This design comes from an exercise in tuning for small area on the open sky130 flow, not from production work. RTL that was checked went through simulation tests only; none was proved equivalent to the original. The series may have gaps, and a smaller design here may also do less where the tests do not look. Function not checked in run 3: the RTL went through the layout flow alone.

run_1/m1.png
Scale bar: 20 um. Supply wires on this layer in grey.
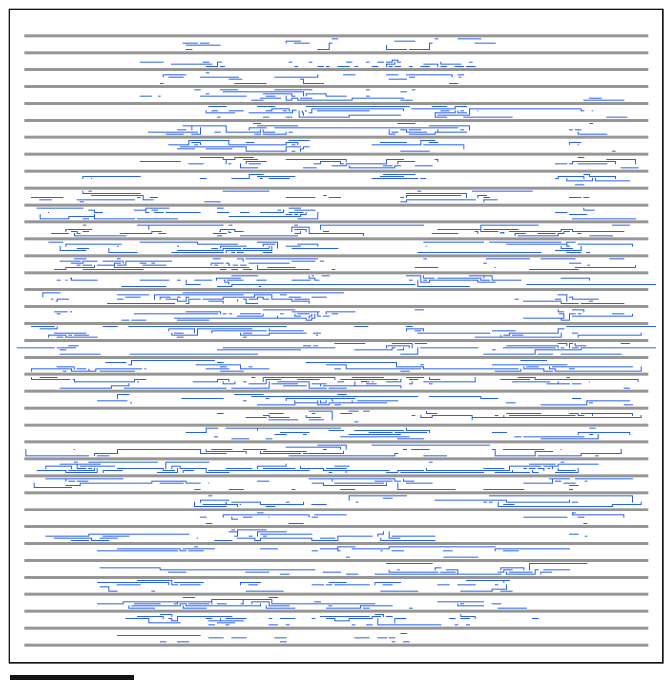
run_1/m2.png
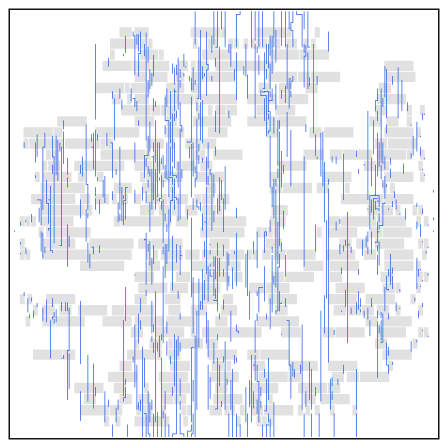
run_1/m3.png
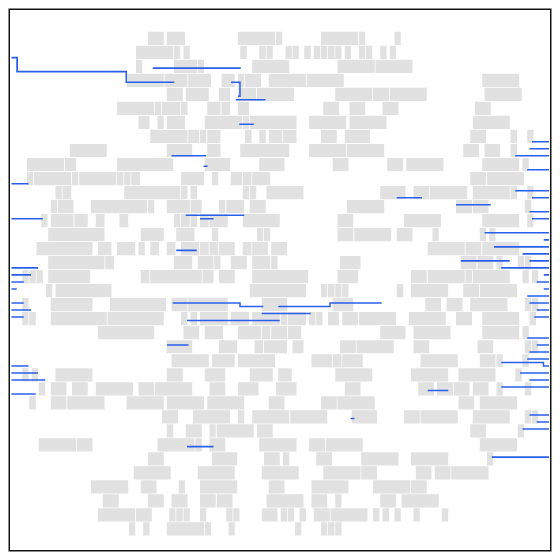
$ cat design/flow/design.v
module regn(Clock, sh, hold, sel, res, Q);
	input wire Clock, sh, hold, sel, res;
	output reg [8:0] Q;
	wire top = sel ? res : Q[0];
	always @(posedge Clock)
		Q <= ({9{sh}} & {top, Q[8:1]}) | ({9{hold}} & Q);
endmodule
module cpu_top (DIN, Resetn, Clock, Run, Done, BusWires, debug_reg0, debug_reg1,
debug_reg2, debug_reg3, debug_reg4, debug_reg5, debug_reg6, debug_reg7);
	input wire [8:0] DIN;
	input wire Resetn, Clock, Run;
	output reg Done;
	output wire [8:0] BusWires;
	output wire [8:0] debug_reg0, debug_reg1;
	output wire [8:0] debug_reg2, debug_reg3, debug_reg4, debug_reg5, debug_reg6, debug_reg7;
	reg busy;             
	reg [3:0] t;          
	reg [1:0] q;          
	reg [8:0] ir;         
	reg cy;               
	reg ib, io;           
	reg [3:0] d;          
	reg [8:0] T;          
	wire [2:0] op = ir[8:6];
	wire [2:0] X = ir[5:3];
	wire [2:0] Y = ir[2:0];
	wire last = t[3];
	wire fin = ~q[1] & ~q[0];
	wire shiftc = op[2];
	wire aluc = ~op[2] & op[1];
	wire passP = shiftc & q[1];
	wire passS = shiftc & ~q[1] & q[0];
	wire [8:0] R0, R1, R2, R3, R4, R5, R6, R7;
	wire [7:0] selX;
	reg res;
	reg xb, yb;
	always @* begin
		case (X)
			3'd0: xb = R0[0];
			3'd1: xb = R1[0];
			3'd2: xb = R2[0];
			3'd3: xb = R3[0];
			3'd4: xb = R4[0];
			3'd5: xb = R5[0];
			3'd6: xb = R6[0];
			default: xb = R7[0];
		endcase
		case (Y)
			3'd0: yb = R0[0];
			3'd1: yb = R1[0];
			3'd2: yb = R2[0];
			3'd3: yb = R3[0];
			3'd4: yb = R4[0];
			3'd5: yb = R5[0];
			3'd6: yb = R6[0];
			default: yb = R7[0];
		endcase
	end
	assign selX = 8'b1 << X;
	wire sh = busy;
	wire hold = ~busy & Resetn;    
	regn reg_0 (Clock, sh, hold, selX[0], res, R0);
	regn reg_1 (Clock, sh, hold, selX[1], res, R1);
	regn reg_2 (Clock, sh, hold, selX[2], res, R2);
	regn reg_3 (Clock, sh, hold, selX[3], res, R3);
	regn reg_4 (Clock, sh, hold, selX[4], res, R4);
	regn reg_5 (Clock, sh, hold, selX[5], res, R5);
	regn reg_6 (Clock, sh, hold, selX[6], res, R6);
	regn reg_7 (Clock, sh, hold, selX[7], res, R7);
	wire yp = yb ^ (q[0] | ib);
	wire s = xb ^ yp ^ cy;
	wire co = (xb & yp) | (xb & cy) | (yp & cy);
	wire dflag = xb ^ yb ^ op[0];           
	wire bma = op[0] & xb & ~yb;            
	wire ns = dflag ? (io ^ (op[0] & xb)) : xb;
	wire tin0 = op[0] & xb;                 
	reg tap;
	always @* begin
		case (d)
			4'd0: tap = tin0;
			4'd1: tap = T[8];
			4'd2: tap = T[7];
			4'd3: tap = T[6];
			4'd4: tap = T[5];
			4'd5: tap = T[4];
			4'd6: tap = T[3];
			4'd7: tap = T[2];
			default: tap = T[1];
		endcase
	end
	wire dinb = last ? DIN[8] : DIN[t[2:0]];
	always @* begin
		if (!fin)
			res = (passS & ~last) ? tap : xb;
		else if (shiftc)
			res = xb;
		else if (op[1])
			res = last ? ns : (s ^ io);
		else if (op[0])
			res = dinb;
		else
			res = yb;
	end
	reg tin;
	always @* begin
		if (passP)
			tin = ~op[0] & cy;
		else if (passS)
			tin = tin0;
		else
			tin = res;
	end
	always @(posedge Clock, negedge Resetn)
		if (!Resetn) begin
			busy <= 1'b0;
			Done <= 1'b0;
		end else begin
			busy <= busy ? ~(last & fin) : Run;
			Done <= busy & last & fin;
		end
	always @(posedge Clock) begin
		T <= {tin, T[8:1]};
		t <= (busy & ~last) ? t + 4'd1 : 4'd0;
		if (!busy) begin
			ir <= DIN;
			q <= {DIN[8], ~DIN[8] & DIN[7]};
			d <= 4'd0;
			cy <= 1'b1;
		end else begin
			if (last)
				q <= q - 2'd1;
			if (passP & ~last & (yb == op[0]))
				d <= d + 4'd1;
			if (passP)
				cy <= xb;
			else if (last)
				cy <= dflag & cy;
			else
				cy <= co;
			if (last & q[0]) begin
				ib <= dflag | bma;
				io <= (dflag & ~cy) | bma;
			end
		end
	end
	assign BusWires = T;
	assign debug_reg0 = R0;
	assign debug_reg1 = R1;
	assign debug_reg2 = R2;
	assign debug_reg3 = R3;
	assign debug_reg4 = R4;
	assign debug_reg5 = R5;
	assign debug_reg6 = R6;
	assign debug_reg7 = R7;
endmodule
$ cat design/flow/flow/run.sh
#!/bin/bash
# Standard ORFS layout (standard.sh, unchanged synthesis), with two
# layout choices: ports are buffered with buf_1 instead of the default
# buffer, and CTS inserts no dummy loads.
set -euo pipefail
bash standard.sh \
  "BUFFER_PORTS_ARGS=-buffer_cell sky130_fd_sc_hd__buf_1" \
  "CTS_ARGS=-sink_clustering_enable -repair_clock_nets -dont_use_dummy_load" \
  finish > standard_make.log 2>&1
$ cat design/flow/config.mk
export PLATFORM = sky130hd
export DESIGN_NAME = cpu_top
export DESIGN_NICKNAME = cpu_top
export VERILOG_FILES = /design/flow/design.v
export SDC_FILE = /design/flow/constraint.sdc
export NUM_CORES = 4
export LEC_CHECK = 0
export CAP_MARGIN = 20
export CORE_MARGIN = 2
export CORE_UTILIZATION = 40
export SLEW_MARGIN = 20
export SYNTH_HIERARCHICAL = 1
export SYNTH_MINIMUM_KEEP_SIZE = 0
$ cat design/flow/constraint.sdc
create_clock -name core_clock -period 12.0 [get_ports {Clock}]
set_input_delay 2.4000 -clock core_clock [delete_from_list [all_inputs] [get_ports {Clock}]]
set_output_delay 2.4000 -clock core_clock [all_outputs]
set_load 0.01 [all_outputs]
$ cat design/flow/standard.sh
#!/bin/bash
# synth_recipe.tcl (not shown) runs the flow's synth.tcl, then flattens the netlist and writes it again
# the make line also repeats each setting of config.mk as NAME=value (left out here)
make -C /OpenROAD-flow-scripts/flow DESIGN_CONFIG=/design/flow/config.mk WORK_HOME=/design/flow/orfs CLKGATE_MAP_FILE= SYNTH_SCRIPT=/design/flow/synth_recipe.tcl "${@:-finish}"
==> impl_metrics.toml, run 1 <==
[global_routing]
track_usage_pct = 15.0
busiest_layer = "met1"
grt_first_pass_wirelength_mm = 13.3
use_met1_pct = 21.8
overflow = 0
antenna_found_initial = 0
grt_pass1_vias = 2615

[setup_path]
crit_path_cell_trace = "and3_1 -> a32o_1 -> o31ai_2 -> inv_1 -> fa_1 -> xor2_1 -> o21ai_0 -> o211a_1 -> o21ai_0 -> nor4_2 -> a311o_1 -> mux2_1 -> a22o_1"
slowest_stage = "o31ai_2"
path_depth = 13
worstSetupStartpoint = "ir[5]"
arrival_ns = 4.82
crit_type = "flop to flop"
worstSetupStartpointType = "flop"
r2r-end = "reg_5.Q[8]"
slowest_delay_ns = 0.80
critPathCapture = "reg_5.Q[8]"
crit_path_end_kind = "flop"
crit_fanout = 14
timing.rr.start = "ir[5]"
crit_family = "compound AO/OA/AOI/OAI gates"
path_common_cell = "o21ai_0"

[cts]
clkSinkCount = 105
htreeDepth = 3
post_cts_buffers = 0
clk_pin_slew_ns = 0.09
cts_made_buffers = 9
cts_root_buf = "clkbuf_8"
clock_path_buffers = 2
cts_resized = 0

[final_layout]
fin_nets = 438
multi_input_gates = 195
clkCellAreaFrac_pct = 2.70
signal_buffers = 95
mostFrequentLayoutCells = "93 x buf_1, 90 x dfxtp_1, 73 x a22o_1"
diodes = 0
syn_to_final_growth_pct = 13.1
layout_commonest_cell = "buf_1"
multi_input_area_mm2 = 0.00165
drive_above_1_share_pct = 6.95
post-route-util_pct = 46.8
fin_cells = 550

[floorplanning]
die_h_um = 105
design.die.area_mm2 = 0.0110
core-area_mm2 = 0.00982
rows = 36
nWellTaps = 133
start_util_pct = 41.4

[hold_path]
min_from = "T[5]"
min_to = "T[4]"
hp-class = "flop to flop"
min_path_cells = 0

[placed_design]
hpwl_mm = 5.66
port_buffers = 93
placed_area_mm2 = 0.00447
dp_slack_ns = 7.48

[synth]
async_flop_share_pct = 1.90
synth_cell_type_count = 56
yosysMostFrequentCell = "dfxtp_1"
synth_edf_count = 13
synth_top_family_by_area = "compound AO/OA/AOI/OAI gates"
synth_area_leader_cell = "dfxtp_1"
seq_area_frac_synth_pct = 55.2
synthMuxAreaShare_pct = 5.42
syn-num-nets = 355
netlist.area_leader.share_pct = 44.3
netlist_area_mm2 = 0.00406
ys_seq_elements = 105
synthSimpleGateAreaFrac_pct = 8.41
synth_area_leaders = "dfxtp_1 44%, a22o_1 16%, edfxtp_1 9.6%"
synth_common_cells = "90 x dfxtp_1, 73 x a22o_1, 17 x buf_2"
avgSynthCellArea_um2 = 12.1

[drt]
wire_per_inst_um = 15.1
met2WireLength_mm = 3.52
dr_wl_met3_um = 383
first_pass_iters = 4
drt-met1-wl_mm = 4.25
drc_errors = 0
viasPerCell = 5.30

[sta]
tightest_slew_ns = 0.955
hold_ws_ns = 0.361
setup_slack_ns = 7.43
tns_ns = 0
slew_viol_final = 0
setup_viol = 0
fmax_mhz = 219
period_minus_slack_ns = 4.57
finalHoldViolations = 0
worst_clock_skew_ns = 0.0173

[status]
status = "complete, no violations"
-- m1.png (at the start) --
The wires run mostly horizontal. The longest straight run is 29.4 um. The layer holds 51% of the routed length.

-- m2.png (at the start) --
The wires run mostly vertical. 384 nets have wire on it. The longest straight run is 42.5 um. The layer carries 3520 um of wire.
met2 GRT Util: 20.9%
via count: 2914

-- m3.png (at the start) --
59 nets have wire on it. The longest straight run is 21.2 um.
total wire length: 8.28 mm
GRT met3 Usage: 4.05%

run_1/gates.png
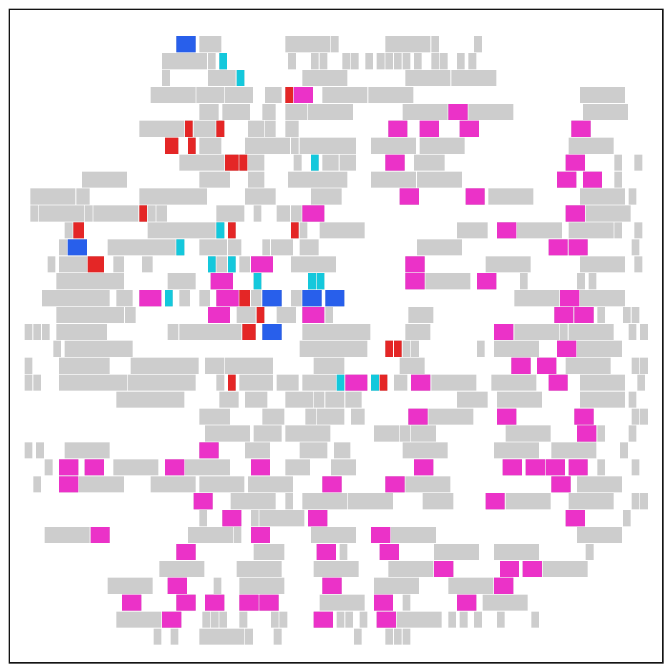

==> inputs of run 2 (changes only) <==
==> design/flow/run.sh (new file) <==
#!/bin/bash
# synth_recipe.tcl (not shown) runs the flow's synth.tcl, then flattens the netlist and writes it again
# the make line also repeats each setting of config.mk as NAME=value (left out here)
make -C /OpenROAD-flow-scripts/flow DESIGN_CONFIG=/design/flow/config.mk WORK_HOME=/design/flow/orfs CLKGATE_MAP_FILE= SYNTH_SCRIPT=/design/flow/synth_recipe.tcl finish
--- a/design/flow/config.mk
+++ b/design/flow/config.mk
@@ -9,5 +9,3 @@
 export CORE_MARGIN = 2
 export CORE_UTILIZATION = 40
 export SLEW_MARGIN = 20
-export SYNTH_HIERARCHICAL = 1
-export SYNTH_MINIMUM_KEEP_SIZE = 0
removed: design/flow/flow/run.sh
removed: design/flow/standard.sh
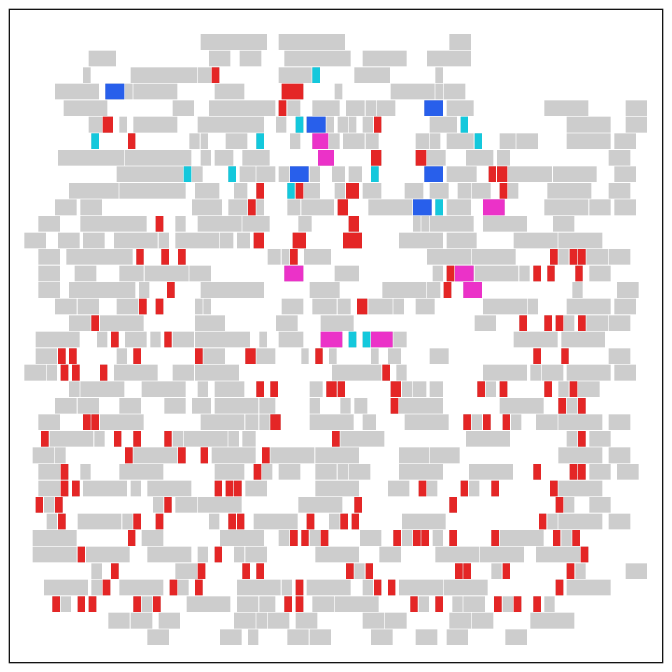
run_2/gates.png
xor and xnor cells: drawn in blue, cells 6, where top centre. nand cells: drawn in red, cells 156. inv cells: drawn in cyan, cells 13, where top centre. non-inverting ao/oa cells: drawn in magenta, cells 8.
fraction of area in multi-input gates: 34.0%
Layout Cells excl Fill: 704
most common cell after layout, fill and taps aside: nand2_1

==> run 2 against run 1 <==
Effect of this change:
- critical path type is now input port to flop
- area after synthesis is 5.0% higher
- highest routed layer unchanged
- largest cell class unchanged
- core utilization is 6.1 points higher
- register-to-register slack better by 1.2 ns
- still clean
- sequential share of layout area decreased by 7.7 points
- critical endpoint is now reg_0.Q[8]
- via count is 23% higher
==> impl_metrics.toml, run 2 <==
[status]
status = "complete, no violations"

[synth]
synth_cell_type_count = 58
synth_compound_area_share_pct = 16.1
synthAdderAreaFrac_pct = 2.05
async_flop_share_pct = 1.90
netlist_area_mm2 = 0.00427
synth_top_family_by_area = "simple AND/OR/NAND/NOR gates"
synth_area_leader_cell = "dfxtp_1"
synth_xor_area_share_pct = 1.23
synth_edf_count = 13
netlist.area_leader.share_pct = 42.2
seq_area_frac_synth_pct = 52.6
synth_flop_cell = "dfxtp_1"
yosysMostFrequentCell = "nand2_1"
synth_area_leaders = "dfxtp_1 42%, nand2_1 12%, edfxtp_1 9.2%"
syn-num-nets = 505
synth_common_cells = "140 x nand2_1, 90 x dfxtp_1, 64 x o21ai_0"
ys_seq_elements = 105
avgSynthCellArea_um2 = 8.78
synthSimpleGateAreaFrac_pct = 20.0
synthMuxAreaShare_pct = 4.11

[final_layout]
seq_cells = 105
seq_share_pct = 41.1
final_area_mm2 = 0.00546
syn_to_final_growth_pct = 28.0
signal_buffers = 95
fin_nets = 582
nonClkBufAreaFrac_pct = 17.3
multi_input_gates = 339
clkCellAreaFrac_pct = 3.57
post-route-util_pct = 52.9
seq_area_mm2 = 0.00225
drive_above_1_share_pct = 5.81
multi_input_area_mm2 = 0.00186
fill_cells = 982
mostFrequentLayoutCells = "140 x nand2_1, 92 x clkdlybuf4s50_1, 90 x dfxtp_1"
diodes = 0
largestClassByArea = "sequential cells"

[setup_path]
rrSetupSlack_ns = 8.65
crit_path_cell_trace = "clkdlybuf4s50_1 -> mux2i_1 -> mux4_2 -> a21oi_1 -> or4_1 -> o211ai_2 -> o211ai_1"
crit_fanout = 8
slowest_delay_ns = 0.51
reg2reg_depth = 10
timing.rr.start = "ir[3]"
crit_family = "multiplexers"
crit_type = "input port to flop"
worstSetupStartpoint = "DIN[7]"
crit_path_end_kind = "flop"
arrival_ns = 4.25
critPathCapture = "reg_0.Q[8]"
worstSetupStartpointType = "input port"
path_depth = 7
crit_required_ns = 12.28
r2r-end = "T[8]"
slowest_stage = "clkdlybuf4s50_1"

[drt]
ant_nets = 0
wire_per_inst_um = 13.9
first_pass_iters = 4
drc_errors = 0
drt_iter0_drc = 157
met2WireLength_mm = 4.36
viasPerCell = 5.09
dr_wl_met3_um = 675
drt-met1-wl_mm = 4.62
highest_layer = "met4"

[sta]
fmax_mhz = 252
tns_ns = 0
worst_clock_skew_ns = 0.0159
hold_ws_ns = 0.376
fin_crit_sh_pct = 33.1
rsz0062_at_grt = "false"
setup_viol = 0
slew_viol_final = 0
finalHoldViolations = 0
slew_headroom_pct = 44.1
period_minus_slack_ns = 3.97
tightest_slew_ns = 0.838
setup_slack_ns = 8.03

[floorplanning]
fp.dieW_um = 107
core-area_mm2 = 0.0103
start_util_pct = 41.3
rows = 37
io_pins = 94
die_h_um = 107
nWellTaps = 136
design.die.area_mm2 = 0.0115

[global_routing]
use_met1_pct = 23.5
grt_max_degree = 139
grt_first_pass_wirelength_mm = 16.1
busiest_layer = "met2"
grt_pass1_vias = 3298
grtUsageMet3_pct = 4.72
antenna_found_initial = 0
track_usage_pct = 17.4
overflow = 0

[cts]
cts_tree = "built"
cts_resized = 0
post_cts_buffers = 0
htreeDepth = 3
clkSinkCount = 105
clock_path_buffers = 2
clk_pin_slew_ns = 0.10
cts_made_buffers = 9
insertion_delay_ns = 0.37
cts_root_buf = "clkbuf_8"

[placed_design]
port_buffers = 93
dp_slack_ns = 7.68
gp_congestion = 0.833
placed_area_mm2 = 0.00526
hpwl_mm = 6.74

[hold_path]
min_path_cells = 0
hp-class = "flop to flop"
min_from = "T[6]"
min_to = "T[5]"

[job]
cap_viol_max_count = 0
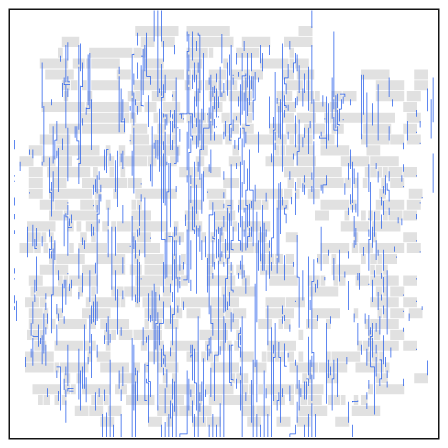
run_2/m2.png
The layer carries 4360 um of wire. 471 nets have wire on it. The wires run mostly vertical. The layer holds 45% of the routed length. The longest straight run is 35.5 um.
met2 GRT Util: 27.0%
total wire length: 9.77 mm
via count: 3583

run_2/cts.png
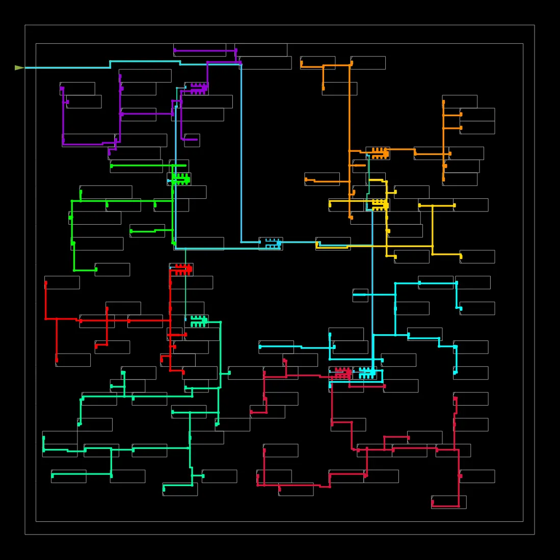

==> inputs of run 3 (changes only) <==
--- a/design/flow/design.v
+++ b/design/flow/design.v
@@ -4,6 +4,14 @@
 	wire top = sel ? res : Q[0];
 	always @(posedge Clock)
 		Q <= ({9{sh}} & {top, Q[8:1]}) | ({9{hold}} & Q);
+endmodule
+module hreg(Clock, ld, hold, d, Q);
+	parameter n = 9;
+	input wire Clock, ld, hold;
+	input wire [n-1:0] d;
+	output reg [n-1:0] Q;
+	always @(posedge Clock)
+		Q <= ({n{ld}} & d) | ({n{hold}} & Q);
 endmodule
 module cpu_top (DIN, Resetn, Clock, Run, Done, BusWires, debug_reg0, debug_reg1,
 debug_reg2, debug_reg3, debug_reg4, debug_reg5, debug_reg6, debug_reg7);
@@ -16,10 +24,11 @@
 	reg busy;             
 	reg [3:0] t;          
 	reg [1:0] q;          
-	reg [8:0] ir;         
+	wire [8:0] ir;        
 	reg cy;               
-	reg ib, io;           
 	reg [3:0] d;          
+	wire ib = d[0];       
+	wire io = d[1];       
 	reg [8:0] T;          
 	wire [2:0] op = ir[8:6];
 	wire [2:0] X = ir[5:3];
@@ -122,7 +131,6 @@
 		T <= {tin, T[8:1]};
 		t <= (busy & ~last) ? t + 4'd1 : 4'd0;
 		if (!busy) begin
-			ir <= DIN;
 			q <= {DIN[8], ~DIN[8] & DIN[7]};
 			d <= 4'd0;
 			cy <= 1'b1;
@@ -137,12 +145,13 @@
 				cy <= dflag & cy;
 			else
 				cy <= co;
-			if (last & q[0]) begin
-				ib <= dflag | bma;
-				io <= (dflag & ~cy) | bma;
+			if (last & q[0] & aluc) begin
+				d[0] <= dflag | bma;
+				d[1] <= (dflag & ~cy) | bma;
 			end
 		end
 	end
+	hreg Ireg (Clock, ~busy, busy, DIN, ir);
 	assign BusWires = T;
 	assign debug_reg0 = R0;
 	assign debug_reg1 = R1;
==> design/flow/flow/run.sh (new file) <==
#!/bin/bash
# Standard ORFS layout (standard.sh, unchanged synthesis), with these
# layout choices: ports are buffered with buf_1 instead of the default buffer,
# CTS inserts no dummy loads, and after global routing gates on paths with
# slack are downsized (RECOVER_POWER).
set -euo pipefail
bash standard.sh \
  "BUFFER_PORTS_ARGS=-buffer_cell sky130_fd_sc_hd__buf_1" \
  "CTS_ARGS=-sink_clustering_enable -repair_clock_nets -dont_use_dummy_load" \
  "RECOVER_POWER=100" \
  finish > standard_make.log 2>&1
==> design/flow/standard.sh (new file) <==
#!/bin/bash
# synth_recipe.tcl (not shown) runs the flow's synth.tcl, then flattens the netlist and writes it again
# the make line also repeats each setting of config.mk as NAME=value (left out here)
make -C /OpenROAD-flow-scripts/flow DESIGN_CONFIG=/design/flow/config.mk WORK_HOME=/design/flow/orfs CLKGATE_MAP_FILE= SYNTH_SCRIPT=/design/flow/synth_recipe.tcl "${@:-finish}"
--- a/design/flow/config.mk
+++ b/design/flow/config.mk
@@ -9,3 +9,5 @@
 export CORE_MARGIN = 2
 export CORE_UTILIZATION = 40
 export SLEW_MARGIN = 20
+export SYNTH_HIERARCHICAL = 1
+export SYNTH_MINIMUM_KEEP_SIZE = 0
removed: design/flow/run.sh
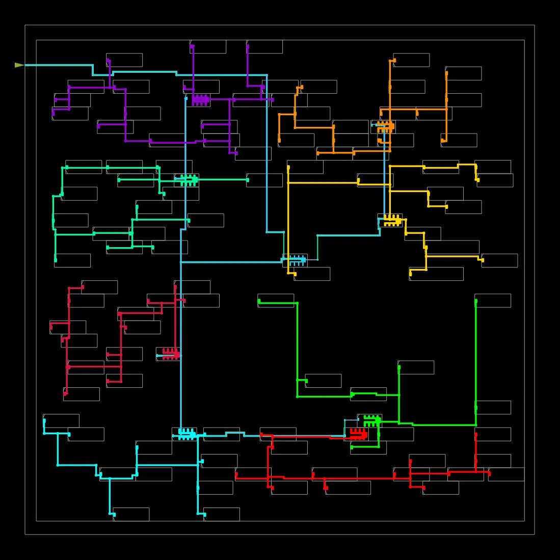
run_3/cts.png
Num CTS Buffers: 9
clk sinks: 103
H-tree levels: 3

==> run 3 against run 2 <==
Effect of this change:
- area after synthesis down 6.8%
- largest cell class unchanged
- maximum frequency down 21%
- first-iteration DRC count is 7.0% lower
- non-clock buffer count unchanged
- critical path depth is 3 lower
- sequential cell count shrank 2
- core utilization fell by 6.8 points
- sequential share of layout area increased by 5.5 points
- critical path type unchanged
- cell count decreased by 20%
- clock skew rose by 0.0057 ns
- now fails the layout checks on capacitance limit, slew limit
- cell area fell by 18%
==> impl_metrics.toml, run 3 <==
[status]
status = "finished with violations"
so_faults = "capacitance limit, slew limit"

[setup_path]
path_depth = 4
crit_path_end_kind = "flop"
crit_family = "buffers and inverters"
worstSetupStartpointType = "input port"
timing.rr.start = "busy"
crit_required_ns = 12.29
critPathCapture = "reg_2.Q[8]"
worstSetupStartpoint = "Resetn"
cp.buffers_inverters = 2
crit_fanout = 72
reg2reg_depth = 4
rrSetupSlack_ns = 7.41
slowest_delay_ns = 2.16
arrival_ns = 5.30
crit_type = "input port to flop"
r2r-end = "d[1]"
slowest_stage = "clkbuf_1"
crit_path_cell_trace = "buf_1 -> nor2b_1 -> clkbuf_1 -> a22o_1"

[drt]
dr_wl_met3_um = 504
first_pass_iters = 4
drc_errors = 0
vias = 3051
viasPerCell = 5.39
highest_layer = "met4"
drt_iter0_drc = 146
drt-met1-wl_mm = 4.30
wl_mm = 8.90
ant_nets = 0
wire_per_inst_um = 15.7
met2WireLength_mm = 3.98

[sta]
tightest_slew_ns = 3.04
hold_ws_ns = 0.358
period_minus_slack_ns = 5.02
fmax_mhz = 199
rsz0062_at_grt = "false"
setup_viol = 0
worst_clock_skew_ns = 0.0216
finalHoldViolations = 0
slew_headroom_pct = -103
setup_slack_ns = 6.98
tns_ns = 0
slew_viol_final = 141
fin_crit_sh_pct = 41.8

[placed_design]
placed_area_mm2 = 0.00439
hpwl_mm = 6.00
port_buffers = 93
gp_congestion = 0.886
dp_slack_ns = 7.49
placed_cells = 557

[final_layout]
largestClassByArea = "sequential cells"
fin_cells = 566
multi_input_area_mm2 = 0.00171
multi_input_gates = 217
layout_commonest_cell = "dfxtp_1"
inv_count = 9
clkCellAreaFrac_pct = 2.76
fill_cells = 981
seq_area_mm2 = 0.00209
clock_buffers = 9
signal_buffers = 95
diodes = 0
fin_nets = 454
multi_input_area_share_pct = 38.2
syn_to_final_growth_pct = 12.8
nonClkBufAreaFrac_pct = 7.95
drive_above_1_share_pct = 3.70
mostFrequentLayoutCells = "99 x dfxtp_1, 93 x buf_1, 82 x a22o_1"
seq_share_pct = 46.7
seq_cells = 103
final_area_mm2 = 0.00448
post-route-util_pct = 46.1

[synth]
avgSynthCellArea_um2 = 11.2
synth_xor_area_share_pct = 1.29
synth_area_leader_cell = "dfxtp_1"
synth_edf_count = 2
synth_common_cells = "99 x dfxtp_1, 82 x a22o_1, 17 x buf_2"
synth_cell_type_count = 57
synthAdderAreaFrac_pct = 2.39
synth_area_leaders = "dfxtp_1 50%, a22o_1 18%, mux2_1 2.3%"
synth_compound_area_share_pct = 24.4
async_flop_share_pct = 1.94
netlist_area_mm2 = 0.00398
synthSimpleGateAreaFrac_pct = 9.69
yosys_warnings = 9
synth_top_family_by_area = "compound AO/OA/AOI/OAI gates"
synthMuxAreaShare_pct = 5.60
netlist.area_leader.share_pct = 49.8
syn-num-nets = 374
seq_area_frac_synth_pct = 52.6
synthCells = 355
synth_flop_cell = "dfxtp_1"
ys_seq_elements = 103
yosysMostFrequentCell = "dfxtp_1"

[floorplanning]
start_util_pct = 40.9
fp.dieW_um = 104
die_h_um = 104
io_pins = 94
core-area_mm2 = 0.00973
rows = 36
design.die.area_mm2 = 0.0108
nWellTaps = 133

[cts]
cts_resized = 0
clock_path_buffers = 2
post_cts_buffers = 0
clk_pin_slew_ns = 0.08
cts_root_buf = "clkbuf_8"
cts_tree = "built"
ctsHoldBuffers = 0
insertion_delay_ns = 0.36

[hold_path]
min_path_cells = 0
hp-class = "flop to flop"
min_from = "T[8]"
min_to = "T[7]"

[global_routing]
use_met1_pct = 23.0
antenna_found_initial = 0
grtUsageMet3_pct = 4.59
grt_first_pass_wirelength_mm = 14.3
overflow = 0
grt_pass1_vias = 2768
grt_max_degree = 73
grt_util_met2_pct = 24.0
track_usage_pct = 16.3
busiest_layer = "met2"

[job]
cap_viol_max_count = 2
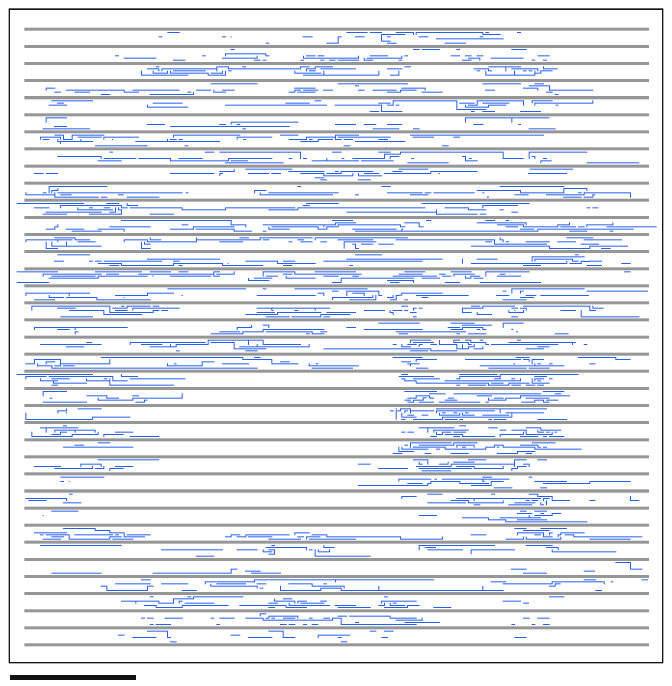
run_3/m1.png
Scale bar: 20 um. Supply wires on this layer in grey.
The longest straight run is 32.7 um. The wires run mostly horizontal.

run_3/m2.png
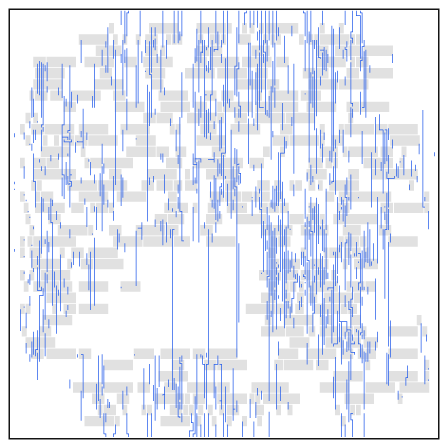

==> inputs of run 4 (changes only) <==
--- a/design/flow/design.v
+++ b/design/flow/design.v
@@ -17,28 +17,29 @@
 debug_reg2, debug_reg3, debug_reg4, debug_reg5, debug_reg6, debug_reg7);
 	input wire [8:0] DIN;
 	input wire Resetn, Clock, Run;
-	output reg Done;
+	output wire Done;
 	output wire [8:0] BusWires;
 	output wire [8:0] debug_reg0, debug_reg1;
 	output wire [8:0] debug_reg2, debug_reg3, debug_reg4, debug_reg5, debug_reg6, debug_reg7;
 	reg busy;             
 	reg [3:0] t;          
-	reg [1:0] q;          
+	reg pa;               
+	reg pb;               
 	wire [8:0] ir;        
 	reg cy;               
 	reg [3:0] d;          
 	wire ib = d[0];       
 	wire io = d[1];       
-	reg [8:0] T;          
+	reg [8:1] T;          
 	wire [2:0] op = ir[8:6];
 	wire [2:0] X = ir[5:3];
 	wire [2:0] Y = ir[2:0];
 	wire last = t[3];
-	wire fin = ~q[1] & ~q[0];
+	wire fin = ~pa & ~pb;
 	wire shiftc = op[2];
 	wire aluc = ~op[2] & op[1];
-	wire passP = shiftc & q[1];
-	wire passS = shiftc & ~q[1] & q[0];
+	wire passP = shiftc & pa;
+	wire passS = pb;
 	wire [8:0] R0, R1, R2, R3, R4, R5, R6, R7;
 	wire [7:0] selX;
 	reg res;
@@ -76,7 +77,7 @@
 	regn reg_5 (Clock, sh, hold, selX[5], res, R5);
 	regn reg_6 (Clock, sh, hold, selX[6], res, R6);
 	regn reg_7 (Clock, sh, hold, selX[7], res, R7);
-	wire yp = yb ^ (q[0] | ib);
+	wire yp = yb ^ (pa | ib);
 	wire s = xb ^ yp ^ cy;
 	wire co = (xb & yp) | (xb & cy) | (yp & cy);
 	wire dflag = xb ^ yb ^ op[0];           
@@ -120,23 +121,24 @@
 			tin = res;
 	end
 	always @(posedge Clock, negedge Resetn)
-		if (!Resetn) begin
+		if (!Resetn)
 			busy <= 1'b0;
-			Done <= 1'b0;
-		end else begin
+		else
 			busy <= busy ? ~(last & fin) : Run;
-			Done <= busy & last & fin;
-		end
+	assign Done = busy & last & fin;
 	always @(posedge Clock) begin
-		T <= {tin, T[8:1]};
+		T <= {tin, T[8:2]};
 		t <= (busy & ~last) ? t + 4'd1 : 4'd0;
 		if (!busy) begin
-			q <= {DIN[8], ~DIN[8] & DIN[7]};
+			pa <= DIN[8] | DIN[7];
+			pb <= 1'b0;
 			d <= 4'd0;
 			cy <= 1'b1;
 		end else begin
-			if (last)
-				q <= q - 2'd1;
+			if (last) begin
+				pa <= 1'b0;
+				pb <= passP;
+			end
 			if (passP & ~last & (yb == op[0]))
 				d <= d + 4'd1;
 			if (passP)
@@ -145,14 +147,14 @@
 				cy <= dflag & cy;
 			else
 				cy <= co;
-			if (last & q[0] & aluc) begin
+			if (last & pa & ~shiftc) begin
 				d[0] <= dflag | bma;
 				d[1] <= (dflag & ~cy) | bma;
 			end
 		end
 	end
 	hreg Ireg (Clock, ~busy, busy, DIN, ir);
-	assign BusWires = T;
+	assign BusWires = {tin, T[8:1]};
 	assign debug_reg0 = R0;
 	assign debug_reg1 = R1;
 	assign debug_reg2 = R2;
==> design/flow/flow/run.sh (replaced) <==
#!/bin/bash
# Standard ORFS layout (standard.sh, unchanged synthesis), with two
# layout choices: ports are buffered with buf_1 instead of the default
# buffer, and CTS inserts no dummy loads.
set -euo pipefail
bash standard.sh \
  "BUFFER_PORTS_ARGS=-buffer_cell sky130_fd_sc_hd__buf_1" \
  "CTS_ARGS=-sink_clustering_enable -repair_clock_nets -dont_use_dummy_load" \
  finish > standard_make.log 2>&1
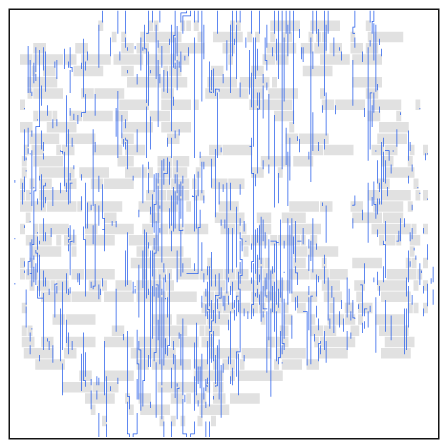
run_4/m2.png
The longest straight run is 38.0 um. The layer carries 3800 um of wire.

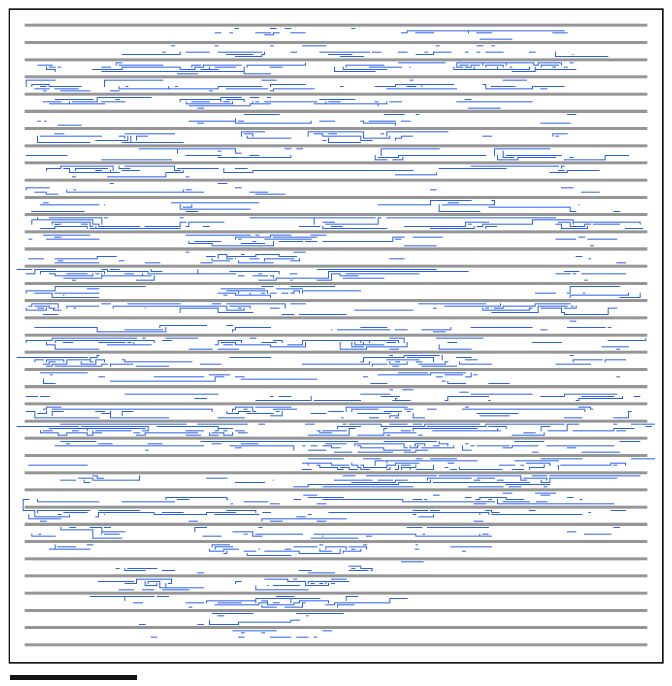
run_4/m1.png
Scale bar: 20 um. Supply wires on this layer in grey.
The layer holds 50% of the routed length. The wires run mostly horizontal. 361 nets have wire on it. The longest straight run is 26.7 um. The layer carries 4220 um of wire.
via count: 2921
total wire length: 8.51 mm
met1 usage: 22.8%

==> run 4 against run 3 <==
Effect of this change:
- clock-buffer cell count did not move
- critical path depth is 3 higher
- first-iteration DRC count is 41% lower
- clock skew is 0.015 ns higher
- critical path type is now input port to primary output
- cell area fell by 0.67%
- wire length decreased by 4.4%
- the run now finishes clean
- register-to-register slack better by 0.57 ns
- sequential share of layout area fell by 0.89 points
- worst setup slack got worse by 1.6 ns
==> impl_metrics.toml, run 4 <==
[global_routing]
track_usage_pct = 16.3
grtUsageMet3_pct = 3.25
busiest_layer = "met2"
grt_pass1_vias = 2719
overflow = 0
grt_max_degree = 91
antenna_found_initial = 0

[sta]
slew_headroom_pct = 38.1
finalHoldViolations = 0
setup_viol = 0
tns_ns = 0
fmax_mhz = 152
setup_slack_ns = 5.40
hold_ws_ns = 0.354
period_minus_slack_ns = 6.60
tightest_slew_ns = 0.928
fin_crit_sh_pct = 55.0

[status]
status = "complete, no violations"

[setup_path]
r2r-end = "reg_3.Q[8]"
crit_required_ns = 9.60
crit_path_end_kind = "primary output"
slowest_delay_ns = 0.57
crit_fanout = 2
crit_family = "compound AO/OA/AOI/OAI gates"
slowest_stage = "o41ai_1"
path_depth = 7
reg2reg_depth = 12
crit_path_cell_trace = "buf_1 -> mux4_1 -> mux2i_1 -> a2111oi_1 -> a311oi_2 -> o41ai_1 -> buf_1"

[synth]
synthSimpleGateAreaFrac_pct = 7.68
avgSynthCellArea_um2 = 11.7
synth_common_cells = "99 x dfxtp_1, 81 x a22o_1, 23 x nor2_1"
synth_top_family_by_area = "compound AO/OA/AOI/OAI gates"
synthAdderAreaFrac_pct = 2.10
yosysMostFrequentCell = "dfxtp_1"
synthMuxAreaShare_pct = 6.44
syn-num-nets = 354
synth_flop_cell = "dfxtp_1"
yosys_warnings = 9
synth_xor_area_share_pct = 1.34

[hold_path]
hp-class = "flop to flop"
min_path_cells = 0
min_to = "T[5]"

[final_layout]
fin_cells = 551
final_area_mm2 = 0.00445
signal_buffers = 95
layout_commonest_cell = "dfxtp_1"
fill_cells = 953
clock_buffers = 9
post-route-util_pct = 46.2
multi_input_area_share_pct = 38.8
diodes = 0
multi_input_gates = 204
seq_cells = 101
clkCellAreaFrac_pct = 2.78
mostFrequentLayoutCells = "99 x dfxtp_1, 93 x buf_1, 81 x a22o_1"

[floorplanning]
core-area_mm2 = 0.00964
io_pins = 94
start_util_pct = 40.7
rows = 36
design.die.area_mm2 = 0.0106

[cts]
clkSinkCount = 101
clock_path_buffers = 2
clk_pin_slew_ns = 0.07
cts_resized = 0
cts_tree = "built"
post_cts_buffers = 0

[drt]
drc_errors = 0
drt-met1-wl_mm = 4.22
wire_per_inst_um = 15.4
first_pass_iters = 4
viasPerCell = 5.30
met2WireLength_mm = 3.80
dr_wl_met3_um = 438

[placed_design]
port_buffers = 93
gp_congestion = 0.887
placed_area_mm2 = 0.00433
dp_slack_ns = 5.36
==> inputs of run 5 (changes only) <==
--- a/design/flow/flow/run.sh
+++ b/design/flow/flow/run.sh
@@ -5,5 +5,5 @@
 set -euo pipefail
 bash standard.sh \
   "BUFFER_PORTS_ARGS=-buffer_cell sky130_fd_sc_hd__buf_1" \
-  "CTS_ARGS=-sink_clustering_enable -repair_clock_nets -dont_use_dummy_load" \
+  "CTS_ARGS=-sink_clustering_enable -repair_clock_nets -dont_use_dummy_load -buf_list sky130_fd_sc_hd__clkbuf_8 -sink_clustering_size 20" \
   finish > standard_make.log 2>&1
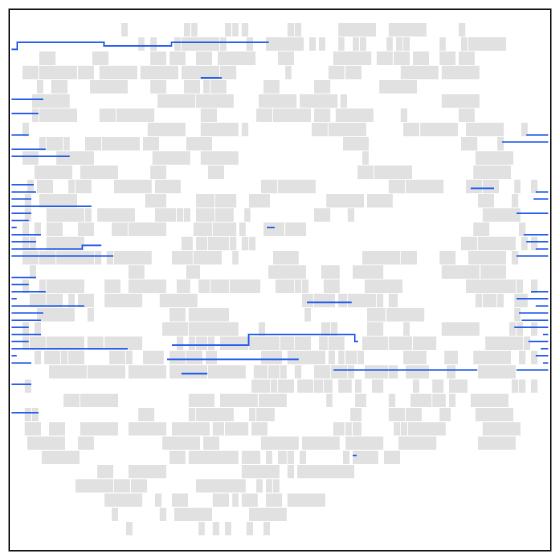
run_5/m3.png
The layer carries 439 um of wire. The longest straight run is 27.1 um. 60 nets have wire on it. The wires run mostly horizontal.
GRT met3 Usage: 3.25%

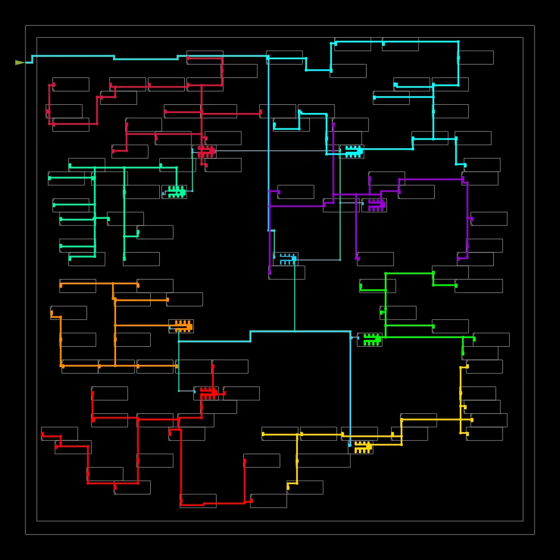
run_5/cts.png
FFs & Latches: 101
clk sinks: 101
CTS root buf: clkbuf_8

==> run 5 against run 4 <==
Effect of this change:
- sequential cell count unchanged
- global-route usage unchanged
- first-iteration DRC count unchanged
- wire length unchanged
- synthesized cell count unchanged
- area after synthesis did not move
- cell count unchanged
- via count unchanged
- die area unchanged
==> impl_metrics.toml, run 5 <==
[final_layout]
mostFrequentLayoutCells = "99 x dfxtp_1, 93 x buf_1, 81 x a22o_1"
layout_commonest_cell = "dfxtp_1"
fin_cells = 551
clock_buffers = 9
multi_input_gates = 204
multi_input_area_share_pct = 38.8
diodes = 0
nonClkBufAreaFrac_pct = 8.17
post-route-util_pct = 46.2
clkCellAreaFrac_pct = 2.78
largestClassByArea = "sequential cells"
signal_buffers = 95
fill_cells = 953
final_area_mm2 = 0.00445
inv_count = 9

[cts]
cts_resized = 0
clock_path_buffers = 2
post_cts_buffers = 0
cts_tree = "built"
clk_pin_slew_ns = 0.07
htreeDepth = 3

[floorplanning]
io_pins = 94
nWellTaps = 133
start_util_pct = 40.7
design.die.area_mm2 = 0.0106
core-area_mm2 = 0.00964
rows = 36

[global_routing]
antenna_found_initial = 0
grt_max_degree = 91
use_met1_pct = 22.8
overflow = 0
track_usage_pct = 16.3
grt_pass1_vias = 2719
busiest_layer = "met2"

[drt]
drt-met1-wl_mm = 4.22
first_pass_iters = 4
wl_mm = 8.51
met2WireLength_mm = 3.80
dr_wl_met3_um = 438
wire_per_inst_um = 15.4
vias = 2921
viasPerCell = 5.30
drc_errors = 0

[synth]
async_flop_share_pct = 0.990
avgSynthCellArea_um2 = 11.7
syn-num-nets = 354
synthAdderAreaFrac_pct = 2.10
yosys_warnings = 9
synth_cell_type_count = 59
synthSimpleGateAreaFrac_pct = 7.68
synthMuxAreaShare_pct = 6.44
synth_flop_cell = "dfxtp_1"
synth_xor_area_share_pct = 1.34
yosysMostFrequentCell = "dfxtp_1"
synth_top_family_by_area = "compound AO/OA/AOI/OAI gates"
synth_common_cells = "99 x dfxtp_1, 81 x a22o_1, 23 x nor2_1"

[hold_path]
min_from = "T[6]"
min_path_cells = 0
hp-class = "flop to flop"
min_to = "T[5]"

[setup_path]
slowest_stage = "o41ai_1"
crit_required_ns = 9.60
slowest_delay_ns = 0.57
arrival_ns = 4.20
crit_path_end_kind = "primary output"
path_depth = 7
reg2reg_depth = 12
crit_fanout = 2
crit_path_cell_trace = "buf_1 -> mux4_1 -> mux2i_1 -> a2111oi_1 -> a311oi_2 -> o41ai_1 -> buf_1"
crit_family = "compound AO/OA/AOI/OAI gates"
r2r-end = "reg_3.Q[8]"

[sta]
setup_viol = 0
period_minus_slack_ns = 6.60
finalHoldViolations = 0
tightest_slew_ns = 0.928
fin_crit_sh_pct = 55.0
fmax_mhz = 152
slew_headroom_pct = 38.1
setup_slack_ns = 5.40
hold_ws_ns = 0.354
tns_ns = 0

[placed_design]
dp_slack_ns = 5.36
port_buffers = 93
placed_area_mm2 = 0.00433
gp_congestion = 0.887
hpwl_mm = 5.77

[job]
cap_viol_max_count = 0

[status]
status = "complete, no violations"
run_5/gates.png
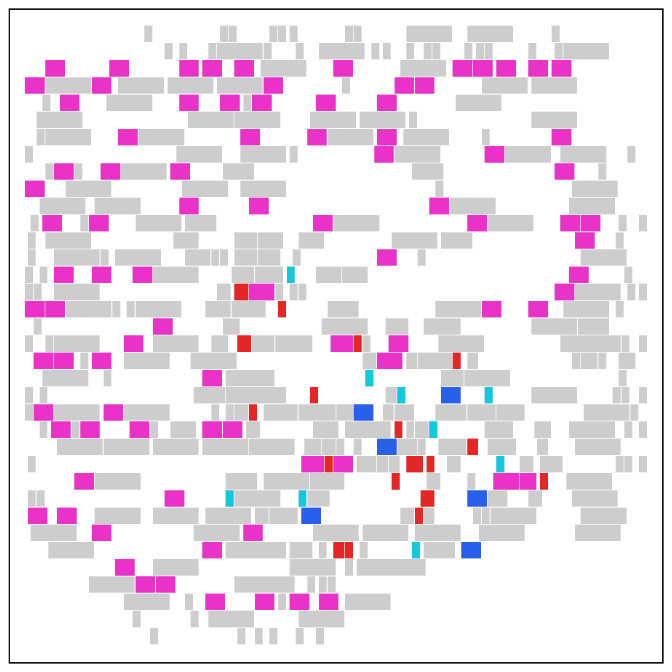

==> inputs of run 6 (changes only) <==
--- a/design/flow/design.v
+++ b/design/flow/design.v
@@ -12,6 +12,31 @@
 	output reg [n-1:0] Q;
 	always @(posedge Clock)
 		Q <= ({n{ld}} & d) | ({n{hold}} & Q);
+endmodule
+module ALU(xb, yb, cy, pa, ib, io, op0, last, res, co, dflag, ibn, ion);
+	input wire xb, yb, cy, pa, ib, io, op0, last;
+	output wire res, co, dflag, ibn, ion;
+	wire yp = yb ^ (pa | ib);
+	wire s = xb ^ yp ^ cy;
+	assign co = (xb & yp) | (xb & cy) | (yp & cy);
+	assign dflag = xb ^ yb ^ op0;           
+	wire bma = op0 & xb & ~yb;              
+	wire ns = dflag ? (io ^ (op0 & xb)) : xb;
+	assign res = last ? ns : (s ^ io);
+	assign ibn = dflag | bma;
+	assign ion = (dflag & ~cy) | bma;
+endmodule
+module mux8(s, i, y);
+	input wire [2:0] s;
+	input wire [7:0] i;
+	output wire y;
+	assign y = i[s];
+endmodule
+module mux9(s, i, y);
+	input wire [3:0] s;
+	input wire [8:0] i;
+	output wire y;
+	assign y = s[3] ? i[8] : i[s[2:0]];
 endmodule
 module cpu_top (DIN, Resetn, Clock, Run, Done, BusWires, debug_reg0, debug_reg1,
 debug_reg2, debug_reg3, debug_reg4, debug_reg5, debug_reg6, debug_reg7);
@@ -43,29 +68,9 @@
 	wire [8:0] R0, R1, R2, R3, R4, R5, R6, R7;
 	wire [7:0] selX;
 	reg res;
-	reg xb, yb;
-	always @* begin
-		case (X)
-			3'd0: xb = R0[0];
-			3'd1: xb = R1[0];
-			3'd2: xb = R2[0];
-			3'd3: xb = R3[0];
-			3'd4: xb = R4[0];
-			3'd5: xb = R5[0];
-			3'd6: xb = R6[0];
-			default: xb = R7[0];
-		endcase
-		case (Y)
-			3'd0: yb = R0[0];
-			3'd1: yb = R1[0];
-			3'd2: yb = R2[0];
-			3'd3: yb = R3[0];
-			3'd4: yb = R4[0];
-			3'd5: yb = R5[0];
-			3'd6: yb = R6[0];
-			default: yb = R7[0];
-		endcase
-	end
+	wire xb, yb;
+	mux8 muxX (X, {R7[0], R6[0], R5[0], R4[0], R3[0], R2[0], R1[0], R0[0]}, xb);
+	mux8 muxY (Y, {R7[0], R6[0], R5[0], R4[0], R3[0], R2[0], R1[0], R0[0]}, yb);
 	assign selX = 8'b1 << X;
 	wire sh = busy;
 	wire hold = ~busy & Resetn;    
@@ -77,35 +82,19 @@
 	regn reg_5 (Clock, sh, hold, selX[5], res, R5);
 	regn reg_6 (Clock, sh, hold, selX[6], res, R6);
 	regn reg_7 (Clock, sh, hold, selX[7], res, R7);
-	wire yp = yb ^ (pa | ib);
-	wire s = xb ^ yp ^ cy;
-	wire co = (xb & yp) | (xb & cy) | (yp & cy);
-	wire dflag = xb ^ yb ^ op[0];           
-	wire bma = op[0] & xb & ~yb;            
-	wire ns = dflag ? (io ^ (op[0] & xb)) : xb;
+	wire alures, co, dflag, ibn, ion;
+	ALU alu (xb, yb, cy, pa, ib, io, op[0], last, alures, co, dflag, ibn, ion);
 	wire tin0 = op[0] & xb;                 
-	reg tap;
-	always @* begin
-		case (d)
-			4'd0: tap = tin0;
-			4'd1: tap = T[8];
-			4'd2: tap = T[7];
-			4'd3: tap = T[6];
-			4'd4: tap = T[5];
-			4'd5: tap = T[4];
-			4'd6: tap = T[3];
-			4'd7: tap = T[2];
-			default: tap = T[1];
-		endcase
-	end
-	wire dinb = last ? DIN[8] : DIN[t[2:0]];
+	wire tap, dinb;
+	mux9 muxT (d, {T[1], T[2], T[3], T[4], T[5], T[6], T[7], T[8], tin0}, tap);
+	mux9 muxD (t, DIN, dinb);
 	always @* begin
 		if (!fin)
 			res = (passS & ~last) ? tap : xb;
 		else if (shiftc)
 			res = xb;
 		else if (op[1])
-			res = last ? ns : (s ^ io);
+			res = alures;
 		else if (op[0])
 			res = dinb;
 		else
@@ -148,8 +137,8 @@
 			else
 				cy <= co;
 			if (last & pa & ~shiftc) begin
-				d[0] <= dflag | bma;
-				d[1] <= (dflag & ~cy) | bma;
+				d[0] <= ibn;
+				d[1] <= ion;
 			end
 		end
 	end
==> design/flow/flow/run.sh (replaced) <==
#!/bin/bash
# Standard ORFS layout (standard.sh, unchanged synthesis), with two
# layout choices: ports are buffered with buf_1 instead of the default
# buffer, and CTS inserts no dummy loads.
set -euo pipefail
bash standard.sh \
  "BUFFER_PORTS_ARGS=-buffer_cell sky130_fd_sc_hd__buf_1" \
  "CTS_ARGS=-sink_clustering_enable -repair_clock_nets -dont_use_dummy_load -buf_list sky130_fd_sc_hd__clkbuf_16 -sink_clustering_size 30 -sink_clustering_max_diameter 200" \
  finish > standard_make.log 2>&1
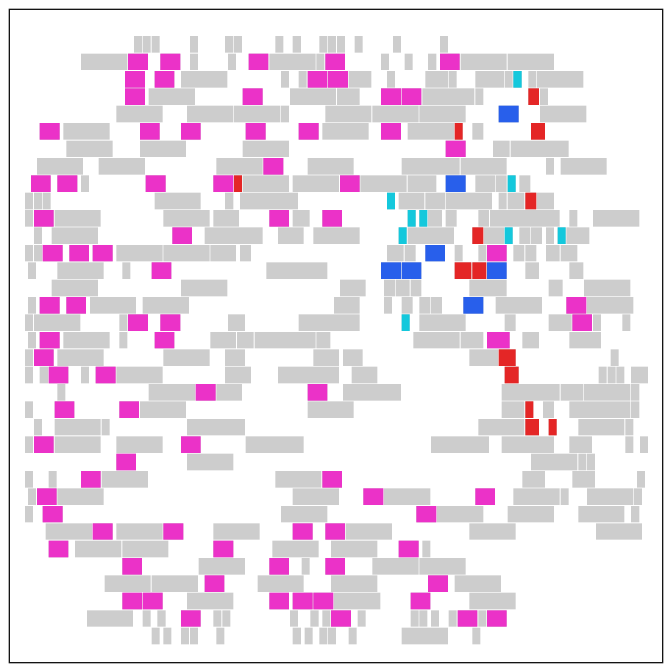
run_6/gates.png
non-inverting ao/oa cells: drawn in magenta, cells 83, where widely spread. inv cells: drawn in cyan, cells 9. xor and xnor cells: drawn in blue, cells 7. nand cells: drawn in red, cells 13.
Layout Cells excl Fill: 533
fraction of area in multi-input gates: 36.5%
most common cell after layout, fill and taps aside: dfxtp_1

==> run 6 against run 5 <==
Effect of this change:
- register-to-register slack improved by 0.29 ns
- hold slack improved by 0.015 ns
- critical endpoint unchanged
- still clean on timing, DRC and antenna
- synthesized cell count down 3.0%
==> impl_metrics.toml, run 6 <==
[setup_path]
crit_path_end_kind = "primary output"
crit_family = "compound AO/OA/AOI/OAI gates"
cp.buffers_inverters = 2
crit_path_cell_trace = "buf_1 -> mux2i_1 -> mux4_2 -> o21ai_1 -> a211oi_1 -> o21ai_0 -> nand3_1 -> a31oi_1 -> buf_1"
crit_required_ns = 9.60
crit_fanout = 2
slowest_stage = "mux4_2"
rrSetupSlack_ns = 8.27
path_depth = 9
reg2reg_depth = 11
slowest_delay_ns = 0.48

[sta]
setup_slack_ns = 5.61
finalHoldViolations = 0
slew_headroom_pct = 35.7
tightest_slew_ns = 0.964
hold_ws_ns = 0.368
tns_ns = 0
setup_viol = 0
fmax_mhz = 156
fin_crit_sh_pct = 53.3
slew_viol_final = 0
period_minus_slack_ns = 6.39

[floorplanning]
nWellTaps = 129
fp.dieW_um = 102
core-area_mm2 = 0.00928
design.die.area_mm2 = 0.0104
rows = 35
io_pins = 94
start_util_pct = 41.3

[final_layout]
inv_count = 9
multi_input_gates = 190
mostFrequentLayoutCells = "99 x dfxtp_1, 93 x buf_1, 81 x a22o_1"
largestClassByArea = "sequential cells"
nonClkBufAreaFrac_pct = 8.19
clkCellAreaFrac_pct = 5.06
diodes = 0
signal_buffers = 95
fill_cells = 890
final_area_mm2 = 0.00445
clock_buffers = 9
post-route-util_pct = 47.9

[placed_design]
dp_slack_ns = 5.59
placed_area_mm2 = 0.00422
hpwl_mm = 5.40
port_buffers = 93
gp_congestion = 0.806

[cts]
cts_resized = 0
clkSinkCount = 101
cts_tree = "built"
post_cts_buffers = 0
clock_path_buffers = 2
cts_made_buffers = 9
htreeDepth = 3
cts_root_buf = "clkbuf_16"
clk_pin_slew_ns = 0.06

[synth]
synth_top_family_by_area = "compound AO/OA/AOI/OAI gates"
synthSimpleGateAreaFrac_pct = 6.78
synth_edf_count = 1
synth_cell_type_count = 48
synthAdderAreaFrac_pct = 1.47
avgSynthCellArea_um2 = 11.8
synthMuxAreaShare_pct = 9.72
yosysMostFrequentCell = "dfxtp_1"
yosys_warnings = 9
async_flop_share_pct = 0.990
synth_xor_area_share_pct = 1.60
synth_common_cells = "99 x dfxtp_1, 81 x a22o_1, 18 x buf_2"
synth_flop_cell = "dfxtp_1"
syn-num-nets = 341

[global_routing]
grt_max_degree = 93
track_usage_pct = 15.9
antenna_found_initial = 0
use_met1_pct = 21.0
overflow = 0
grt_pass1_vias = 2579
busiest_layer = "met2"

[drt]
first_pass_iters = 4
drt-met1-wl_mm = 3.99
wire_per_inst_um = 15.5
met2WireLength_mm = 3.80
drt_iter0_drc = 98
viasPerCell = 5.23
dr_wl_met3_um = 366

[hold_path]
hp-class = "flop to flop"
min_to = "T[1]"
min_path_cells = 0

[status]
status = "complete, no violations"

[job]
cap_viol_max_count = 0
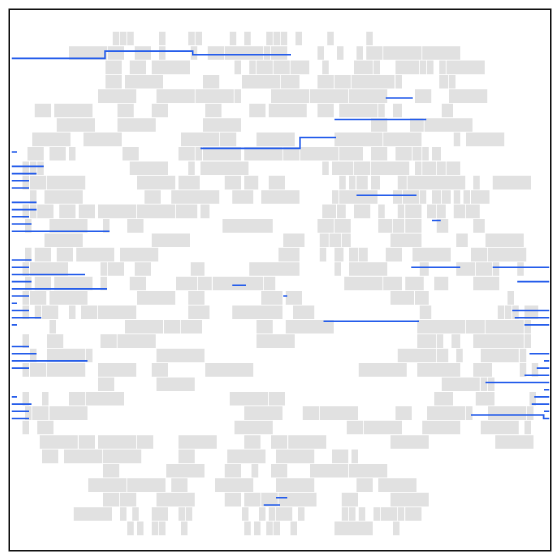
run_6/m3.png
51 nets have wire on it. The layer holds 4.4% of the routed length. The layer carries 366 um of wire. The longest straight run is 18.6 um. The wires run mostly horizontal.
via count: 2788
total wire length: 8.26 mm
GRT met3 Usage: 5.27%

run_6/cts.png
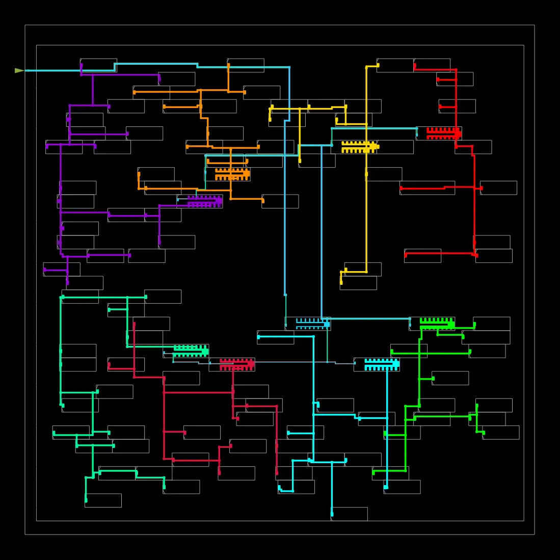

==> inputs of run 7 (changes only) <==
==> design/flow/flow/run.sh (replaced) <==
#!/bin/bash
# Standard ORFS layout (standard.sh, unchanged synthesis), with two
# layout choices: ports are buffered with buf_1 instead of the default
# buffer, and CTS inserts no dummy loads.
set -euo pipefail
bash standard.sh \
  "BUFFER_PORTS_ARGS=-buffer_cell sky130_fd_sc_hd__buf_1" \
  "CTS_ARGS=-repair_clock_nets -dont_use_dummy_load" \
  finish > standard_make.log 2>&1
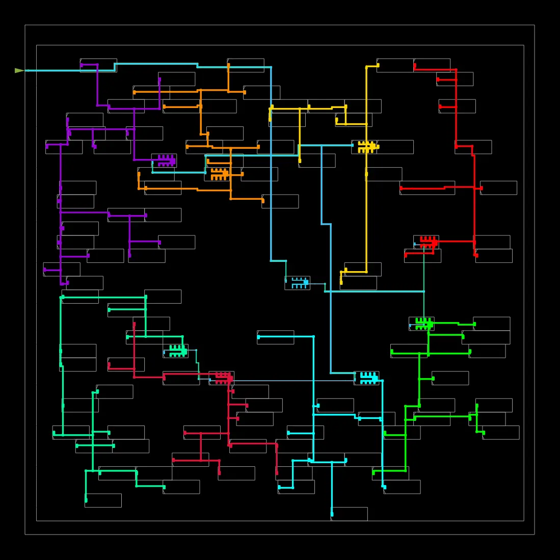
run_7/cts.png

==> run 7 against run 6 <==
Effect of this change:
- wire length about the same
- cell count unchanged
- clock-buffer cell count unchanged
- synthesized cell count unchanged
- area after synthesis unchanged
- register-to-register slack worse by 0.02 ns
- maximum frequency about the same
- clock skew up 0.017 ns
- die area unchanged
- largest cell class unchanged
==> impl_metrics.toml, run 7 <==
[setup_path]
reg2reg_depth = 11
crit_path_cell_trace = "buf_1 -> mux2i_1 -> mux4_2 -> o21ai_1 -> a211oi_1 -> o21ai_0 -> nand3_1 -> a31oi_1 -> buf_1"
slowest_stage = "mux4_2"
slowest_delay_ns = 0.48
cp.buffers_inverters = 2
crit_path_end_kind = "primary output"
crit_family = "compound AO/OA/AOI/OAI gates"
path_depth = 9

[drt]
drt_iter0_drc = 94
wl_mm = 8.26
drt-met1-wl_mm = 3.99
first_pass_iters = 4
met2WireLength_mm = 3.80
dr_wl_met3_um = 355

[placed_design]
placed_area_mm2 = 0.00422
hpwl_mm = 5.40
dp_slack_ns = 5.59
port_buffers = 93

[synth]
avgSynthCellArea_um2 = 11.8
synthSimpleGateAreaFrac_pct = 6.78
synth_cell_type_count = 48
syn-num-nets = 341
synth_edf_count = 1
synth_xor_area_share_pct = 1.60
async_flop_share_pct = 0.990
synthMuxAreaShare_pct = 9.72
synthAdderAreaFrac_pct = 1.47
synth_top_family_by_area = "compound AO/OA/AOI/OAI gates"
synth_flop_cell = "dfxtp_1"

[final_layout]
inv_count = 9
signal_buffers = 95
diodes = 0
multi_input_area_share_pct = 37.4
fin_cells = 533
multi_input_gates = 190
fill_cells = 902
nonClkBufAreaFrac_pct = 8.38
layout_commonest_cell = "dfxtp_1"
clkCellAreaFrac_pct = 2.85
final_area_mm2 = 0.00435
mostFrequentLayoutCells = "99 x dfxtp_1, 93 x buf_1, 81 x a22o_1"

[global_routing]
track_usage_pct = 15.9
use_met1_pct = 21.1
grt_max_degree = 93
overflow = 0
busiest_layer = "met2"
antenna_found_initial = 0

[floorplanning]
io_pins = 94
rows = 35
nWellTaps = 129
fp.dieW_um = 102
start_util_pct = 41.3
design.die.area_mm2 = 0.0104
core-area_mm2 = 0.00928

[cts]
clock_path_buffers = 2
cts_resized = 0
cts_made_buffers = 9
clk_pin_slew_ns = 0.08
clkSinkCount = 101
cts_tree = "built"
htreeDepth = 3

[sta]
hold_ws_ns = 0.371
finalHoldViolations = 0
tns_ns = 0
rsz0062_at_grt = "false"
setup_slack_ns = 5.61
fin_crit_sh_pct = 53.3
slew_viol_final = 0
setup_viol = 0
slew_headroom_pct = 35.1
tightest_slew_ns = 0.964

[hold_path]
hp-class = "flop to flop"
min_path_cells = 0
min_to = "T[3]"

[job]
cap_viol_max_count = 0

[status]
status = "complete, no violations"
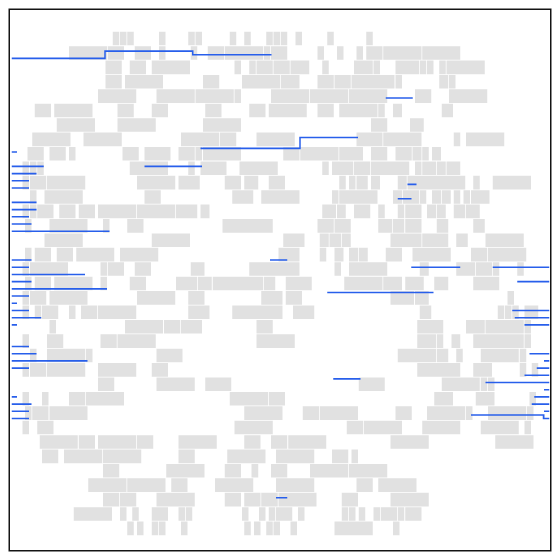
run_7/m3.png
The layer holds 4.3% of the routed length. The longest straight run is 19.8 um. 49 nets have wire on it. The wires run mostly horizontal.
via count: 2799
GRT met3 Usage: 5.06%

==> inputs of run 8 (changes only) <==
--- a/design/flow/config.mk
+++ b/design/flow/config.mk
@@ -5,9 +5,9 @@
 export SDC_FILE = /design/flow/constraint.sdc
 export NUM_CORES = 4
 export LEC_CHECK = 0
-export CAP_MARGIN = 20
+export CAP_MARGIN = 0
 export CORE_MARGIN = 2
 export CORE_UTILIZATION = 40
-export SLEW_MARGIN = 20
+export SLEW_MARGIN = 0
 export SYNTH_HIERARCHICAL = 1
 export SYNTH_MINIMUM_KEEP_SIZE = 0
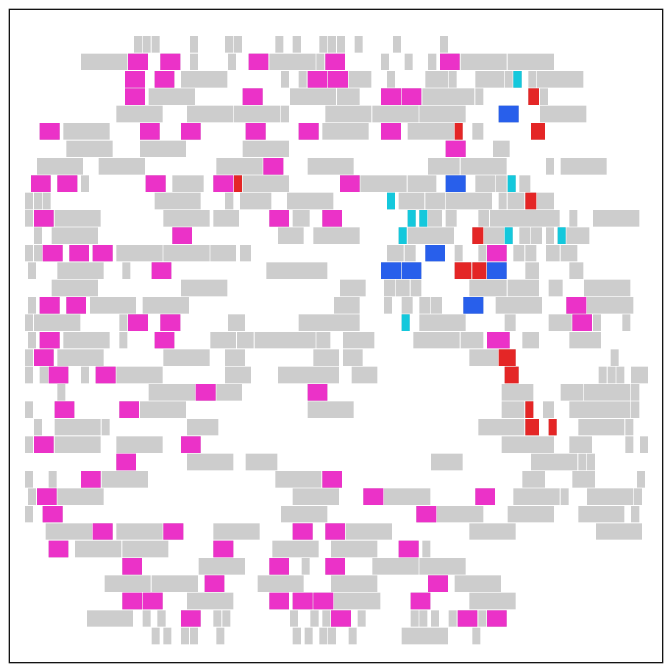
run_8/gates.png
xor and xnor cells: drawn in blue, cells 7. inv cells: drawn in cyan, cells 9. nand cells: drawn in red, cells 13. non-inverting ao/oa cells: drawn in magenta, cells 83, where widely spread.

==> run 8 against run 7 <==
Effect of this change:
- still clean on timing, DRC and antenna
- cell count unchanged
- first-iteration DRC count unchanged
- sequential cell count unchanged
==> impl_metrics.toml, run 8 <==
[status]
status = "complete, no violations"

[floorplanning]
design.die.area_mm2 = 0.0104
start_util_pct = 41.3
fp.dieW_um = 102
die_h_um = 102
core-area_mm2 = 0.00928
nWellTaps = 129
rows = 35
io_pins = 94

[cts]
ctsHoldBuffers = 0
clk_pin_slew_ns = 0.08
insertion_delay_ns = 0.37
htreeDepth = 3
clock_path_buffers = 2
clkSinkCount = 101
cts_tree = "built"
cts_made_buffers = 9
cts_resized = 0

[placed_design]
placed_area_mm2 = 0.00422
dp_slack_ns = 5.59
placed_cells = 524
port_buffers = 93
hpwl_mm = 5.40

[final_layout]
clkCellAreaFrac_pct = 2.85
signal_buffers = 95
nonClkBufAreaFrac_pct = 8.38
syn_to_final_growth_pct = 13.3
multi_input_area_share_pct = 37.4
layout_commonest_cell = "dfxtp_1"
multi_input_area_mm2 = 0.00163
seq_share_pct = 46.9
clock_buffers = 9
fin_cells = 533
largestClassByArea = "sequential cells"
final_area_mm2 = 0.00435
diodes = 0
fin_nets = 421
mostFrequentLayoutCells = "99 x dfxtp_1, 93 x buf_1, 81 x a22o_1"
seq_area_mm2 = 0.00204
seq_cells = 101
multi_input_gates = 190
fill_cells = 902
post-route-util_pct = 46.8
inv_count = 9

[setup_path]
crit_path_end_kind = "primary output"
cp.buffers_inverters = 2
path_depth = 9
path_common_cell = "buf_1"
crit_type = "input port to primary output"
crit_path_cell_trace = "buf_1 -> mux2i_1 -> mux4_2 -> o21ai_1 -> a211oi_1 -> o21ai_0 -> nand3_1 -> a31oi_1 -> buf_1"
slowest_delay_ns = 0.48
slowest_stage = "mux4_2"
timing.rr.start = "Ireg.Q[3]"
crit_family = "compound AO/OA/AOI/OAI gates"
reg2reg_depth = 11
crit_required_ns = 9.60

[synth]
yosys_warnings = 9
synthCells = 326
synthAdderAreaFrac_pct = 1.47
synth_flop_cell = "dfxtp_1"
synthMuxAreaShare_pct = 9.72
syn-num-nets = 341
synth_top_family_by_area = "compound AO/OA/AOI/OAI gates"
synth_edf_count = 1
synth_xor_area_share_pct = 1.60
synth_common_cells = "99 x dfxtp_1, 81 x a22o_1, 18 x buf_2"
yosysMostFrequentCell = "dfxtp_1"
synth_cell_type_count = 48
ys_seq_elements = 101
async_flop_share_pct = 0.990
seq_area_frac_synth_pct = 53.1
synth_area_leader_cell = "dfxtp_1"
synthSimpleGateAreaFrac_pct = 6.78
avgSynthCellArea_um2 = 11.8

[drt]
drt_iter0_drc = 94
first_pass_iters = 4
dr_wl_met3_um = 355
drt-met1-wl_mm = 3.99
wire_per_inst_um = 15.5
wl_mm = 8.26
viasPerCell = 5.25
drc_errors = 0
met2WireLength_mm = 3.80
ant_nets = 0
vias = 2799
highest_layer = "met4"

[global_routing]
grt_pass1_vias = 2570
grtUsageMet3_pct = 5.06
antenna_found_initial = 0
grt_max_degree = 93
track_usage_pct = 15.9
busiest_layer = "met2"
use_met1_pct = 21.1
overflow = 0

[hold_path]
min_path_cells = 0
min_to = "T[3]"
min_from = "T[4]"
hp-class = "flop to flop"

[sta]
worst_clock_skew_ns = 0.0373
hold_ws_ns = 0.371
fin_crit_sh_pct = 53.3
tns_ns = 0
setup_viol = 0
period_minus_slack_ns = 6.39
finalHoldViolations = 0
slew_headroom_pct = 35.1
setup_slack_ns = 5.61
fmax_mhz = 156
slew_viol_final = 0
rsz0062_at_grt = "false"
tightest_slew_ns = 0.964

[job]
cap_viol_max_count = 0
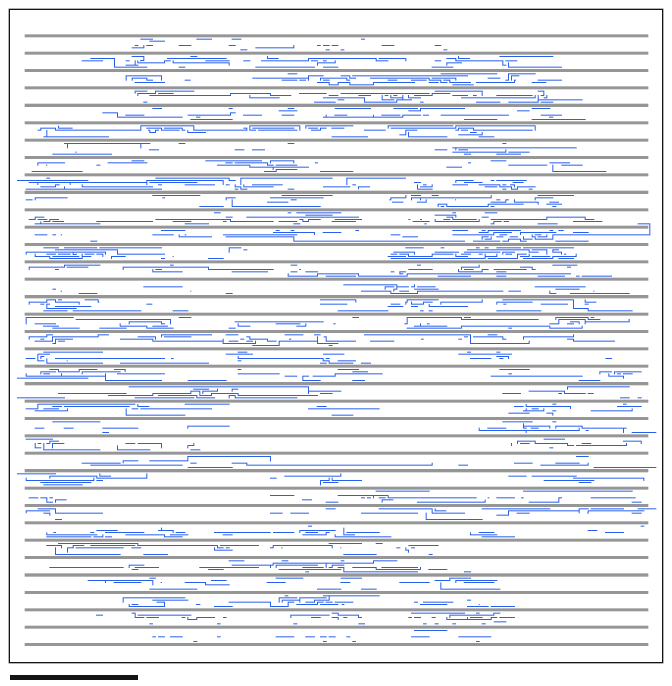
run_8/m1.png
Scale bar: 20 um. Supply wires on this layer in grey.
The layer carries 3990 um of wire. The longest straight run is 29.0 um. The layer holds 48% of the routed length.

==> inputs of run 9 (changes only) <==
--- a/design/flow/flow/run.sh
+++ b/design/flow/flow/run.sh
@@ -5,5 +5,5 @@
 set -euo pipefail
 bash standard.sh \
   "BUFFER_PORTS_ARGS=-buffer_cell sky130_fd_sc_hd__buf_1" \
-  "CTS_ARGS=-repair_clock_nets -dont_use_dummy_load" \
+  "CTS_ARGS=-sink_clustering_enable -sink_clustering_size 30 -sink_clustering_max_diameter 1000 -sink_clustering_levels 1 -repair_clock_nets -dont_use_dummy_load -buf_list sky130_fd_sc_hd__clkbuf_8" \
   finish > standard_make.log 2>&1
--- a/design/flow/config.mk
+++ b/design/flow/config.mk
@@ -5,9 +5,9 @@
 export SDC_FILE = /design/flow/constraint.sdc
 export NUM_CORES = 4
 export LEC_CHECK = 0
-export CAP_MARGIN = 0
+export CAP_MARGIN = 20
 export CORE_MARGIN = 2
 export CORE_UTILIZATION = 40
-export SLEW_MARGIN = 0
+export SLEW_MARGIN = 20
 export SYNTH_HIERARCHICAL = 1
 export SYNTH_MINIMUM_KEEP_SIZE = 0
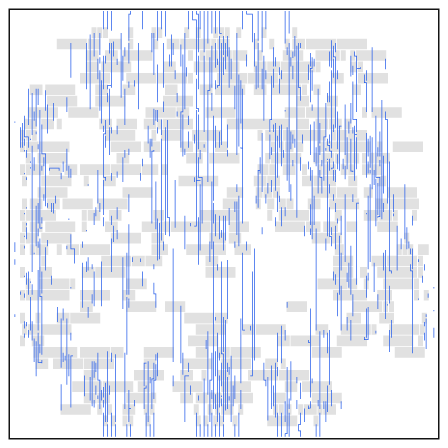
run_9/m2.png
The layer carries 3800 um of wire. 364 nets have wire on it. The layer holds 46% of the routed length. The longest straight run is 40.8 um.
met2 GRT Util: 24.7%
total wire length: 8.26 mm

==> run 9 against run 8 <==
Effect of this change:
- still clean
- via count is the same
- die area unchanged
- sequential cell count is the same
- register-to-register slack is essentially flat
- critical path type unchanged
- critical endpoint unchanged
- highest routed layer unchanged
==> impl_metrics.toml, run 9 <==
[synth]
synth_top_family_by_area = "compound AO/OA/AOI/OAI gates"
yosysMostFrequentCell = "dfxtp_1"
synthSimpleGateAreaFrac_pct = 6.78
yosys_warnings = 9
seq_area_frac_synth_pct = 53.1
synth_flop_cell = "dfxtp_1"
synthAdderAreaFrac_pct = 1.47
async_flop_share_pct = 0.990
synth_common_cells = "99 x dfxtp_1, 81 x a22o_1, 18 x buf_2"
synth_cell_type_count = 48
synth_area_leader_cell = "dfxtp_1"
ys_seq_elements = 101
synth_xor_area_share_pct = 1.60
avgSynthCellArea_um2 = 11.8
synth_edf_count = 1

[drt]
highest_layer = "met4"
ant_nets = 0
dr_wl_met3_um = 355
drt-met1-wl_mm = 3.99
met2WireLength_mm = 3.80
vias = 2799
viasPerCell = 5.25
drc_errors = 0

[final_layout]
fin_nets = 421
multi_input_gates = 190
seq_cells = 101
signal_buffers = 95
seq_area_mm2 = 0.00204
layout_commonest_cell = "dfxtp_1"
diodes = 0
multi_input_area_share_pct = 37.4
multi_input_area_mm2 = 0.00163
syn_to_final_growth_pct = 13.3
post-route-util_pct = 46.8
inv_count = 9
fin_cells = 533
mostFrequentLayoutCells = "99 x dfxtp_1, 93 x buf_1, 81 x a22o_1"
seq_share_pct = 46.9
final_area_mm2 = 0.00435
clkCellAreaFrac_pct = 2.85
largestClassByArea = "sequential cells"

[setup_path]
crit_required_ns = 9.60
path_depth = 9
crit_path_cell_trace = "buf_1 -> mux2i_1 -> mux4_2 -> o21ai_1 -> a211oi_1 -> o21ai_0 -> nand3_1 -> a31oi_1 -> buf_1"
crit_family = "compound AO/OA/AOI/OAI gates"
crit_path_end_kind = "primary output"
timing.rr.start = "Ireg.Q[3]"
cp.buffers_inverters = 2
reg2reg_depth = 11

[placed_design]
placed_area_mm2 = 0.00422
port_buffers = 93
hpwl_mm = 5.40
dp_slack_ns = 5.59

[floorplanning]
fp.dieW_um = 102
nWellTaps = 129
design.die.area_mm2 = 0.0104
die_h_um = 102
io_pins = 94
core-area_mm2 = 0.00928
start_util_pct = 41.3
rows = 35

[global_routing]
use_met1_pct = 21.1
busiest_layer = "met2"
track_usage_pct = 15.9
grtUsageMet3_pct = 5.06
antenna_found_initial = 0
grt_max_degree = 93
grt_pass1_vias = 2570
overflow = 0

[sta]
period_minus_slack_ns = 6.39
setup_viol = 0
fin_crit_sh_pct = 53.3
slew_headroom_pct = 35.1
tns_ns = 0
rsz0062_at_grt = "false"
tightest_slew_ns = 0.964
hold_ws_ns = 0.371
fmax_mhz = 156

[cts]
insertion_delay_ns = 0.37
clkSinkCount = 101
clk_pin_slew_ns = 0.08
cts_resized = 0
cts_tree = "built"
cts_made_buffers = 9
ctsHoldBuffers = 0
htreeDepth = 3

[status]
status = "complete, no violations"

[hold_path]
hp-class = "flop to flop"
min_path_cells = 0
min_to = "T[3]"
==> inputs of run 10 (changes only) <==
--- a/design/flow/design.v
+++ b/design/flow/design.v
@@ -17,8 +17,8 @@
 	input wire xb, yb, cy, pa, ib, io, op0, last;
 	output wire res, co, dflag, ibn, ion;
 	wire yp = yb ^ (pa | ib);
-	wire s = xb ^ yp ^ cy;
-	assign co = (xb & yp) | (xb & cy) | (yp & cy);
+	wire s;
+	assign {co, s} = xb + yp + cy;
 	assign dflag = xb ^ yb ^ op0;           
 	wire bma = op0 & xb & ~yb;              
 	wire ns = dflag ? (io ^ (op0 & xb)) : xb;
@@ -26,17 +26,32 @@
 	assign ibn = dflag | bma;
 	assign ion = (dflag & ~cy) | bma;
 endmodule
+module mux4(s, i, y);
+	input wire [1:0] s;
+	input wire [3:0] i;
+	output wire y;
+	assign y = i[s];
+endmodule
 module mux8(s, i, y);
 	input wire [2:0] s;
 	input wire [7:0] i;
 	output wire y;
-	assign y = i[s];
+	wire lo, hi;
+	mux4 m0 (s[1:0], i[3:0], lo);
+	mux4 m1 (s[1:0], i[7:4], hi);
+	assign y = s[2] ? hi : lo;
 endmodule
 module mux9(s, i, y);
 	input wire [3:0] s;
 	input wire [8:0] i;
 	output wire y;
 	assign y = s[3] ? i[8] : i[s[2:0]];
+endmodule
+module andor8(s, i, y);
+	input wire [7:0] s;
+	input wire [7:0] i;
+	output wire y;
+	assign y = |(s & i);
 endmodule
 module cpu_top (DIN, Resetn, Clock, Run, Done, BusWires, debug_reg0, debug_reg1,
 debug_reg2, debug_reg3, debug_reg4, debug_reg5, debug_reg6, debug_reg7);
@@ -69,7 +84,7 @@
 	wire [7:0] selX;
 	reg res;
 	wire xb, yb;
-	mux8 muxX (X, {R7[0], R6[0], R5[0], R4[0], R3[0], R2[0], R1[0], R0[0]}, xb);
+	andor8 muxX (selX, {R7[0], R6[0], R5[0], R4[0], R3[0], R2[0], R1[0], R0[0]}, xb);
 	mux8 muxY (Y, {R7[0], R6[0], R5[0], R4[0], R3[0], R2[0], R1[0], R0[0]}, yb);
 	assign selX = 8'b1 << X;
 	wire sh = busy;
@@ -117,17 +132,15 @@
 	assign Done = busy & last & fin;
 	always @(posedge Clock) begin
 		T <= {tin, T[8:2]};
+		pa <= (busy & pa & ~last) | (~busy & (DIN[8] | DIN[7]));
 		t <= (busy & ~last) ? t + 4'd1 : 4'd0;
 		if (!busy) begin
-			pa <= DIN[8] | DIN[7];
 			pb <= 1'b0;
 			d <= 4'd0;
 			cy <= 1'b1;
 		end else begin
-			if (last) begin
-				pa <= 1'b0;
+			if (last)
 				pb <= passP;
-			end
 			if (passP & ~last & (yb == op[0]))
 				d <= d + 4'd1;
 			if (passP)
==> design/flow/flow/run.sh (replaced) <==
#!/bin/bash
# Standard ORFS layout (standard.sh, unchanged synthesis), with two
# layout choices: ports are buffered with buf_1 instead of the default
# buffer, and CTS builds its tree without sink clustering and without dummy
# loads.
set -euo pipefail
bash standard.sh \
  "BUFFER_PORTS_ARGS=-buffer_cell sky130_fd_sc_hd__buf_1" \
  "CTS_ARGS=-repair_clock_nets -dont_use_dummy_load" \
  finish > standard_make.log 2>&1
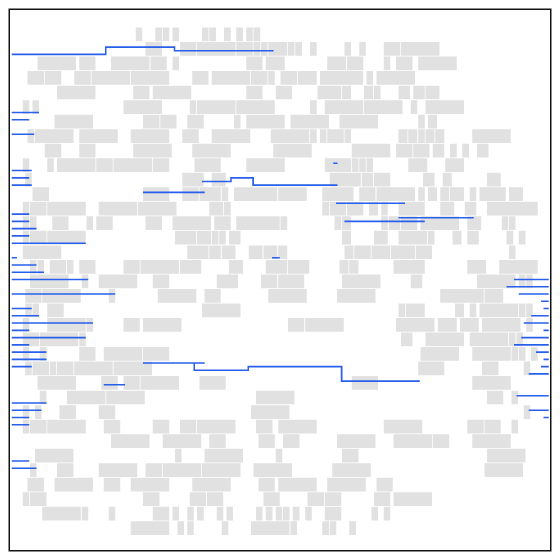
run_10/m3.png
The longest straight run is 19.1 um. 53 nets have wire on it. The layer holds 5.3% of the routed length.

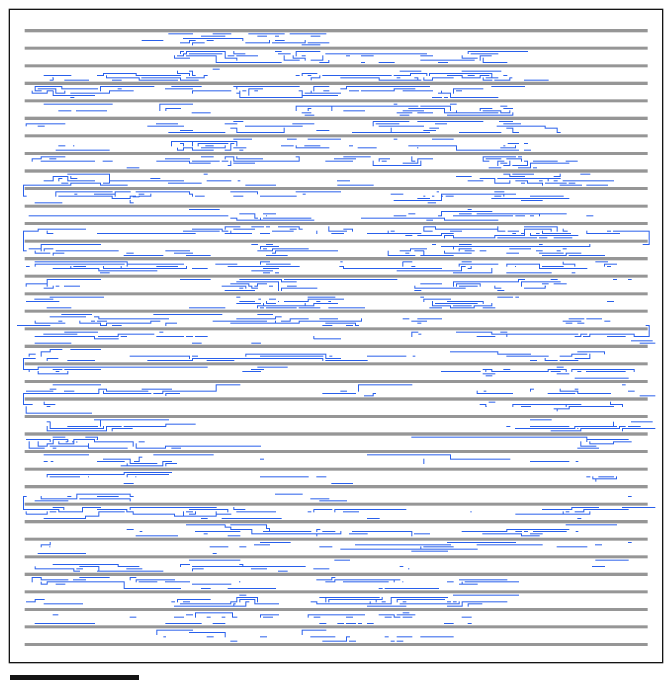
run_10/m1.png
Scale bar: 20 um. Supply wires on this layer in grey.
The layer carries 3840 um of wire. The layer holds 48% of the routed length.
via count: 2790
met1 usage: 22.6%
total wire length: 8.03 mm

==> run 10 against run 9 <==
Effect of this change:
- area after synthesis is 1.7% lower
- hold slack got worse by 0.0037 ns
- wire length decreased by 2.8%
- sequential share of layout area is 0.48 points higher
- register-to-register slack better by 0.03 ns
- maximum frequency grew 0.52%
- synthesized cell count shrank 0.31%
- cell area fell by 1.5%
- via count decreased by 0.32%
- highest routed layer unchanged
==> impl_metrics.toml, run 10 <==
[setup_path]
crit_fanout = 3
crit_required_ns = 9.60
timing.rr.start = "Ireg.Q[3]"
crit_path_end_kind = "primary output"
crit_path_cell_trace = "buf_1 -> mux2i_1 -> mux4_2 -> o21ai_1 -> a211oi_1 -> o21ai_0 -> nand3_1 -> a31oi_1 -> buf_1"
path_depth = 9
crit_family = "compound AO/OA/AOI/OAI gates"
cp.buffers_inverters = 2
reg2reg_depth = 12
crit_type = "input port to primary output"

[sta]
hold_ws_ns = 0.367
period_minus_slack_ns = 6.36
tightest_slew_ns = 0.954
fmax_mhz = 157
setup_viol = 0
rsz0062_at_grt = "false"
slew_headroom_pct = 36.4
tns_ns = 0
fin_crit_sh_pct = 53.0

[final_layout]
fin_nets = 422
multi_input_gates = 191
signal_buffers = 95
final_area_mm2 = 0.00428
post-route-util_pct = 46.6
multi_input_area_mm2 = 0.00159
syn_to_final_growth_pct = 13.5
multi_input_area_share_pct = 37.2
clkCellAreaFrac_pct = 2.89
fill_cells = 871
seq_cells = 101
fin_cells = 516
inv_count = 9
seq_area_mm2 = 0.00203
seq_share_pct = 47.4
layout_commonest_cell = "dfxtp_1"
largestClassByArea = "sequential cells"
diodes = 0
mostFrequentLayoutCells = "100 x dfxtp_1, 93 x buf_1, 81 x a22o_1"
clock_buffers = 9

[hold_path]
min_to = "T[6]"
hp-class = "flop to flop"
min_path_cells = 0

[floorplanning]
die_h_um = 101
io_pins = 94
fp.dieW_um = 101
rows = 35
design.die.area_mm2 = 0.0102
nWellTaps = 111
start_util_pct = 41.0
core-area_mm2 = 0.00920

[cts]
insertion_delay_ns = 0.37
clk_pin_slew_ns = 0.08
cts_tree = "built"
cts_made_buffers = 9
htreeDepth = 3
cts_resized = 0
ctsHoldBuffers = 0
clkSinkCount = 101

[drt]
first_pass_iters = 4
drc_errors = 0
ant_nets = 0
met2WireLength_mm = 3.68
drt-met1-wl_mm = 3.84
highest_layer = "met4"
viasPerCell = 5.41
dr_wl_met3_um = 426

[synth]
yosysMostFrequentCell = "dfxtp_1"
avgSynthCellArea_um2 = 11.6
synth_edf_count = 0
synth_common_cells = "100 x dfxtp_1, 81 x a22o_1, 19 x buf_2"
synth_cell_type_count = 47
synth_xor_area_share_pct = 2.06
synth_flop_cell = "dfxtp_1"
synthSimpleGateAreaFrac_pct = 7.13
synthAdderAreaFrac_pct = 1.19
synth_area_leader_cell = "dfxtp_1"
seq_area_frac_synth_pct = 53.7
netlist_area_mm2 = 0.00377
yosys_warnings = 9
synth_top_family_by_area = "compound AO/OA/AOI/OAI gates"
async_flop_share_pct = 0.990
ys_seq_elements = 101

[placed_design]
hpwl_mm = 5.24
dp_slack_ns = 5.63
port_buffers = 93
placed_area_mm2 = 0.00416
placed_cells = 507

[global_routing]
track_usage_pct = 16.2
overflow = 0
grt_first_pass_wirelength_mm = 13.1
grt_pass1_vias = 2585
grtUsageMet3_pct = 5.66
antenna_found_initial = 0
grt_util_met2_pct = 24.0
busiest_layer = "met2"
grt_max_degree = 93

[status]
status = "complete, no violations"
run_10/m2.png
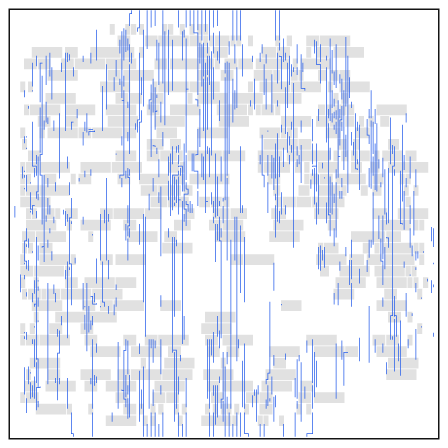

==> inputs of run 11 (changes only) <==
--- a/design/flow/design.v
+++ b/design/flow/design.v
@@ -155,7 +155,7 @@
 			end
 		end
 	end
-	hreg Ireg (Clock, ~busy, busy, DIN, ir);
+	hreg Ireg (Clock, hold, sh, DIN, ir);
 	assign BusWires = {tin, T[8:1]};
 	assign debug_reg0 = R0;
 	assign debug_reg1 = R1;
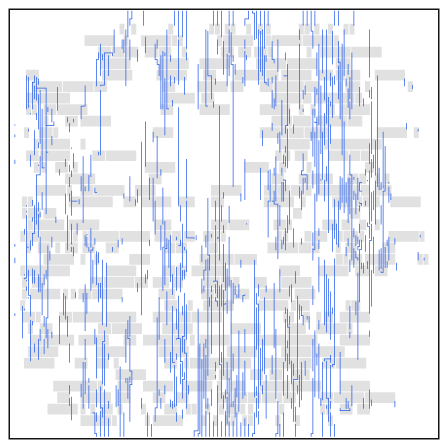
run_11/m2.png
376 nets have wire on it. The wires run mostly vertical. The layer carries 3800 um of wire.
via count: 2812
met2 GRT Util: 23.6%
total wire length: 8.12 mm

==> run 11 against run 10 <==
Effect of this change:
- largest cell class unchanged
- critical endpoint unchanged
- die area decreased by 0.16%
- critical path depth unchanged
- clock-buffer cell count unchanged
- still clean on timing, DRC and antenna
- cell area decreased by 0.15%
- worst setup slack got worse by 0.10 ns
- highest routed layer unchanged
- via count increased by 0.79%
==> impl_metrics.toml, run 11 <==
[synth]
syn-num-nets = 341
synthCells = 326
yosys_warnings = 9
yosysMostFrequentCell = "dfxtp_1"
seq_area_frac_synth_pct = 53.8
synth_common_cells = "100 x dfxtp_1, 81 x a22o_1, 19 x buf_2"
netlist_area_mm2 = 0.00377
synth_flop_cell = "dfxtp_1"
synthSimpleGateAreaFrac_pct = 7.17
avgSynthCellArea_um2 = 11.6
synth_top_family_by_area = "compound AO/OA/AOI/OAI gates"
synth_compound_area_share_pct = 23.7
synthMuxAreaShare_pct = 8.10
ys_seq_elements = 101
netlist.area_leader.share_pct = 53.1
synthAdderAreaFrac_pct = 1.20
synth_area_leaders = "dfxtp_1 53%, a22o_1 19%, mux2i_1 2.9%"
synth_edf_count = 0
async_flop_share_pct = 0.990
synth_cell_type_count = 46
synth_area_leader_cell = "dfxtp_1"
synth_xor_area_share_pct = 1.83

[global_routing]
grt_max_degree = 94
grtUsageMet3_pct = 3.88
grt_pass1_vias = 2561
grt_first_pass_wirelength_mm = 12.8
busiest_layer = "met2"
antenna_found_initial = 0
use_met1_pct = 22.2
overflow = 0
track_usage_pct = 15.8

[final_layout]
multi_input_area_mm2 = 0.00159
signal_buffers = 95
multi_input_area_share_pct = 37.2
diodes = 0
seq_cells = 101
drive_above_1_share_pct = 6.16
largestClassByArea = "sequential cells"
final_area_mm2 = 0.00428
layout_commonest_cell = "dfxtp_1"
mostFrequentLayoutCells = "100 x dfxtp_1, 93 x buf_1, 81 x a22o_1"
syn_to_final_growth_pct = 13.5
post-route-util_pct = 46.5
nonClkBufAreaFrac_pct = 8.52
fin_cells = 517
multi_input_gates = 193
fill_cells = 887
clkCellAreaFrac_pct = 2.90
clock_buffers = 9
fin_nets = 423
seq_area_mm2 = 0.00203
seq_share_pct = 47.4
inv_count = 8

[setup_path]
path_depth = 9
slowest_delay_ns = 0.51
worstSetupStartpointType = "input port"
critPathCapture = "BusWires[8]"
crit_path_cell_trace = "buf_1 -> mux2i_1 -> mux4_2 -> o21ai_1 -> a211oi_1 -> o21ai_0 -> nand3_1 -> a31oi_1 -> buf_1"
path_common_cell = "buf_1"
slowest_stage = "mux4_2"
reg2reg_depth = 12
arrival_ns = 4.06
worstSetupStartpoint = "DIN[7]"
crit_family = "multiplexers"
timing.rr.start = "Ireg.Q[5]"
r2r-end = "reg_7.Q[8]"
crit_fanout = 3
crit_required_ns = 9.60
crit_type = "input port to primary output"
cp.buffers_inverters = 2
crit_path_end_kind = "primary output"
rrSetupSlack_ns = 8.25

[floorplanning]
start_util_pct = 41.0
io_pins = 94
rows = 35
design.die.area_mm2 = 0.0102
fp.dieW_um = 101
core-area_mm2 = 0.00920
die_h_um = 101
nWellTaps = 111

[hold_path]
min_path_cells = 0
min_from = "T[3]"
hp-class = "flop to flop"
min_to = "T[2]"

[placed_design]
placed_area_mm2 = 0.00415
dp_slack_ns = 5.54
placed_cells = 508
gp_congestion = 0.757
port_buffers = 93
hpwl_mm = 5.39

[sta]
rsz0062_at_grt = "false"
tightest_slew_ns = 0.953
fin_crit_sh_pct = 53.9
slew_headroom_pct = 36.5
setup_viol = 0
setup_slack_ns = 5.54
fmax_mhz = 155
finalHoldViolations = 0
hold_ws_ns = 0.368
worst_clock_skew_ns = 0.0317
slew_viol_final = 0
tns_ns = 0
period_minus_slack_ns = 6.46

[status]
status = "complete, no violations"

[cts]
cts_resized = 0
clock_path_buffers = 2
cts_made_buffers = 9
htreeDepth = 3
cts_root_buf = "clkbuf_8"
clk_pin_slew_ns = 0.08
post_cts_buffers = 0
insertion_delay_ns = 0.35
cts_tree = "built"
clkSinkCount = 101
ctsHoldBuffers = 0

[drt]
viasPerCell = 5.44
drc_errors = 0
highest_layer = "met4"
met2WireLength_mm = 3.80
ant_nets = 0
wire_per_inst_um = 15.7
dr_wl_met3_um = 302
drt-met1-wl_mm = 3.96
first_pass_iters = 4
drt_iter0_drc = 83

[job]
cap_viol_max_count = 0
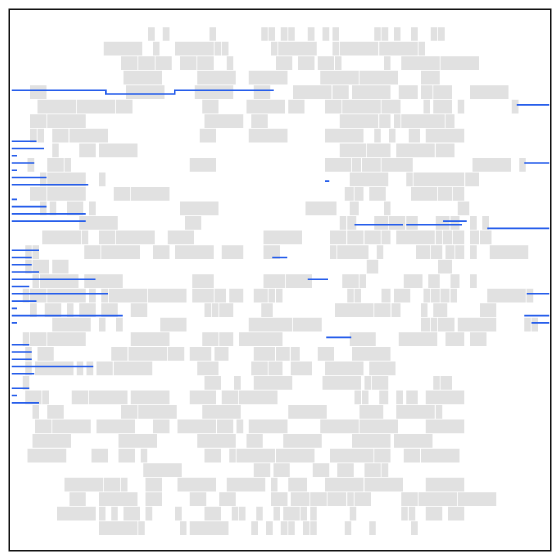
run_11/m3.png
The layer carries 302 um of wire. The layer holds 3.7% of the routed length. The wires run mostly horizontal. 41 nets have wire on it.

run_11/cts.png
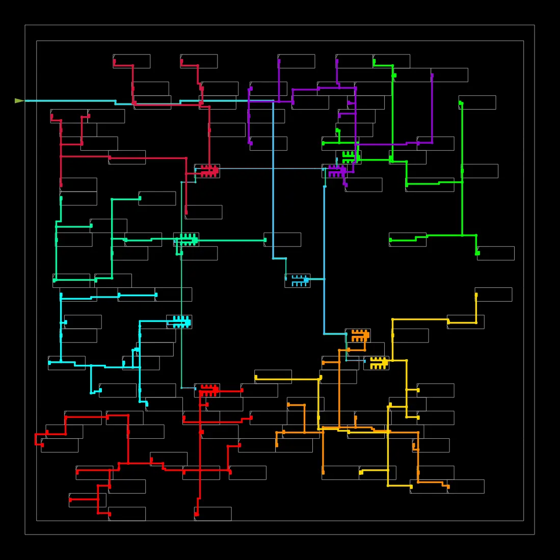

==> inputs of run 12 (changes only) <==
==> design/flow/flow/run.sh (replaced) <==
#!/bin/bash
# Layout flow: standard.sh (the standard ORFS flow) with these changes.
#  - Ports are buffered with buf_1 instead of the default buffer.
#  - CTS builds its tree without sink clustering and without dummy loads.
# Each make run's full output goes to its own log in this folder; ORFS keeps
# each tool's log under orfs/logs.
set -euo pipefail
W=$PWD
rm -rf "$W/scripts_abc"
cp -r "$FLOW_HOME/scripts" "$W/scripts_abc"
cp "$W/flow/abc_map.script" "$W/scripts_abc/abc_speed.script"
bash standard.sh "SCRIPTS_DIR=$W/scripts_abc" synth > synth_make.log 2>&1
bash standard.sh \
  "BUFFER_PORTS_ARGS=-buffer_cell sky130_fd_sc_hd__buf_1" \
  "CTS_ARGS=-repair_clock_nets -dont_use_dummy_load" \
  finish > layout_make.log 2>&1
==> design/flow/flow/abc_map.script (new file) <==
&get -n
&st
&dch
&nf -R 1000 -p -E 100
&put
topo
dnsize -c
--- a/design/flow/config.mk
+++ b/design/flow/config.mk
@@ -9,5 +9,3 @@
 export CORE_MARGIN = 2
 export CORE_UTILIZATION = 40
 export SLEW_MARGIN = 20
-export SYNTH_HIERARCHICAL = 1
-export SYNTH_MINIMUM_KEEP_SIZE = 0
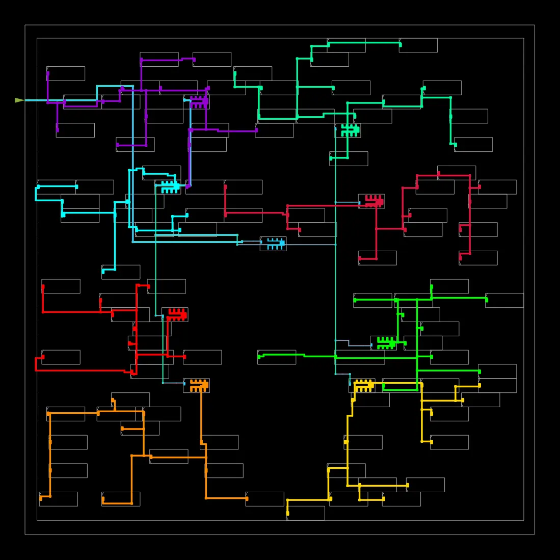
run_12/cts.png

==> run 12 against run 11 <==
Effect of this change:
- via count is 2.3% lower
- synthesized cell count is 8.3% lower
- global-route usage is 0.33 points higher
- highest routed layer unchanged
- worst setup slack worse by 0.55 ns
- still clean on timing, DRC and antenna
- critical path depth is 4 higher
- first-iteration DRC count is 96% higher
- non-clock buffer count stayed put
- die area is 6.5% lower
- clock-buffer cell count stayed put
- cell area is 3.2% lower
- wire length is 4.7% lower
==> impl_metrics.toml, run 12 <==
[setup_path]
critPathCapture = "BusWires[8]"
cp.buffers_inverters = 2
r2r-end = "reg_0.Q[8]"
worstSetupStartpoint = "DIN[7]"
timing.rr.start = "Ireg.Q[4]"
rrSetupSlack_ns = 8.46
crit_path_end_kind = "primary output"
slowest_delay_ns = 0.47
crit_fanout = 9
worstSetupStartpointType = "input port"
crit_path_cell_trace = "buf_1 -> mux4_2 -> mux2i_1 -> o21ai_0 -> a211oi_1 -> a211oi_1 -> a21oi_1 -> nand2_1 -> o21ai_0 -> o21ai_0 -> nand2_1 -> o31ai_1 -> buf_1"
slowest_stage = "mux4_2"
crit_type = "input port to primary output"
crit_required_ns = 9.60
crit_family = "compound AO/OA/AOI/OAI gates"
path_common_cell = "o21ai_0"

[global_routing]
antenna_found_initial = 0
overflow = 0
busiest_layer = "met1"
grt_pass1_vias = 2509
grt_max_degree = 92
track_usage_pct = 16.1
grt_first_pass_wirelength_mm = 12.6
use_met1_pct = 23.9
grtUsageMet3_pct = 4.44
grt_util_met2_pct = 22.2

[final_layout]
fill_cells = 844
syn_to_final_growth_pct = 17.8
layout_commonest_cell = "dfxtp_1"
seq_cells = 101
seq_share_pct = 49.0
inv_count = 5
signal_buffers = 95
post-route-util_pct = 47.9
clkCellAreaFrac_pct = 2.99
multi_input_area_share_pct = 35.5
fin_cells = 510
mostFrequentLayoutCells = "100 x dfxtp_1, 93 x buf_1, 81 x a22o_1"
clock_buffers = 9
nonClkBufAreaFrac_pct = 8.80
drive_above_1_share_pct = 4.73
final_area_mm2 = 0.00414
seq_area_mm2 = 0.00203
diodes = 0
multi_input_area_mm2 = 0.00147
largestClassByArea = "sequential cells"
multi_input_gates = 192
fin_nets = 419

[drt]
drt-met1-wl_mm = 3.90
drt_iter0_drc = 163
vias = 2747
wl_mm = 7.74
highest_layer = "met4"
viasPerCell = 5.39
ant_nets = 0
wire_per_inst_um = 15.2
first_pass_iters = 5
dr_wl_met3_um = 483
drc_errors = 0
met2WireLength_mm = 3.31

[sta]
finalHoldViolations = 0
tightest_slew_ns = 0.931
slew_viol_final = 0
rsz0062_at_grt = "false"
fmax_mhz = 143
tns_ns = 0
fin_crit_sh_pct = 58.5
setup_slack_ns = 4.98
worst_clock_skew_ns = 0.0148
slew_headroom_pct = 37.3

[synth]
seq_area_frac_synth_pct = 57.7
synthMuxAreaShare_pct = 4.98
netlist.area_leader.share_pct = 57.0
synth_common_cells = "100 x dfxtp_1, 81 x a22o_1, 21 x nor2_1"
synth_flop_cell = "dfxtp_1"
synth_area_leader_cell = "dfxtp_1"
synth_area_leaders = "dfxtp_1 57%, a22o_1 20%, mux4_2 3.8%"
avgSynthCellArea_um2 = 11.8
synthAdderAreaFrac_pct = 1.28
yosys_warnings = 3
yosysMostFrequentCell = "dfxtp_1"
synthCells = 299
syn-num-nets = 314
async_flop_share_pct = 0.990
synth_cell_type_count = 35
ys_seq_elements = 101
synth_top_family_by_area = "compound AO/OA/AOI/OAI gates"
netlist_area_mm2 = 0.00351
synth_xor_area_share_pct = 1.50
synth_compound_area_share_pct = 26.5

[cts]
clk_pin_slew_ns = 0.08
cts_made_buffers = 9
post_cts_buffers = 0
cts_resized = 0
clock_path_buffers = 2
htreeDepth = 3
ctsHoldBuffers = 0
cts_tree = "built"
cts_root_buf = "clkbuf_8"
clkSinkCount = 101

[hold_path]
hp-class = "flop to flop"
min_to = "T[3]"

[floorplanning]
io_pins = 94
core-area_mm2 = 0.00864
start_util_pct = 40.7
die_h_um = 97.7
design.die.area_mm2 = 0.00955
rows = 34
nWellTaps = 108

[job]
cap_viol_max_count = 0

[placed_design]
hpwl_mm = 5.15
port_buffers = 93
gp_congestion = 0.846
dp_slack_ns = 4.94
placed_cells = 501
placed_area_mm2 = 0.00402

[status]
status = "complete, no violations"
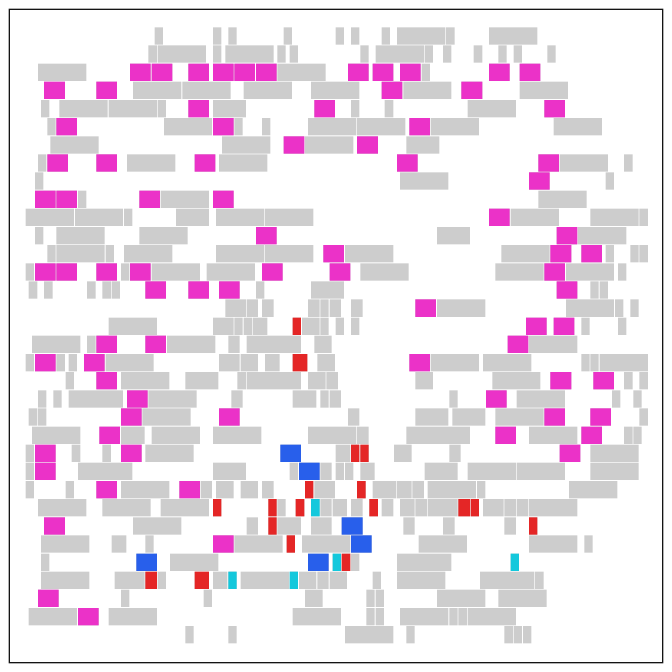
run_12/gates.png
inv cells: drawn in cyan, cells 5, where bottom centre. non-inverting ao/oa cells: drawn in magenta, cells 81. xor and xnor cells: drawn in blue, cells 6, where bottom centre. nand cells: drawn in red, cells 18.

run_12/m2.png
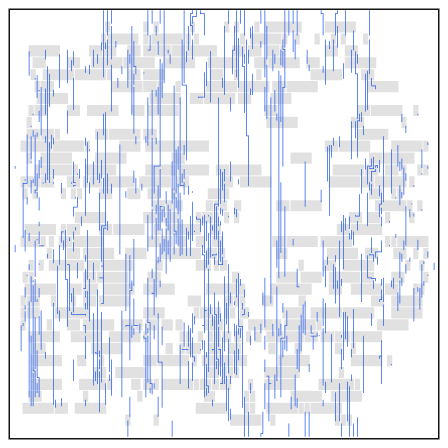

==> inputs of run 13 (changes only) <==
--- a/design/flow/design.v
+++ b/design/flow/design.v
@@ -64,7 +64,6 @@
 	reg busy;             
 	reg [3:0] t;          
 	reg pa;               
-	reg pb;               
 	wire [8:0] ir;        
 	reg cy;               
 	reg [3:0] d;          
@@ -75,11 +74,10 @@
 	wire [2:0] X = ir[5:3];
 	wire [2:0] Y = ir[2:0];
 	wire last = t[3];
-	wire fin = ~pa & ~pb;
 	wire shiftc = op[2];
-	wire aluc = ~op[2] & op[1];
+	wire passS = shiftc & ~pa & cy;   
+	wire fin = ~pa & ~passS;
 	wire passP = shiftc & pa;
-	wire passS = pb;
 	wire [8:0] R0, R1, R2, R3, R4, R5, R6, R7;
 	wire [7:0] selX;
 	reg res;
@@ -135,16 +133,15 @@
 		pa <= (busy & pa & ~last) | (~busy & (DIN[8] | DIN[7]));
 		t <= (busy & ~last) ? t + 4'd1 : 4'd0;
 		if (!busy) begin
-			pb <= 1'b0;
 			d <= 4'd0;
 			cy <= 1'b1;
 		end else begin
-			if (last)
-				pb <= passP;
 			if (passP & ~last & (yb == op[0]))
 				d <= d + 4'd1;
 			if (passP)
-				cy <= xb;
+				cy <= last | xb;
+			else if (shiftc)
+				cy <= cy & ~last;
 			else if (last)
 				cy <= dflag & cy;
 			else
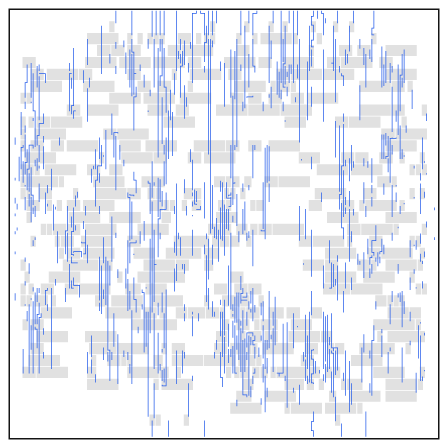
run_13/m2.png
The layer carries 3200 um of wire. The longest straight run is 44.2 um.

==> run 13 against run 12 <==
Effect of this change:
- still clean on timing, DRC and antenna
- non-clock buffer count did not move
- maximum frequency rose by 1.4%
- sequential cell count fell by 1
- largest cell class unchanged
==> impl_metrics.toml, run 13 <==
[floorplanning]
rows = 34
nWellTaps = 108

[final_layout]
seq_share_pct = 48.6
drive_above_1_share_pct = 4.48
multi_input_gates = 194
fin_cells = 510
final_area_mm2 = 0.00413
seq_area_mm2 = 0.00201
largestClassByArea = "sequential cells"
clock_buffers = 9
diodes = 0
fill_cells = 825
signal_buffers = 95
seq_cells = 100

[sta]
slew_headroom_pct = 30.1
slew_viol_final = 0
finalHoldViolations = 0
fin_crit_sh_pct = 57.6
tns_ns = 0
worst_clock_skew_ns = 0.0285

[placed_design]
placed_area_mm2 = 0.00401
hpwl_mm = 5.09

[setup_path]
worstSetupStartpointType = "input port"
cp.buffers_inverters = 2
crit_family = "compound AO/OA/AOI/OAI gates"
crit_fanout = 9
crit_required_ns = 9.60
crit_path_cell_trace = "buf_1 -> mux4_2 -> mux2i_1 -> o21ai_0 -> a211oi_1 -> o311ai_0 -> o21ai_0 -> mux2i_1 -> nand2_1 -> o31ai_1 -> buf_1"
crit_type = "input port to primary output"
r2r-end = "reg_7.Q[8]"
timing.rr.start = "Ireg.Q[3]"
rrSetupSlack_ns = 8.20
slowest_delay_ns = 0.47
critPathCapture = "BusWires[8]"

[drt]
highest_layer = "met4"
drc_errors = 0
ant_nets = 0
vias = 2794
dr_wl_met3_um = 426
drt_iter0_drc = 126
first_pass_iters = 4
met2WireLength_mm = 3.20

[global_routing]
use_met1_pct = 23.9
overflow = 0
track_usage_pct = 15.9
grtUsageMet3_pct = 3.60
antenna_found_initial = 0
busiest_layer = "met1"
grt_pass1_vias = 2581

[synth]
netlist_area_mm2 = 0.00351
async_flop_share_pct = 1.00
synth_compound_area_share_pct = 27.6
synth_common_cells = "99 x dfxtp_1, 81 x a22o_1, 21 x nor2_1"
ys_seq_elements = 100
synthMuxAreaShare_pct = 4.35
synthCells = 299
synth_area_leaders = "dfxtp_1 56%, a22o_1 20%, mux4_2 3.2%"
yosys_warnings = 3
yosysMostFrequentCell = "dfxtp_1"
synth_flop_cell = "dfxtp_1"

[job]
cap_viol_max_count = 0

[cts]
post_cts_buffers = 0
ctsHoldBuffers = 0
clock_path_buffers = 2
clk_pin_slew_ns = 0.08

[status]
status = "complete, no violations"

[hold_path]
hp-class = "flop to flop"
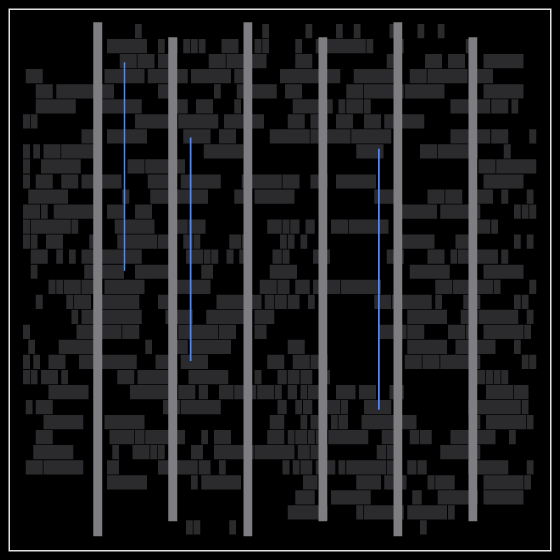
run_13/m4.png
Supply wires on this layer in grey.
The longest straight run is 46.9 um. The wires run mostly vertical. The layer carries 124 um of wire. 2 nets have wire on it.

run_13/cts.png
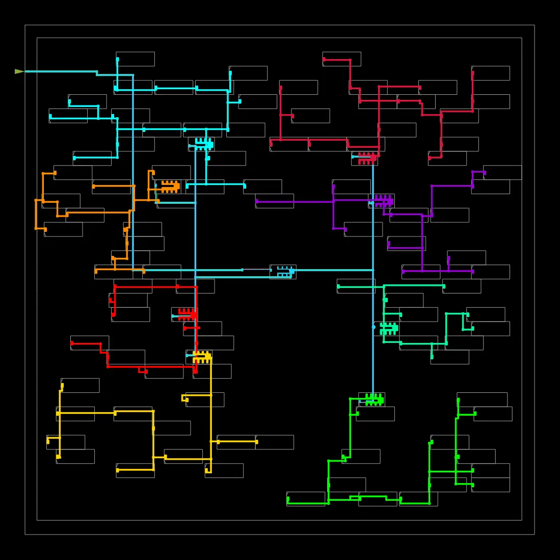

==> inputs of run 14 (changes only) <==
--- a/design/flow/design.v
+++ b/design/flow/design.v
@@ -85,8 +85,8 @@
 	andor8 muxX (selX, {R7[0], R6[0], R5[0], R4[0], R3[0], R2[0], R1[0], R0[0]}, xb);
 	mux8 muxY (Y, {R7[0], R6[0], R5[0], R4[0], R3[0], R2[0], R1[0], R0[0]}, yb);
 	assign selX = 8'b1 << X;
-	wire sh = busy;
-	wire hold = ~busy & Resetn;    
+	wire sh = busy & Resetn;
+	wire hold = ~busy & Resetn;
 	regn reg_0 (Clock, sh, hold, selX[0], res, R0);
 	regn reg_1 (Clock, sh, hold, selX[1], res, R1);
 	regn reg_2 (Clock, sh, hold, selX[2], res, R2);
@@ -122,11 +122,8 @@
 		else
 			tin = res;
 	end
-	always @(posedge Clock, negedge Resetn)
-		if (!Resetn)
-			busy <= 1'b0;
-		else
-			busy <= busy ? ~(last & fin) : Run;
+	always @(posedge Clock)
+		busy <= Resetn & (busy ? ~(last & fin) : Run);
 	assign Done = busy & last & fin;
 	always @(posedge Clock) begin
 		T <= {tin, T[8:2]};
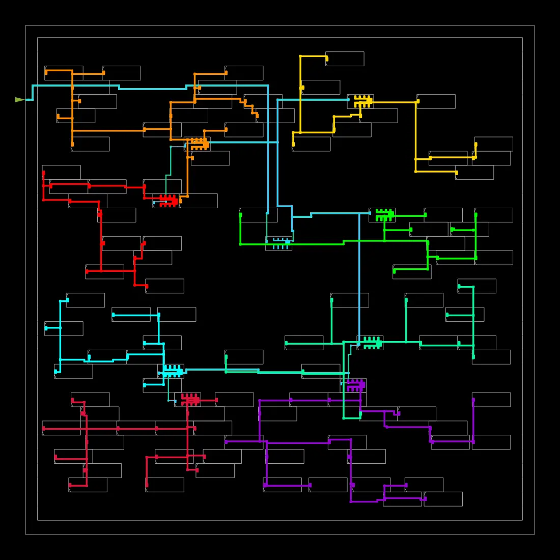
run_14/cts.png
FFs & Latches: 100
clk sinks: 100

==> run 14 against run 13 <==
Effect of this change:
- register-to-register slack better by 0.11 ns
- critical path depth unchanged
- maximum frequency down 0.55%
- via count down 1.4%
- sequential cell count unchanged
- wire length up 0.94%
- first-iteration DRC count down 22%
- core utilization down 0.12 points
- clock-buffer cell count unchanged
==> impl_metrics.toml, run 14 <==
[synth]
avgSynthCellArea_um2 = 11.9
synth_common_cells = "100 x dfxtp_1, 81 x a22o_1, 20 x nor2_1"
synthMuxAreaShare_pct = 4.43
yosys_warnings = 3
synthSimpleGateAreaFrac_pct = 6.62
async_flop_share_pct = 0
synthCells = 294
ys_seq_elements = 100
synth_area_leaders = "dfxtp_1 57%, a22o_1 20%, mux4_2 3.9%"
yosysMostFrequentCell = "dfxtp_1"
netlist_area_mm2 = 0.00350
synth_flop_cell = "dfxtp_1"
synth_edf_count = 0
synth_compound_area_share_pct = 27.9
synth_area_leader_cell = "dfxtp_1"

[cts]
clock_path_buffers = 2
cts_tree = "built"
insertion_delay_ns = 0.37
ctsHoldBuffers = 0
clk_pin_slew_ns = 0.07
cts_root_buf = "clkbuf_8"
cts_resized = 0
post_cts_buffers = 0

[final_layout]
largestClassByArea = "sequential cells"
drive_above_1_share_pct = 4.79
clkCellAreaFrac_pct = 3.00
nonClkBufAreaFrac_pct = 8.83
seq_area_mm2 = 0.00200
fin_cells = 505
final_area_mm2 = 0.00412
diodes = 0
clock_buffers = 9
seq_share_pct = 48.6
signal_buffers = 95
fill_cells = 832
multi_input_gates = 188

[sta]
fin_crit_sh_pct = 58.0
fmax_mhz = 144
finalHoldViolations = 0
slew_headroom_pct = 38.7
worst_clock_skew_ns = 0.0339
slew_viol_final = 0
setup_slack_ns = 5.04
setup_viol = 0
tns_ns = 0

[floorplanning]
fp.dieW_um = 97.5
nWellTaps = 108
design.die.area_mm2 = 0.00951
rows = 34
start_util_pct = 40.7
die_h_um = 97.5

[drt]
first_pass_iters = 4
vias = 2756
highest_layer = "met4"
viasPerCell = 5.46
drt_iter0_drc = 98
ant_nets = 0
dr_wl_met3_um = 392
met2WireLength_mm = 3.29
wl_mm = 7.81
drc_errors = 0

[setup_path]
worstSetupStartpointType = "input port"
cp.buffers_inverters = 2
slowest_delay_ns = 0.48
rrSetupSlack_ns = 8.31
crit_fanout = 9
arrival_ns = 4.56
timing.rr.start = "Ireg.Q[4]"
crit_path_cell_trace = "buf_1 -> mux4_2 -> mux2i_1 -> o21ai_0 -> a211oi_1 -> o311ai_0 -> o21ai_0 -> o21ai_0 -> o211ai_1 -> o31ai_1 -> buf_1"
reg2reg_depth = 11
r2r-end = "T[8]"
crit_family = "compound AO/OA/AOI/OAI gates"
crit_type = "input port to primary output"
crit_required_ns = 9.60
critPathCapture = "BusWires[8]"

[hold_path]
min_path_cells = 0
hp-class = "flop to flop"

[status]
status = "complete, no violations"

[global_routing]
overflow = 0
antenna_found_initial = 0
grtUsageMet3_pct = 4.39
busiest_layer = "met1"
grt_pass1_vias = 2434
track_usage_pct = 16.3
use_met1_pct = 24.2

[job]
cap_viol_max_count = 0

[placed_design]
hpwl_mm = 5.13
port_buffers = 93
placed_area_mm2 = 0.00400
dp_slack_ns = 5.00
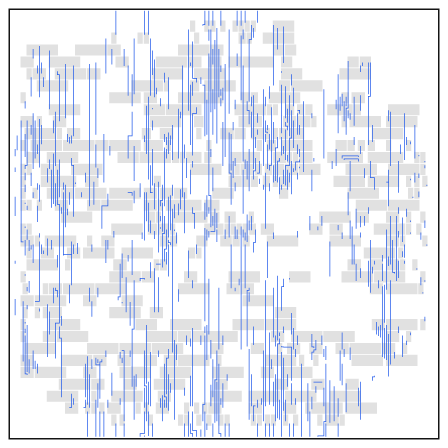
run_14/m2.png
360 nets have wire on it. The layer holds 42% of the routed length. The wires run mostly vertical.


==> gallery <==
M3 wires.
(a)
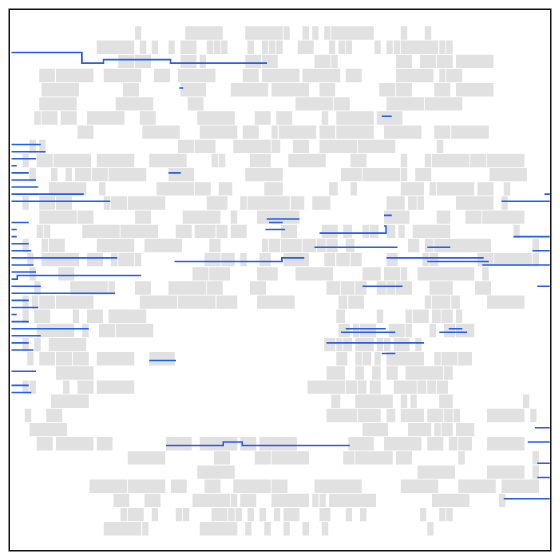
(b)
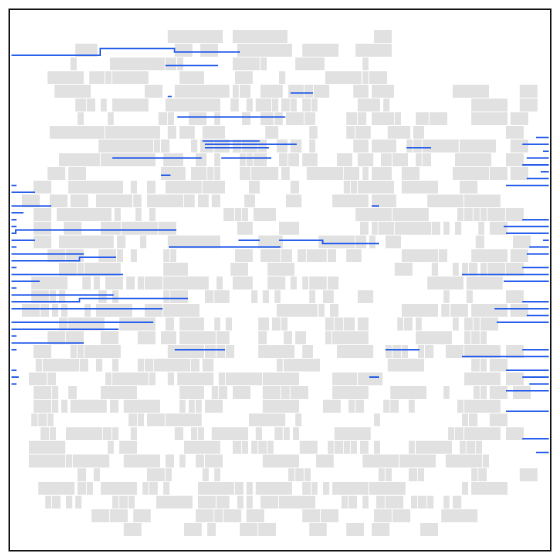
(c)
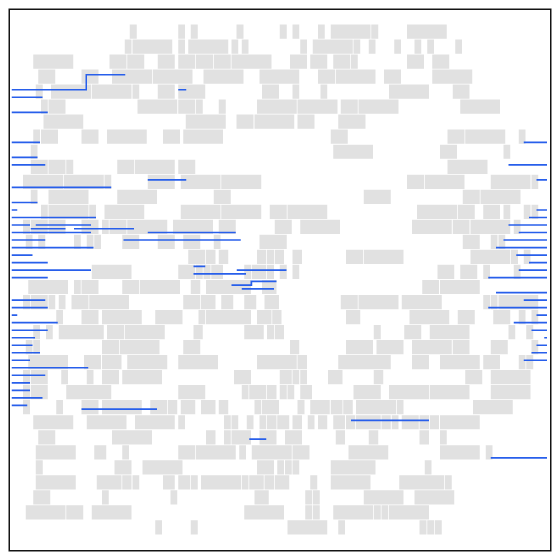
(d)
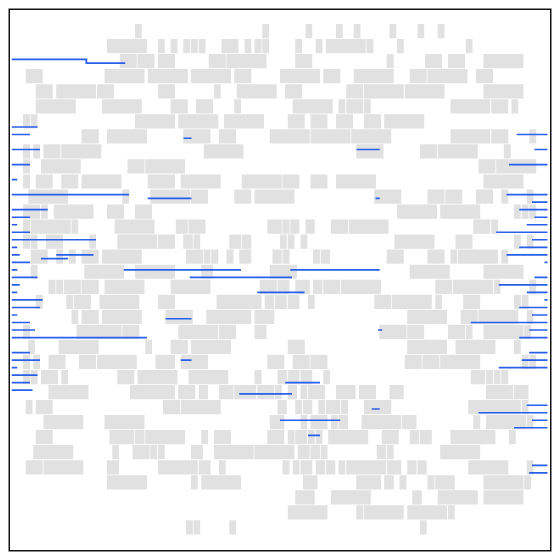
(e)
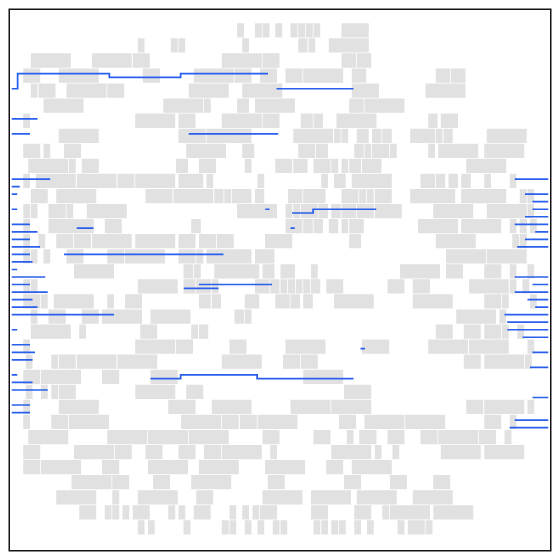
| from | picture |
|---|---|
| run 12 | (c) |
| run 13 | (d) |
| run 2 | (b) |
| run 14 | (e) |
| run 3 | (a) |


==> gallery <==
Metal 1.
Scale bar: 20 um. Supply wires on this layer in grey.
Plate I
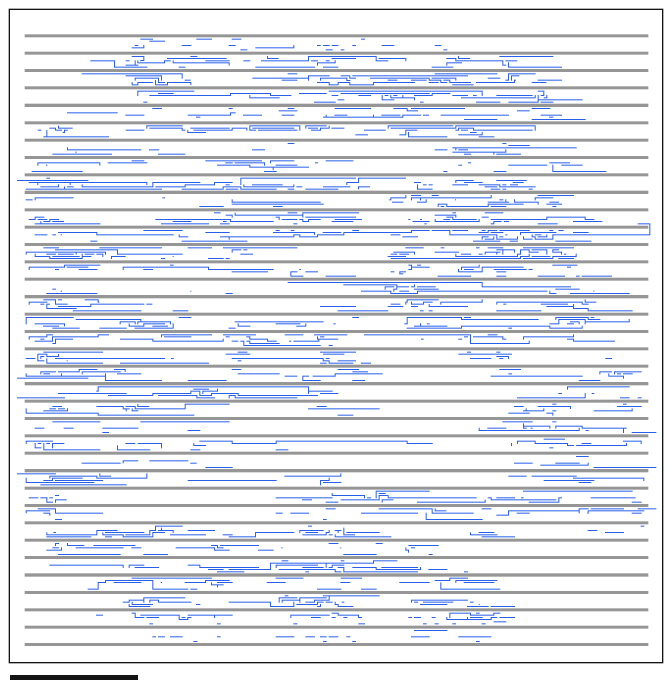
Plate II
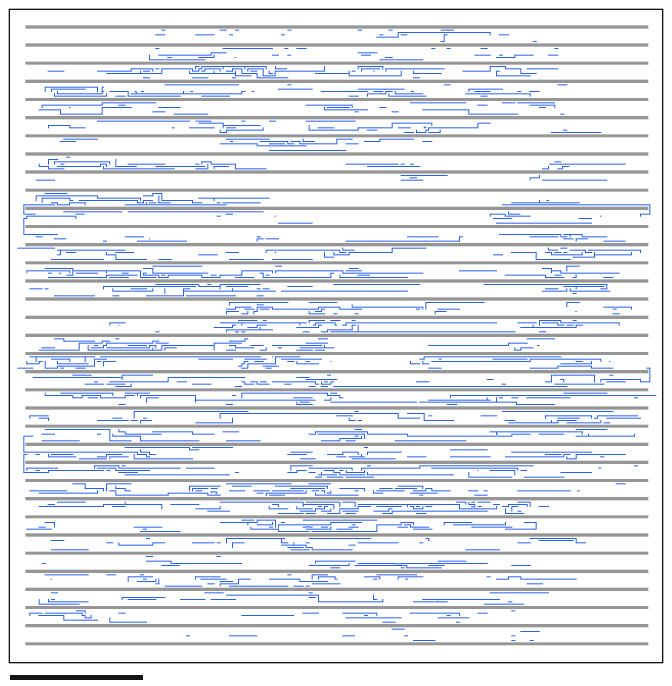
Plate III
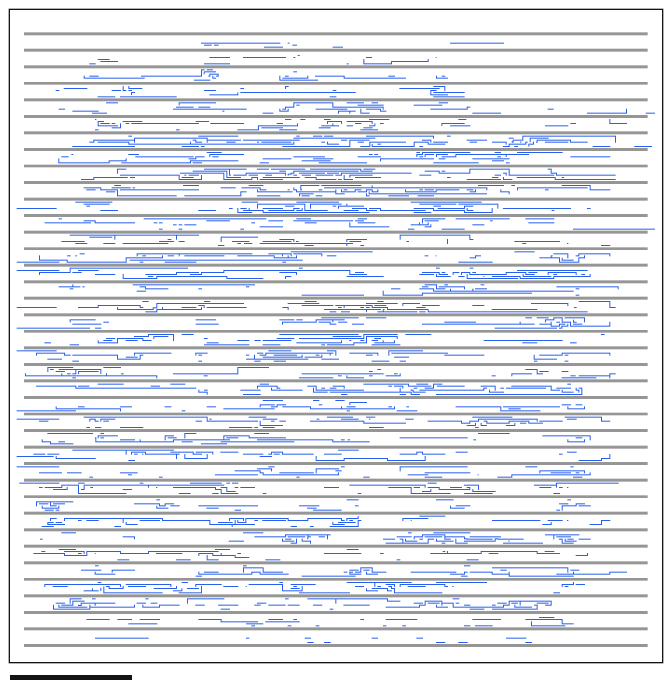
Plate IV
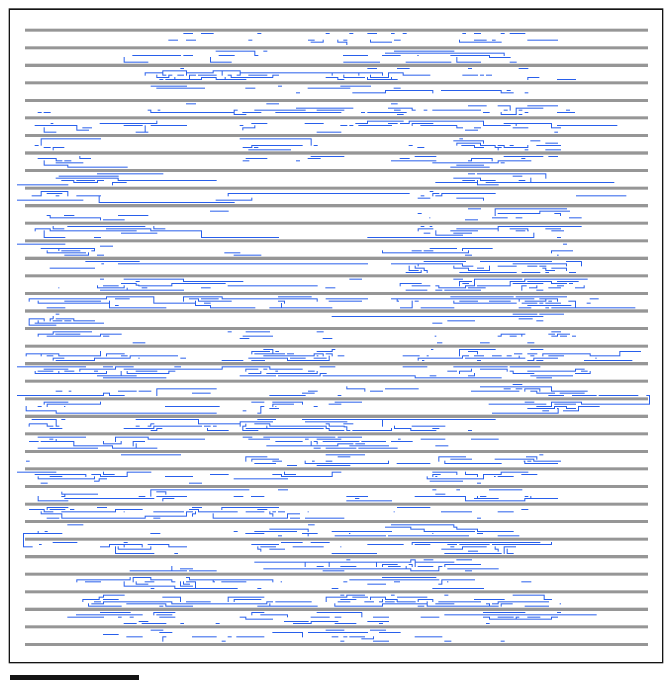
| picture | from |
|---|---|
| Plate IV | run 11 |
| Plate II | run 12 |
| Plate III | run 2 |
| Plate I | run 6 |

[port drivers added, routing unchanged]
The flow's constraints put no driver on any port. The routed layouts listed below were extracted and timed again, unchanged, in two steps. Step 1: set_driving_cell puts a clkbuf_16 on Clock and a buf_2 on each other input, an assumption about the parent block. Step 2 moves the port delays by t, midway between the first and last clock arrival at a register: inputs arrive t later, outputs are due t later. That takes back most of the time a late clock gives input paths. a / b / c = no drivers / after step 1 / after step 2; a / b = the first two.
run | shift t [ns] | setup WS [ns] | clock arrival spread, ns
run 1 | 0.386 | 7.429 / 7.429 / 7.429 | 0.017 / 0.017
run 2 | 0.393 | 8.028 / 8.035 / 7.642 | 0.017 / 0.016
run 3 | 0.386 | 6.981 / 6.993 / 6.607 | 0.024 / 0.025
run 4 | 0.370 | 5.400 / 5.358 / 5.358 | 0.036 / 0.037
run 5 | 0.370 | 5.400 / 5.358 / 5.358 | 0.036 / 0.037
run 6 | 0.368 | 5.609 / 5.581 / 5.581 | 0.024 / 0.024
run 7 | 0.385 | 5.608 / 5.580 / 5.580 | 0.037 / 0.038
run 8 | 0.385 | 5.608 / 5.580 / 5.580 | 0.037 / 0.038
run 9 | 0.385 | 5.608 / 5.580 / 5.580 | 0.037 / 0.038
run 10 | 0.386 | 5.641 / 5.617 / 5.617 | 0.040 / 0.041
run 11 | 0.367 | 5.536 / 5.512 / 5.512 | 0.033 / 0.033
run 12 | 0.369 | 4.983 / 4.963 / 4.963 | 0.017 / 0.017
run 13 | 0.368 | 5.082 / 5.063 / 5.063 | 0.029 / 0.029
run 14 | 0.382 | 5.044 / 5.024 / 5.024 | 0.035 / 0.035
For run 2, which loses most, drivers alone change the setup slack by +0.007 ns; drivers and shift together by -0.386 ns.
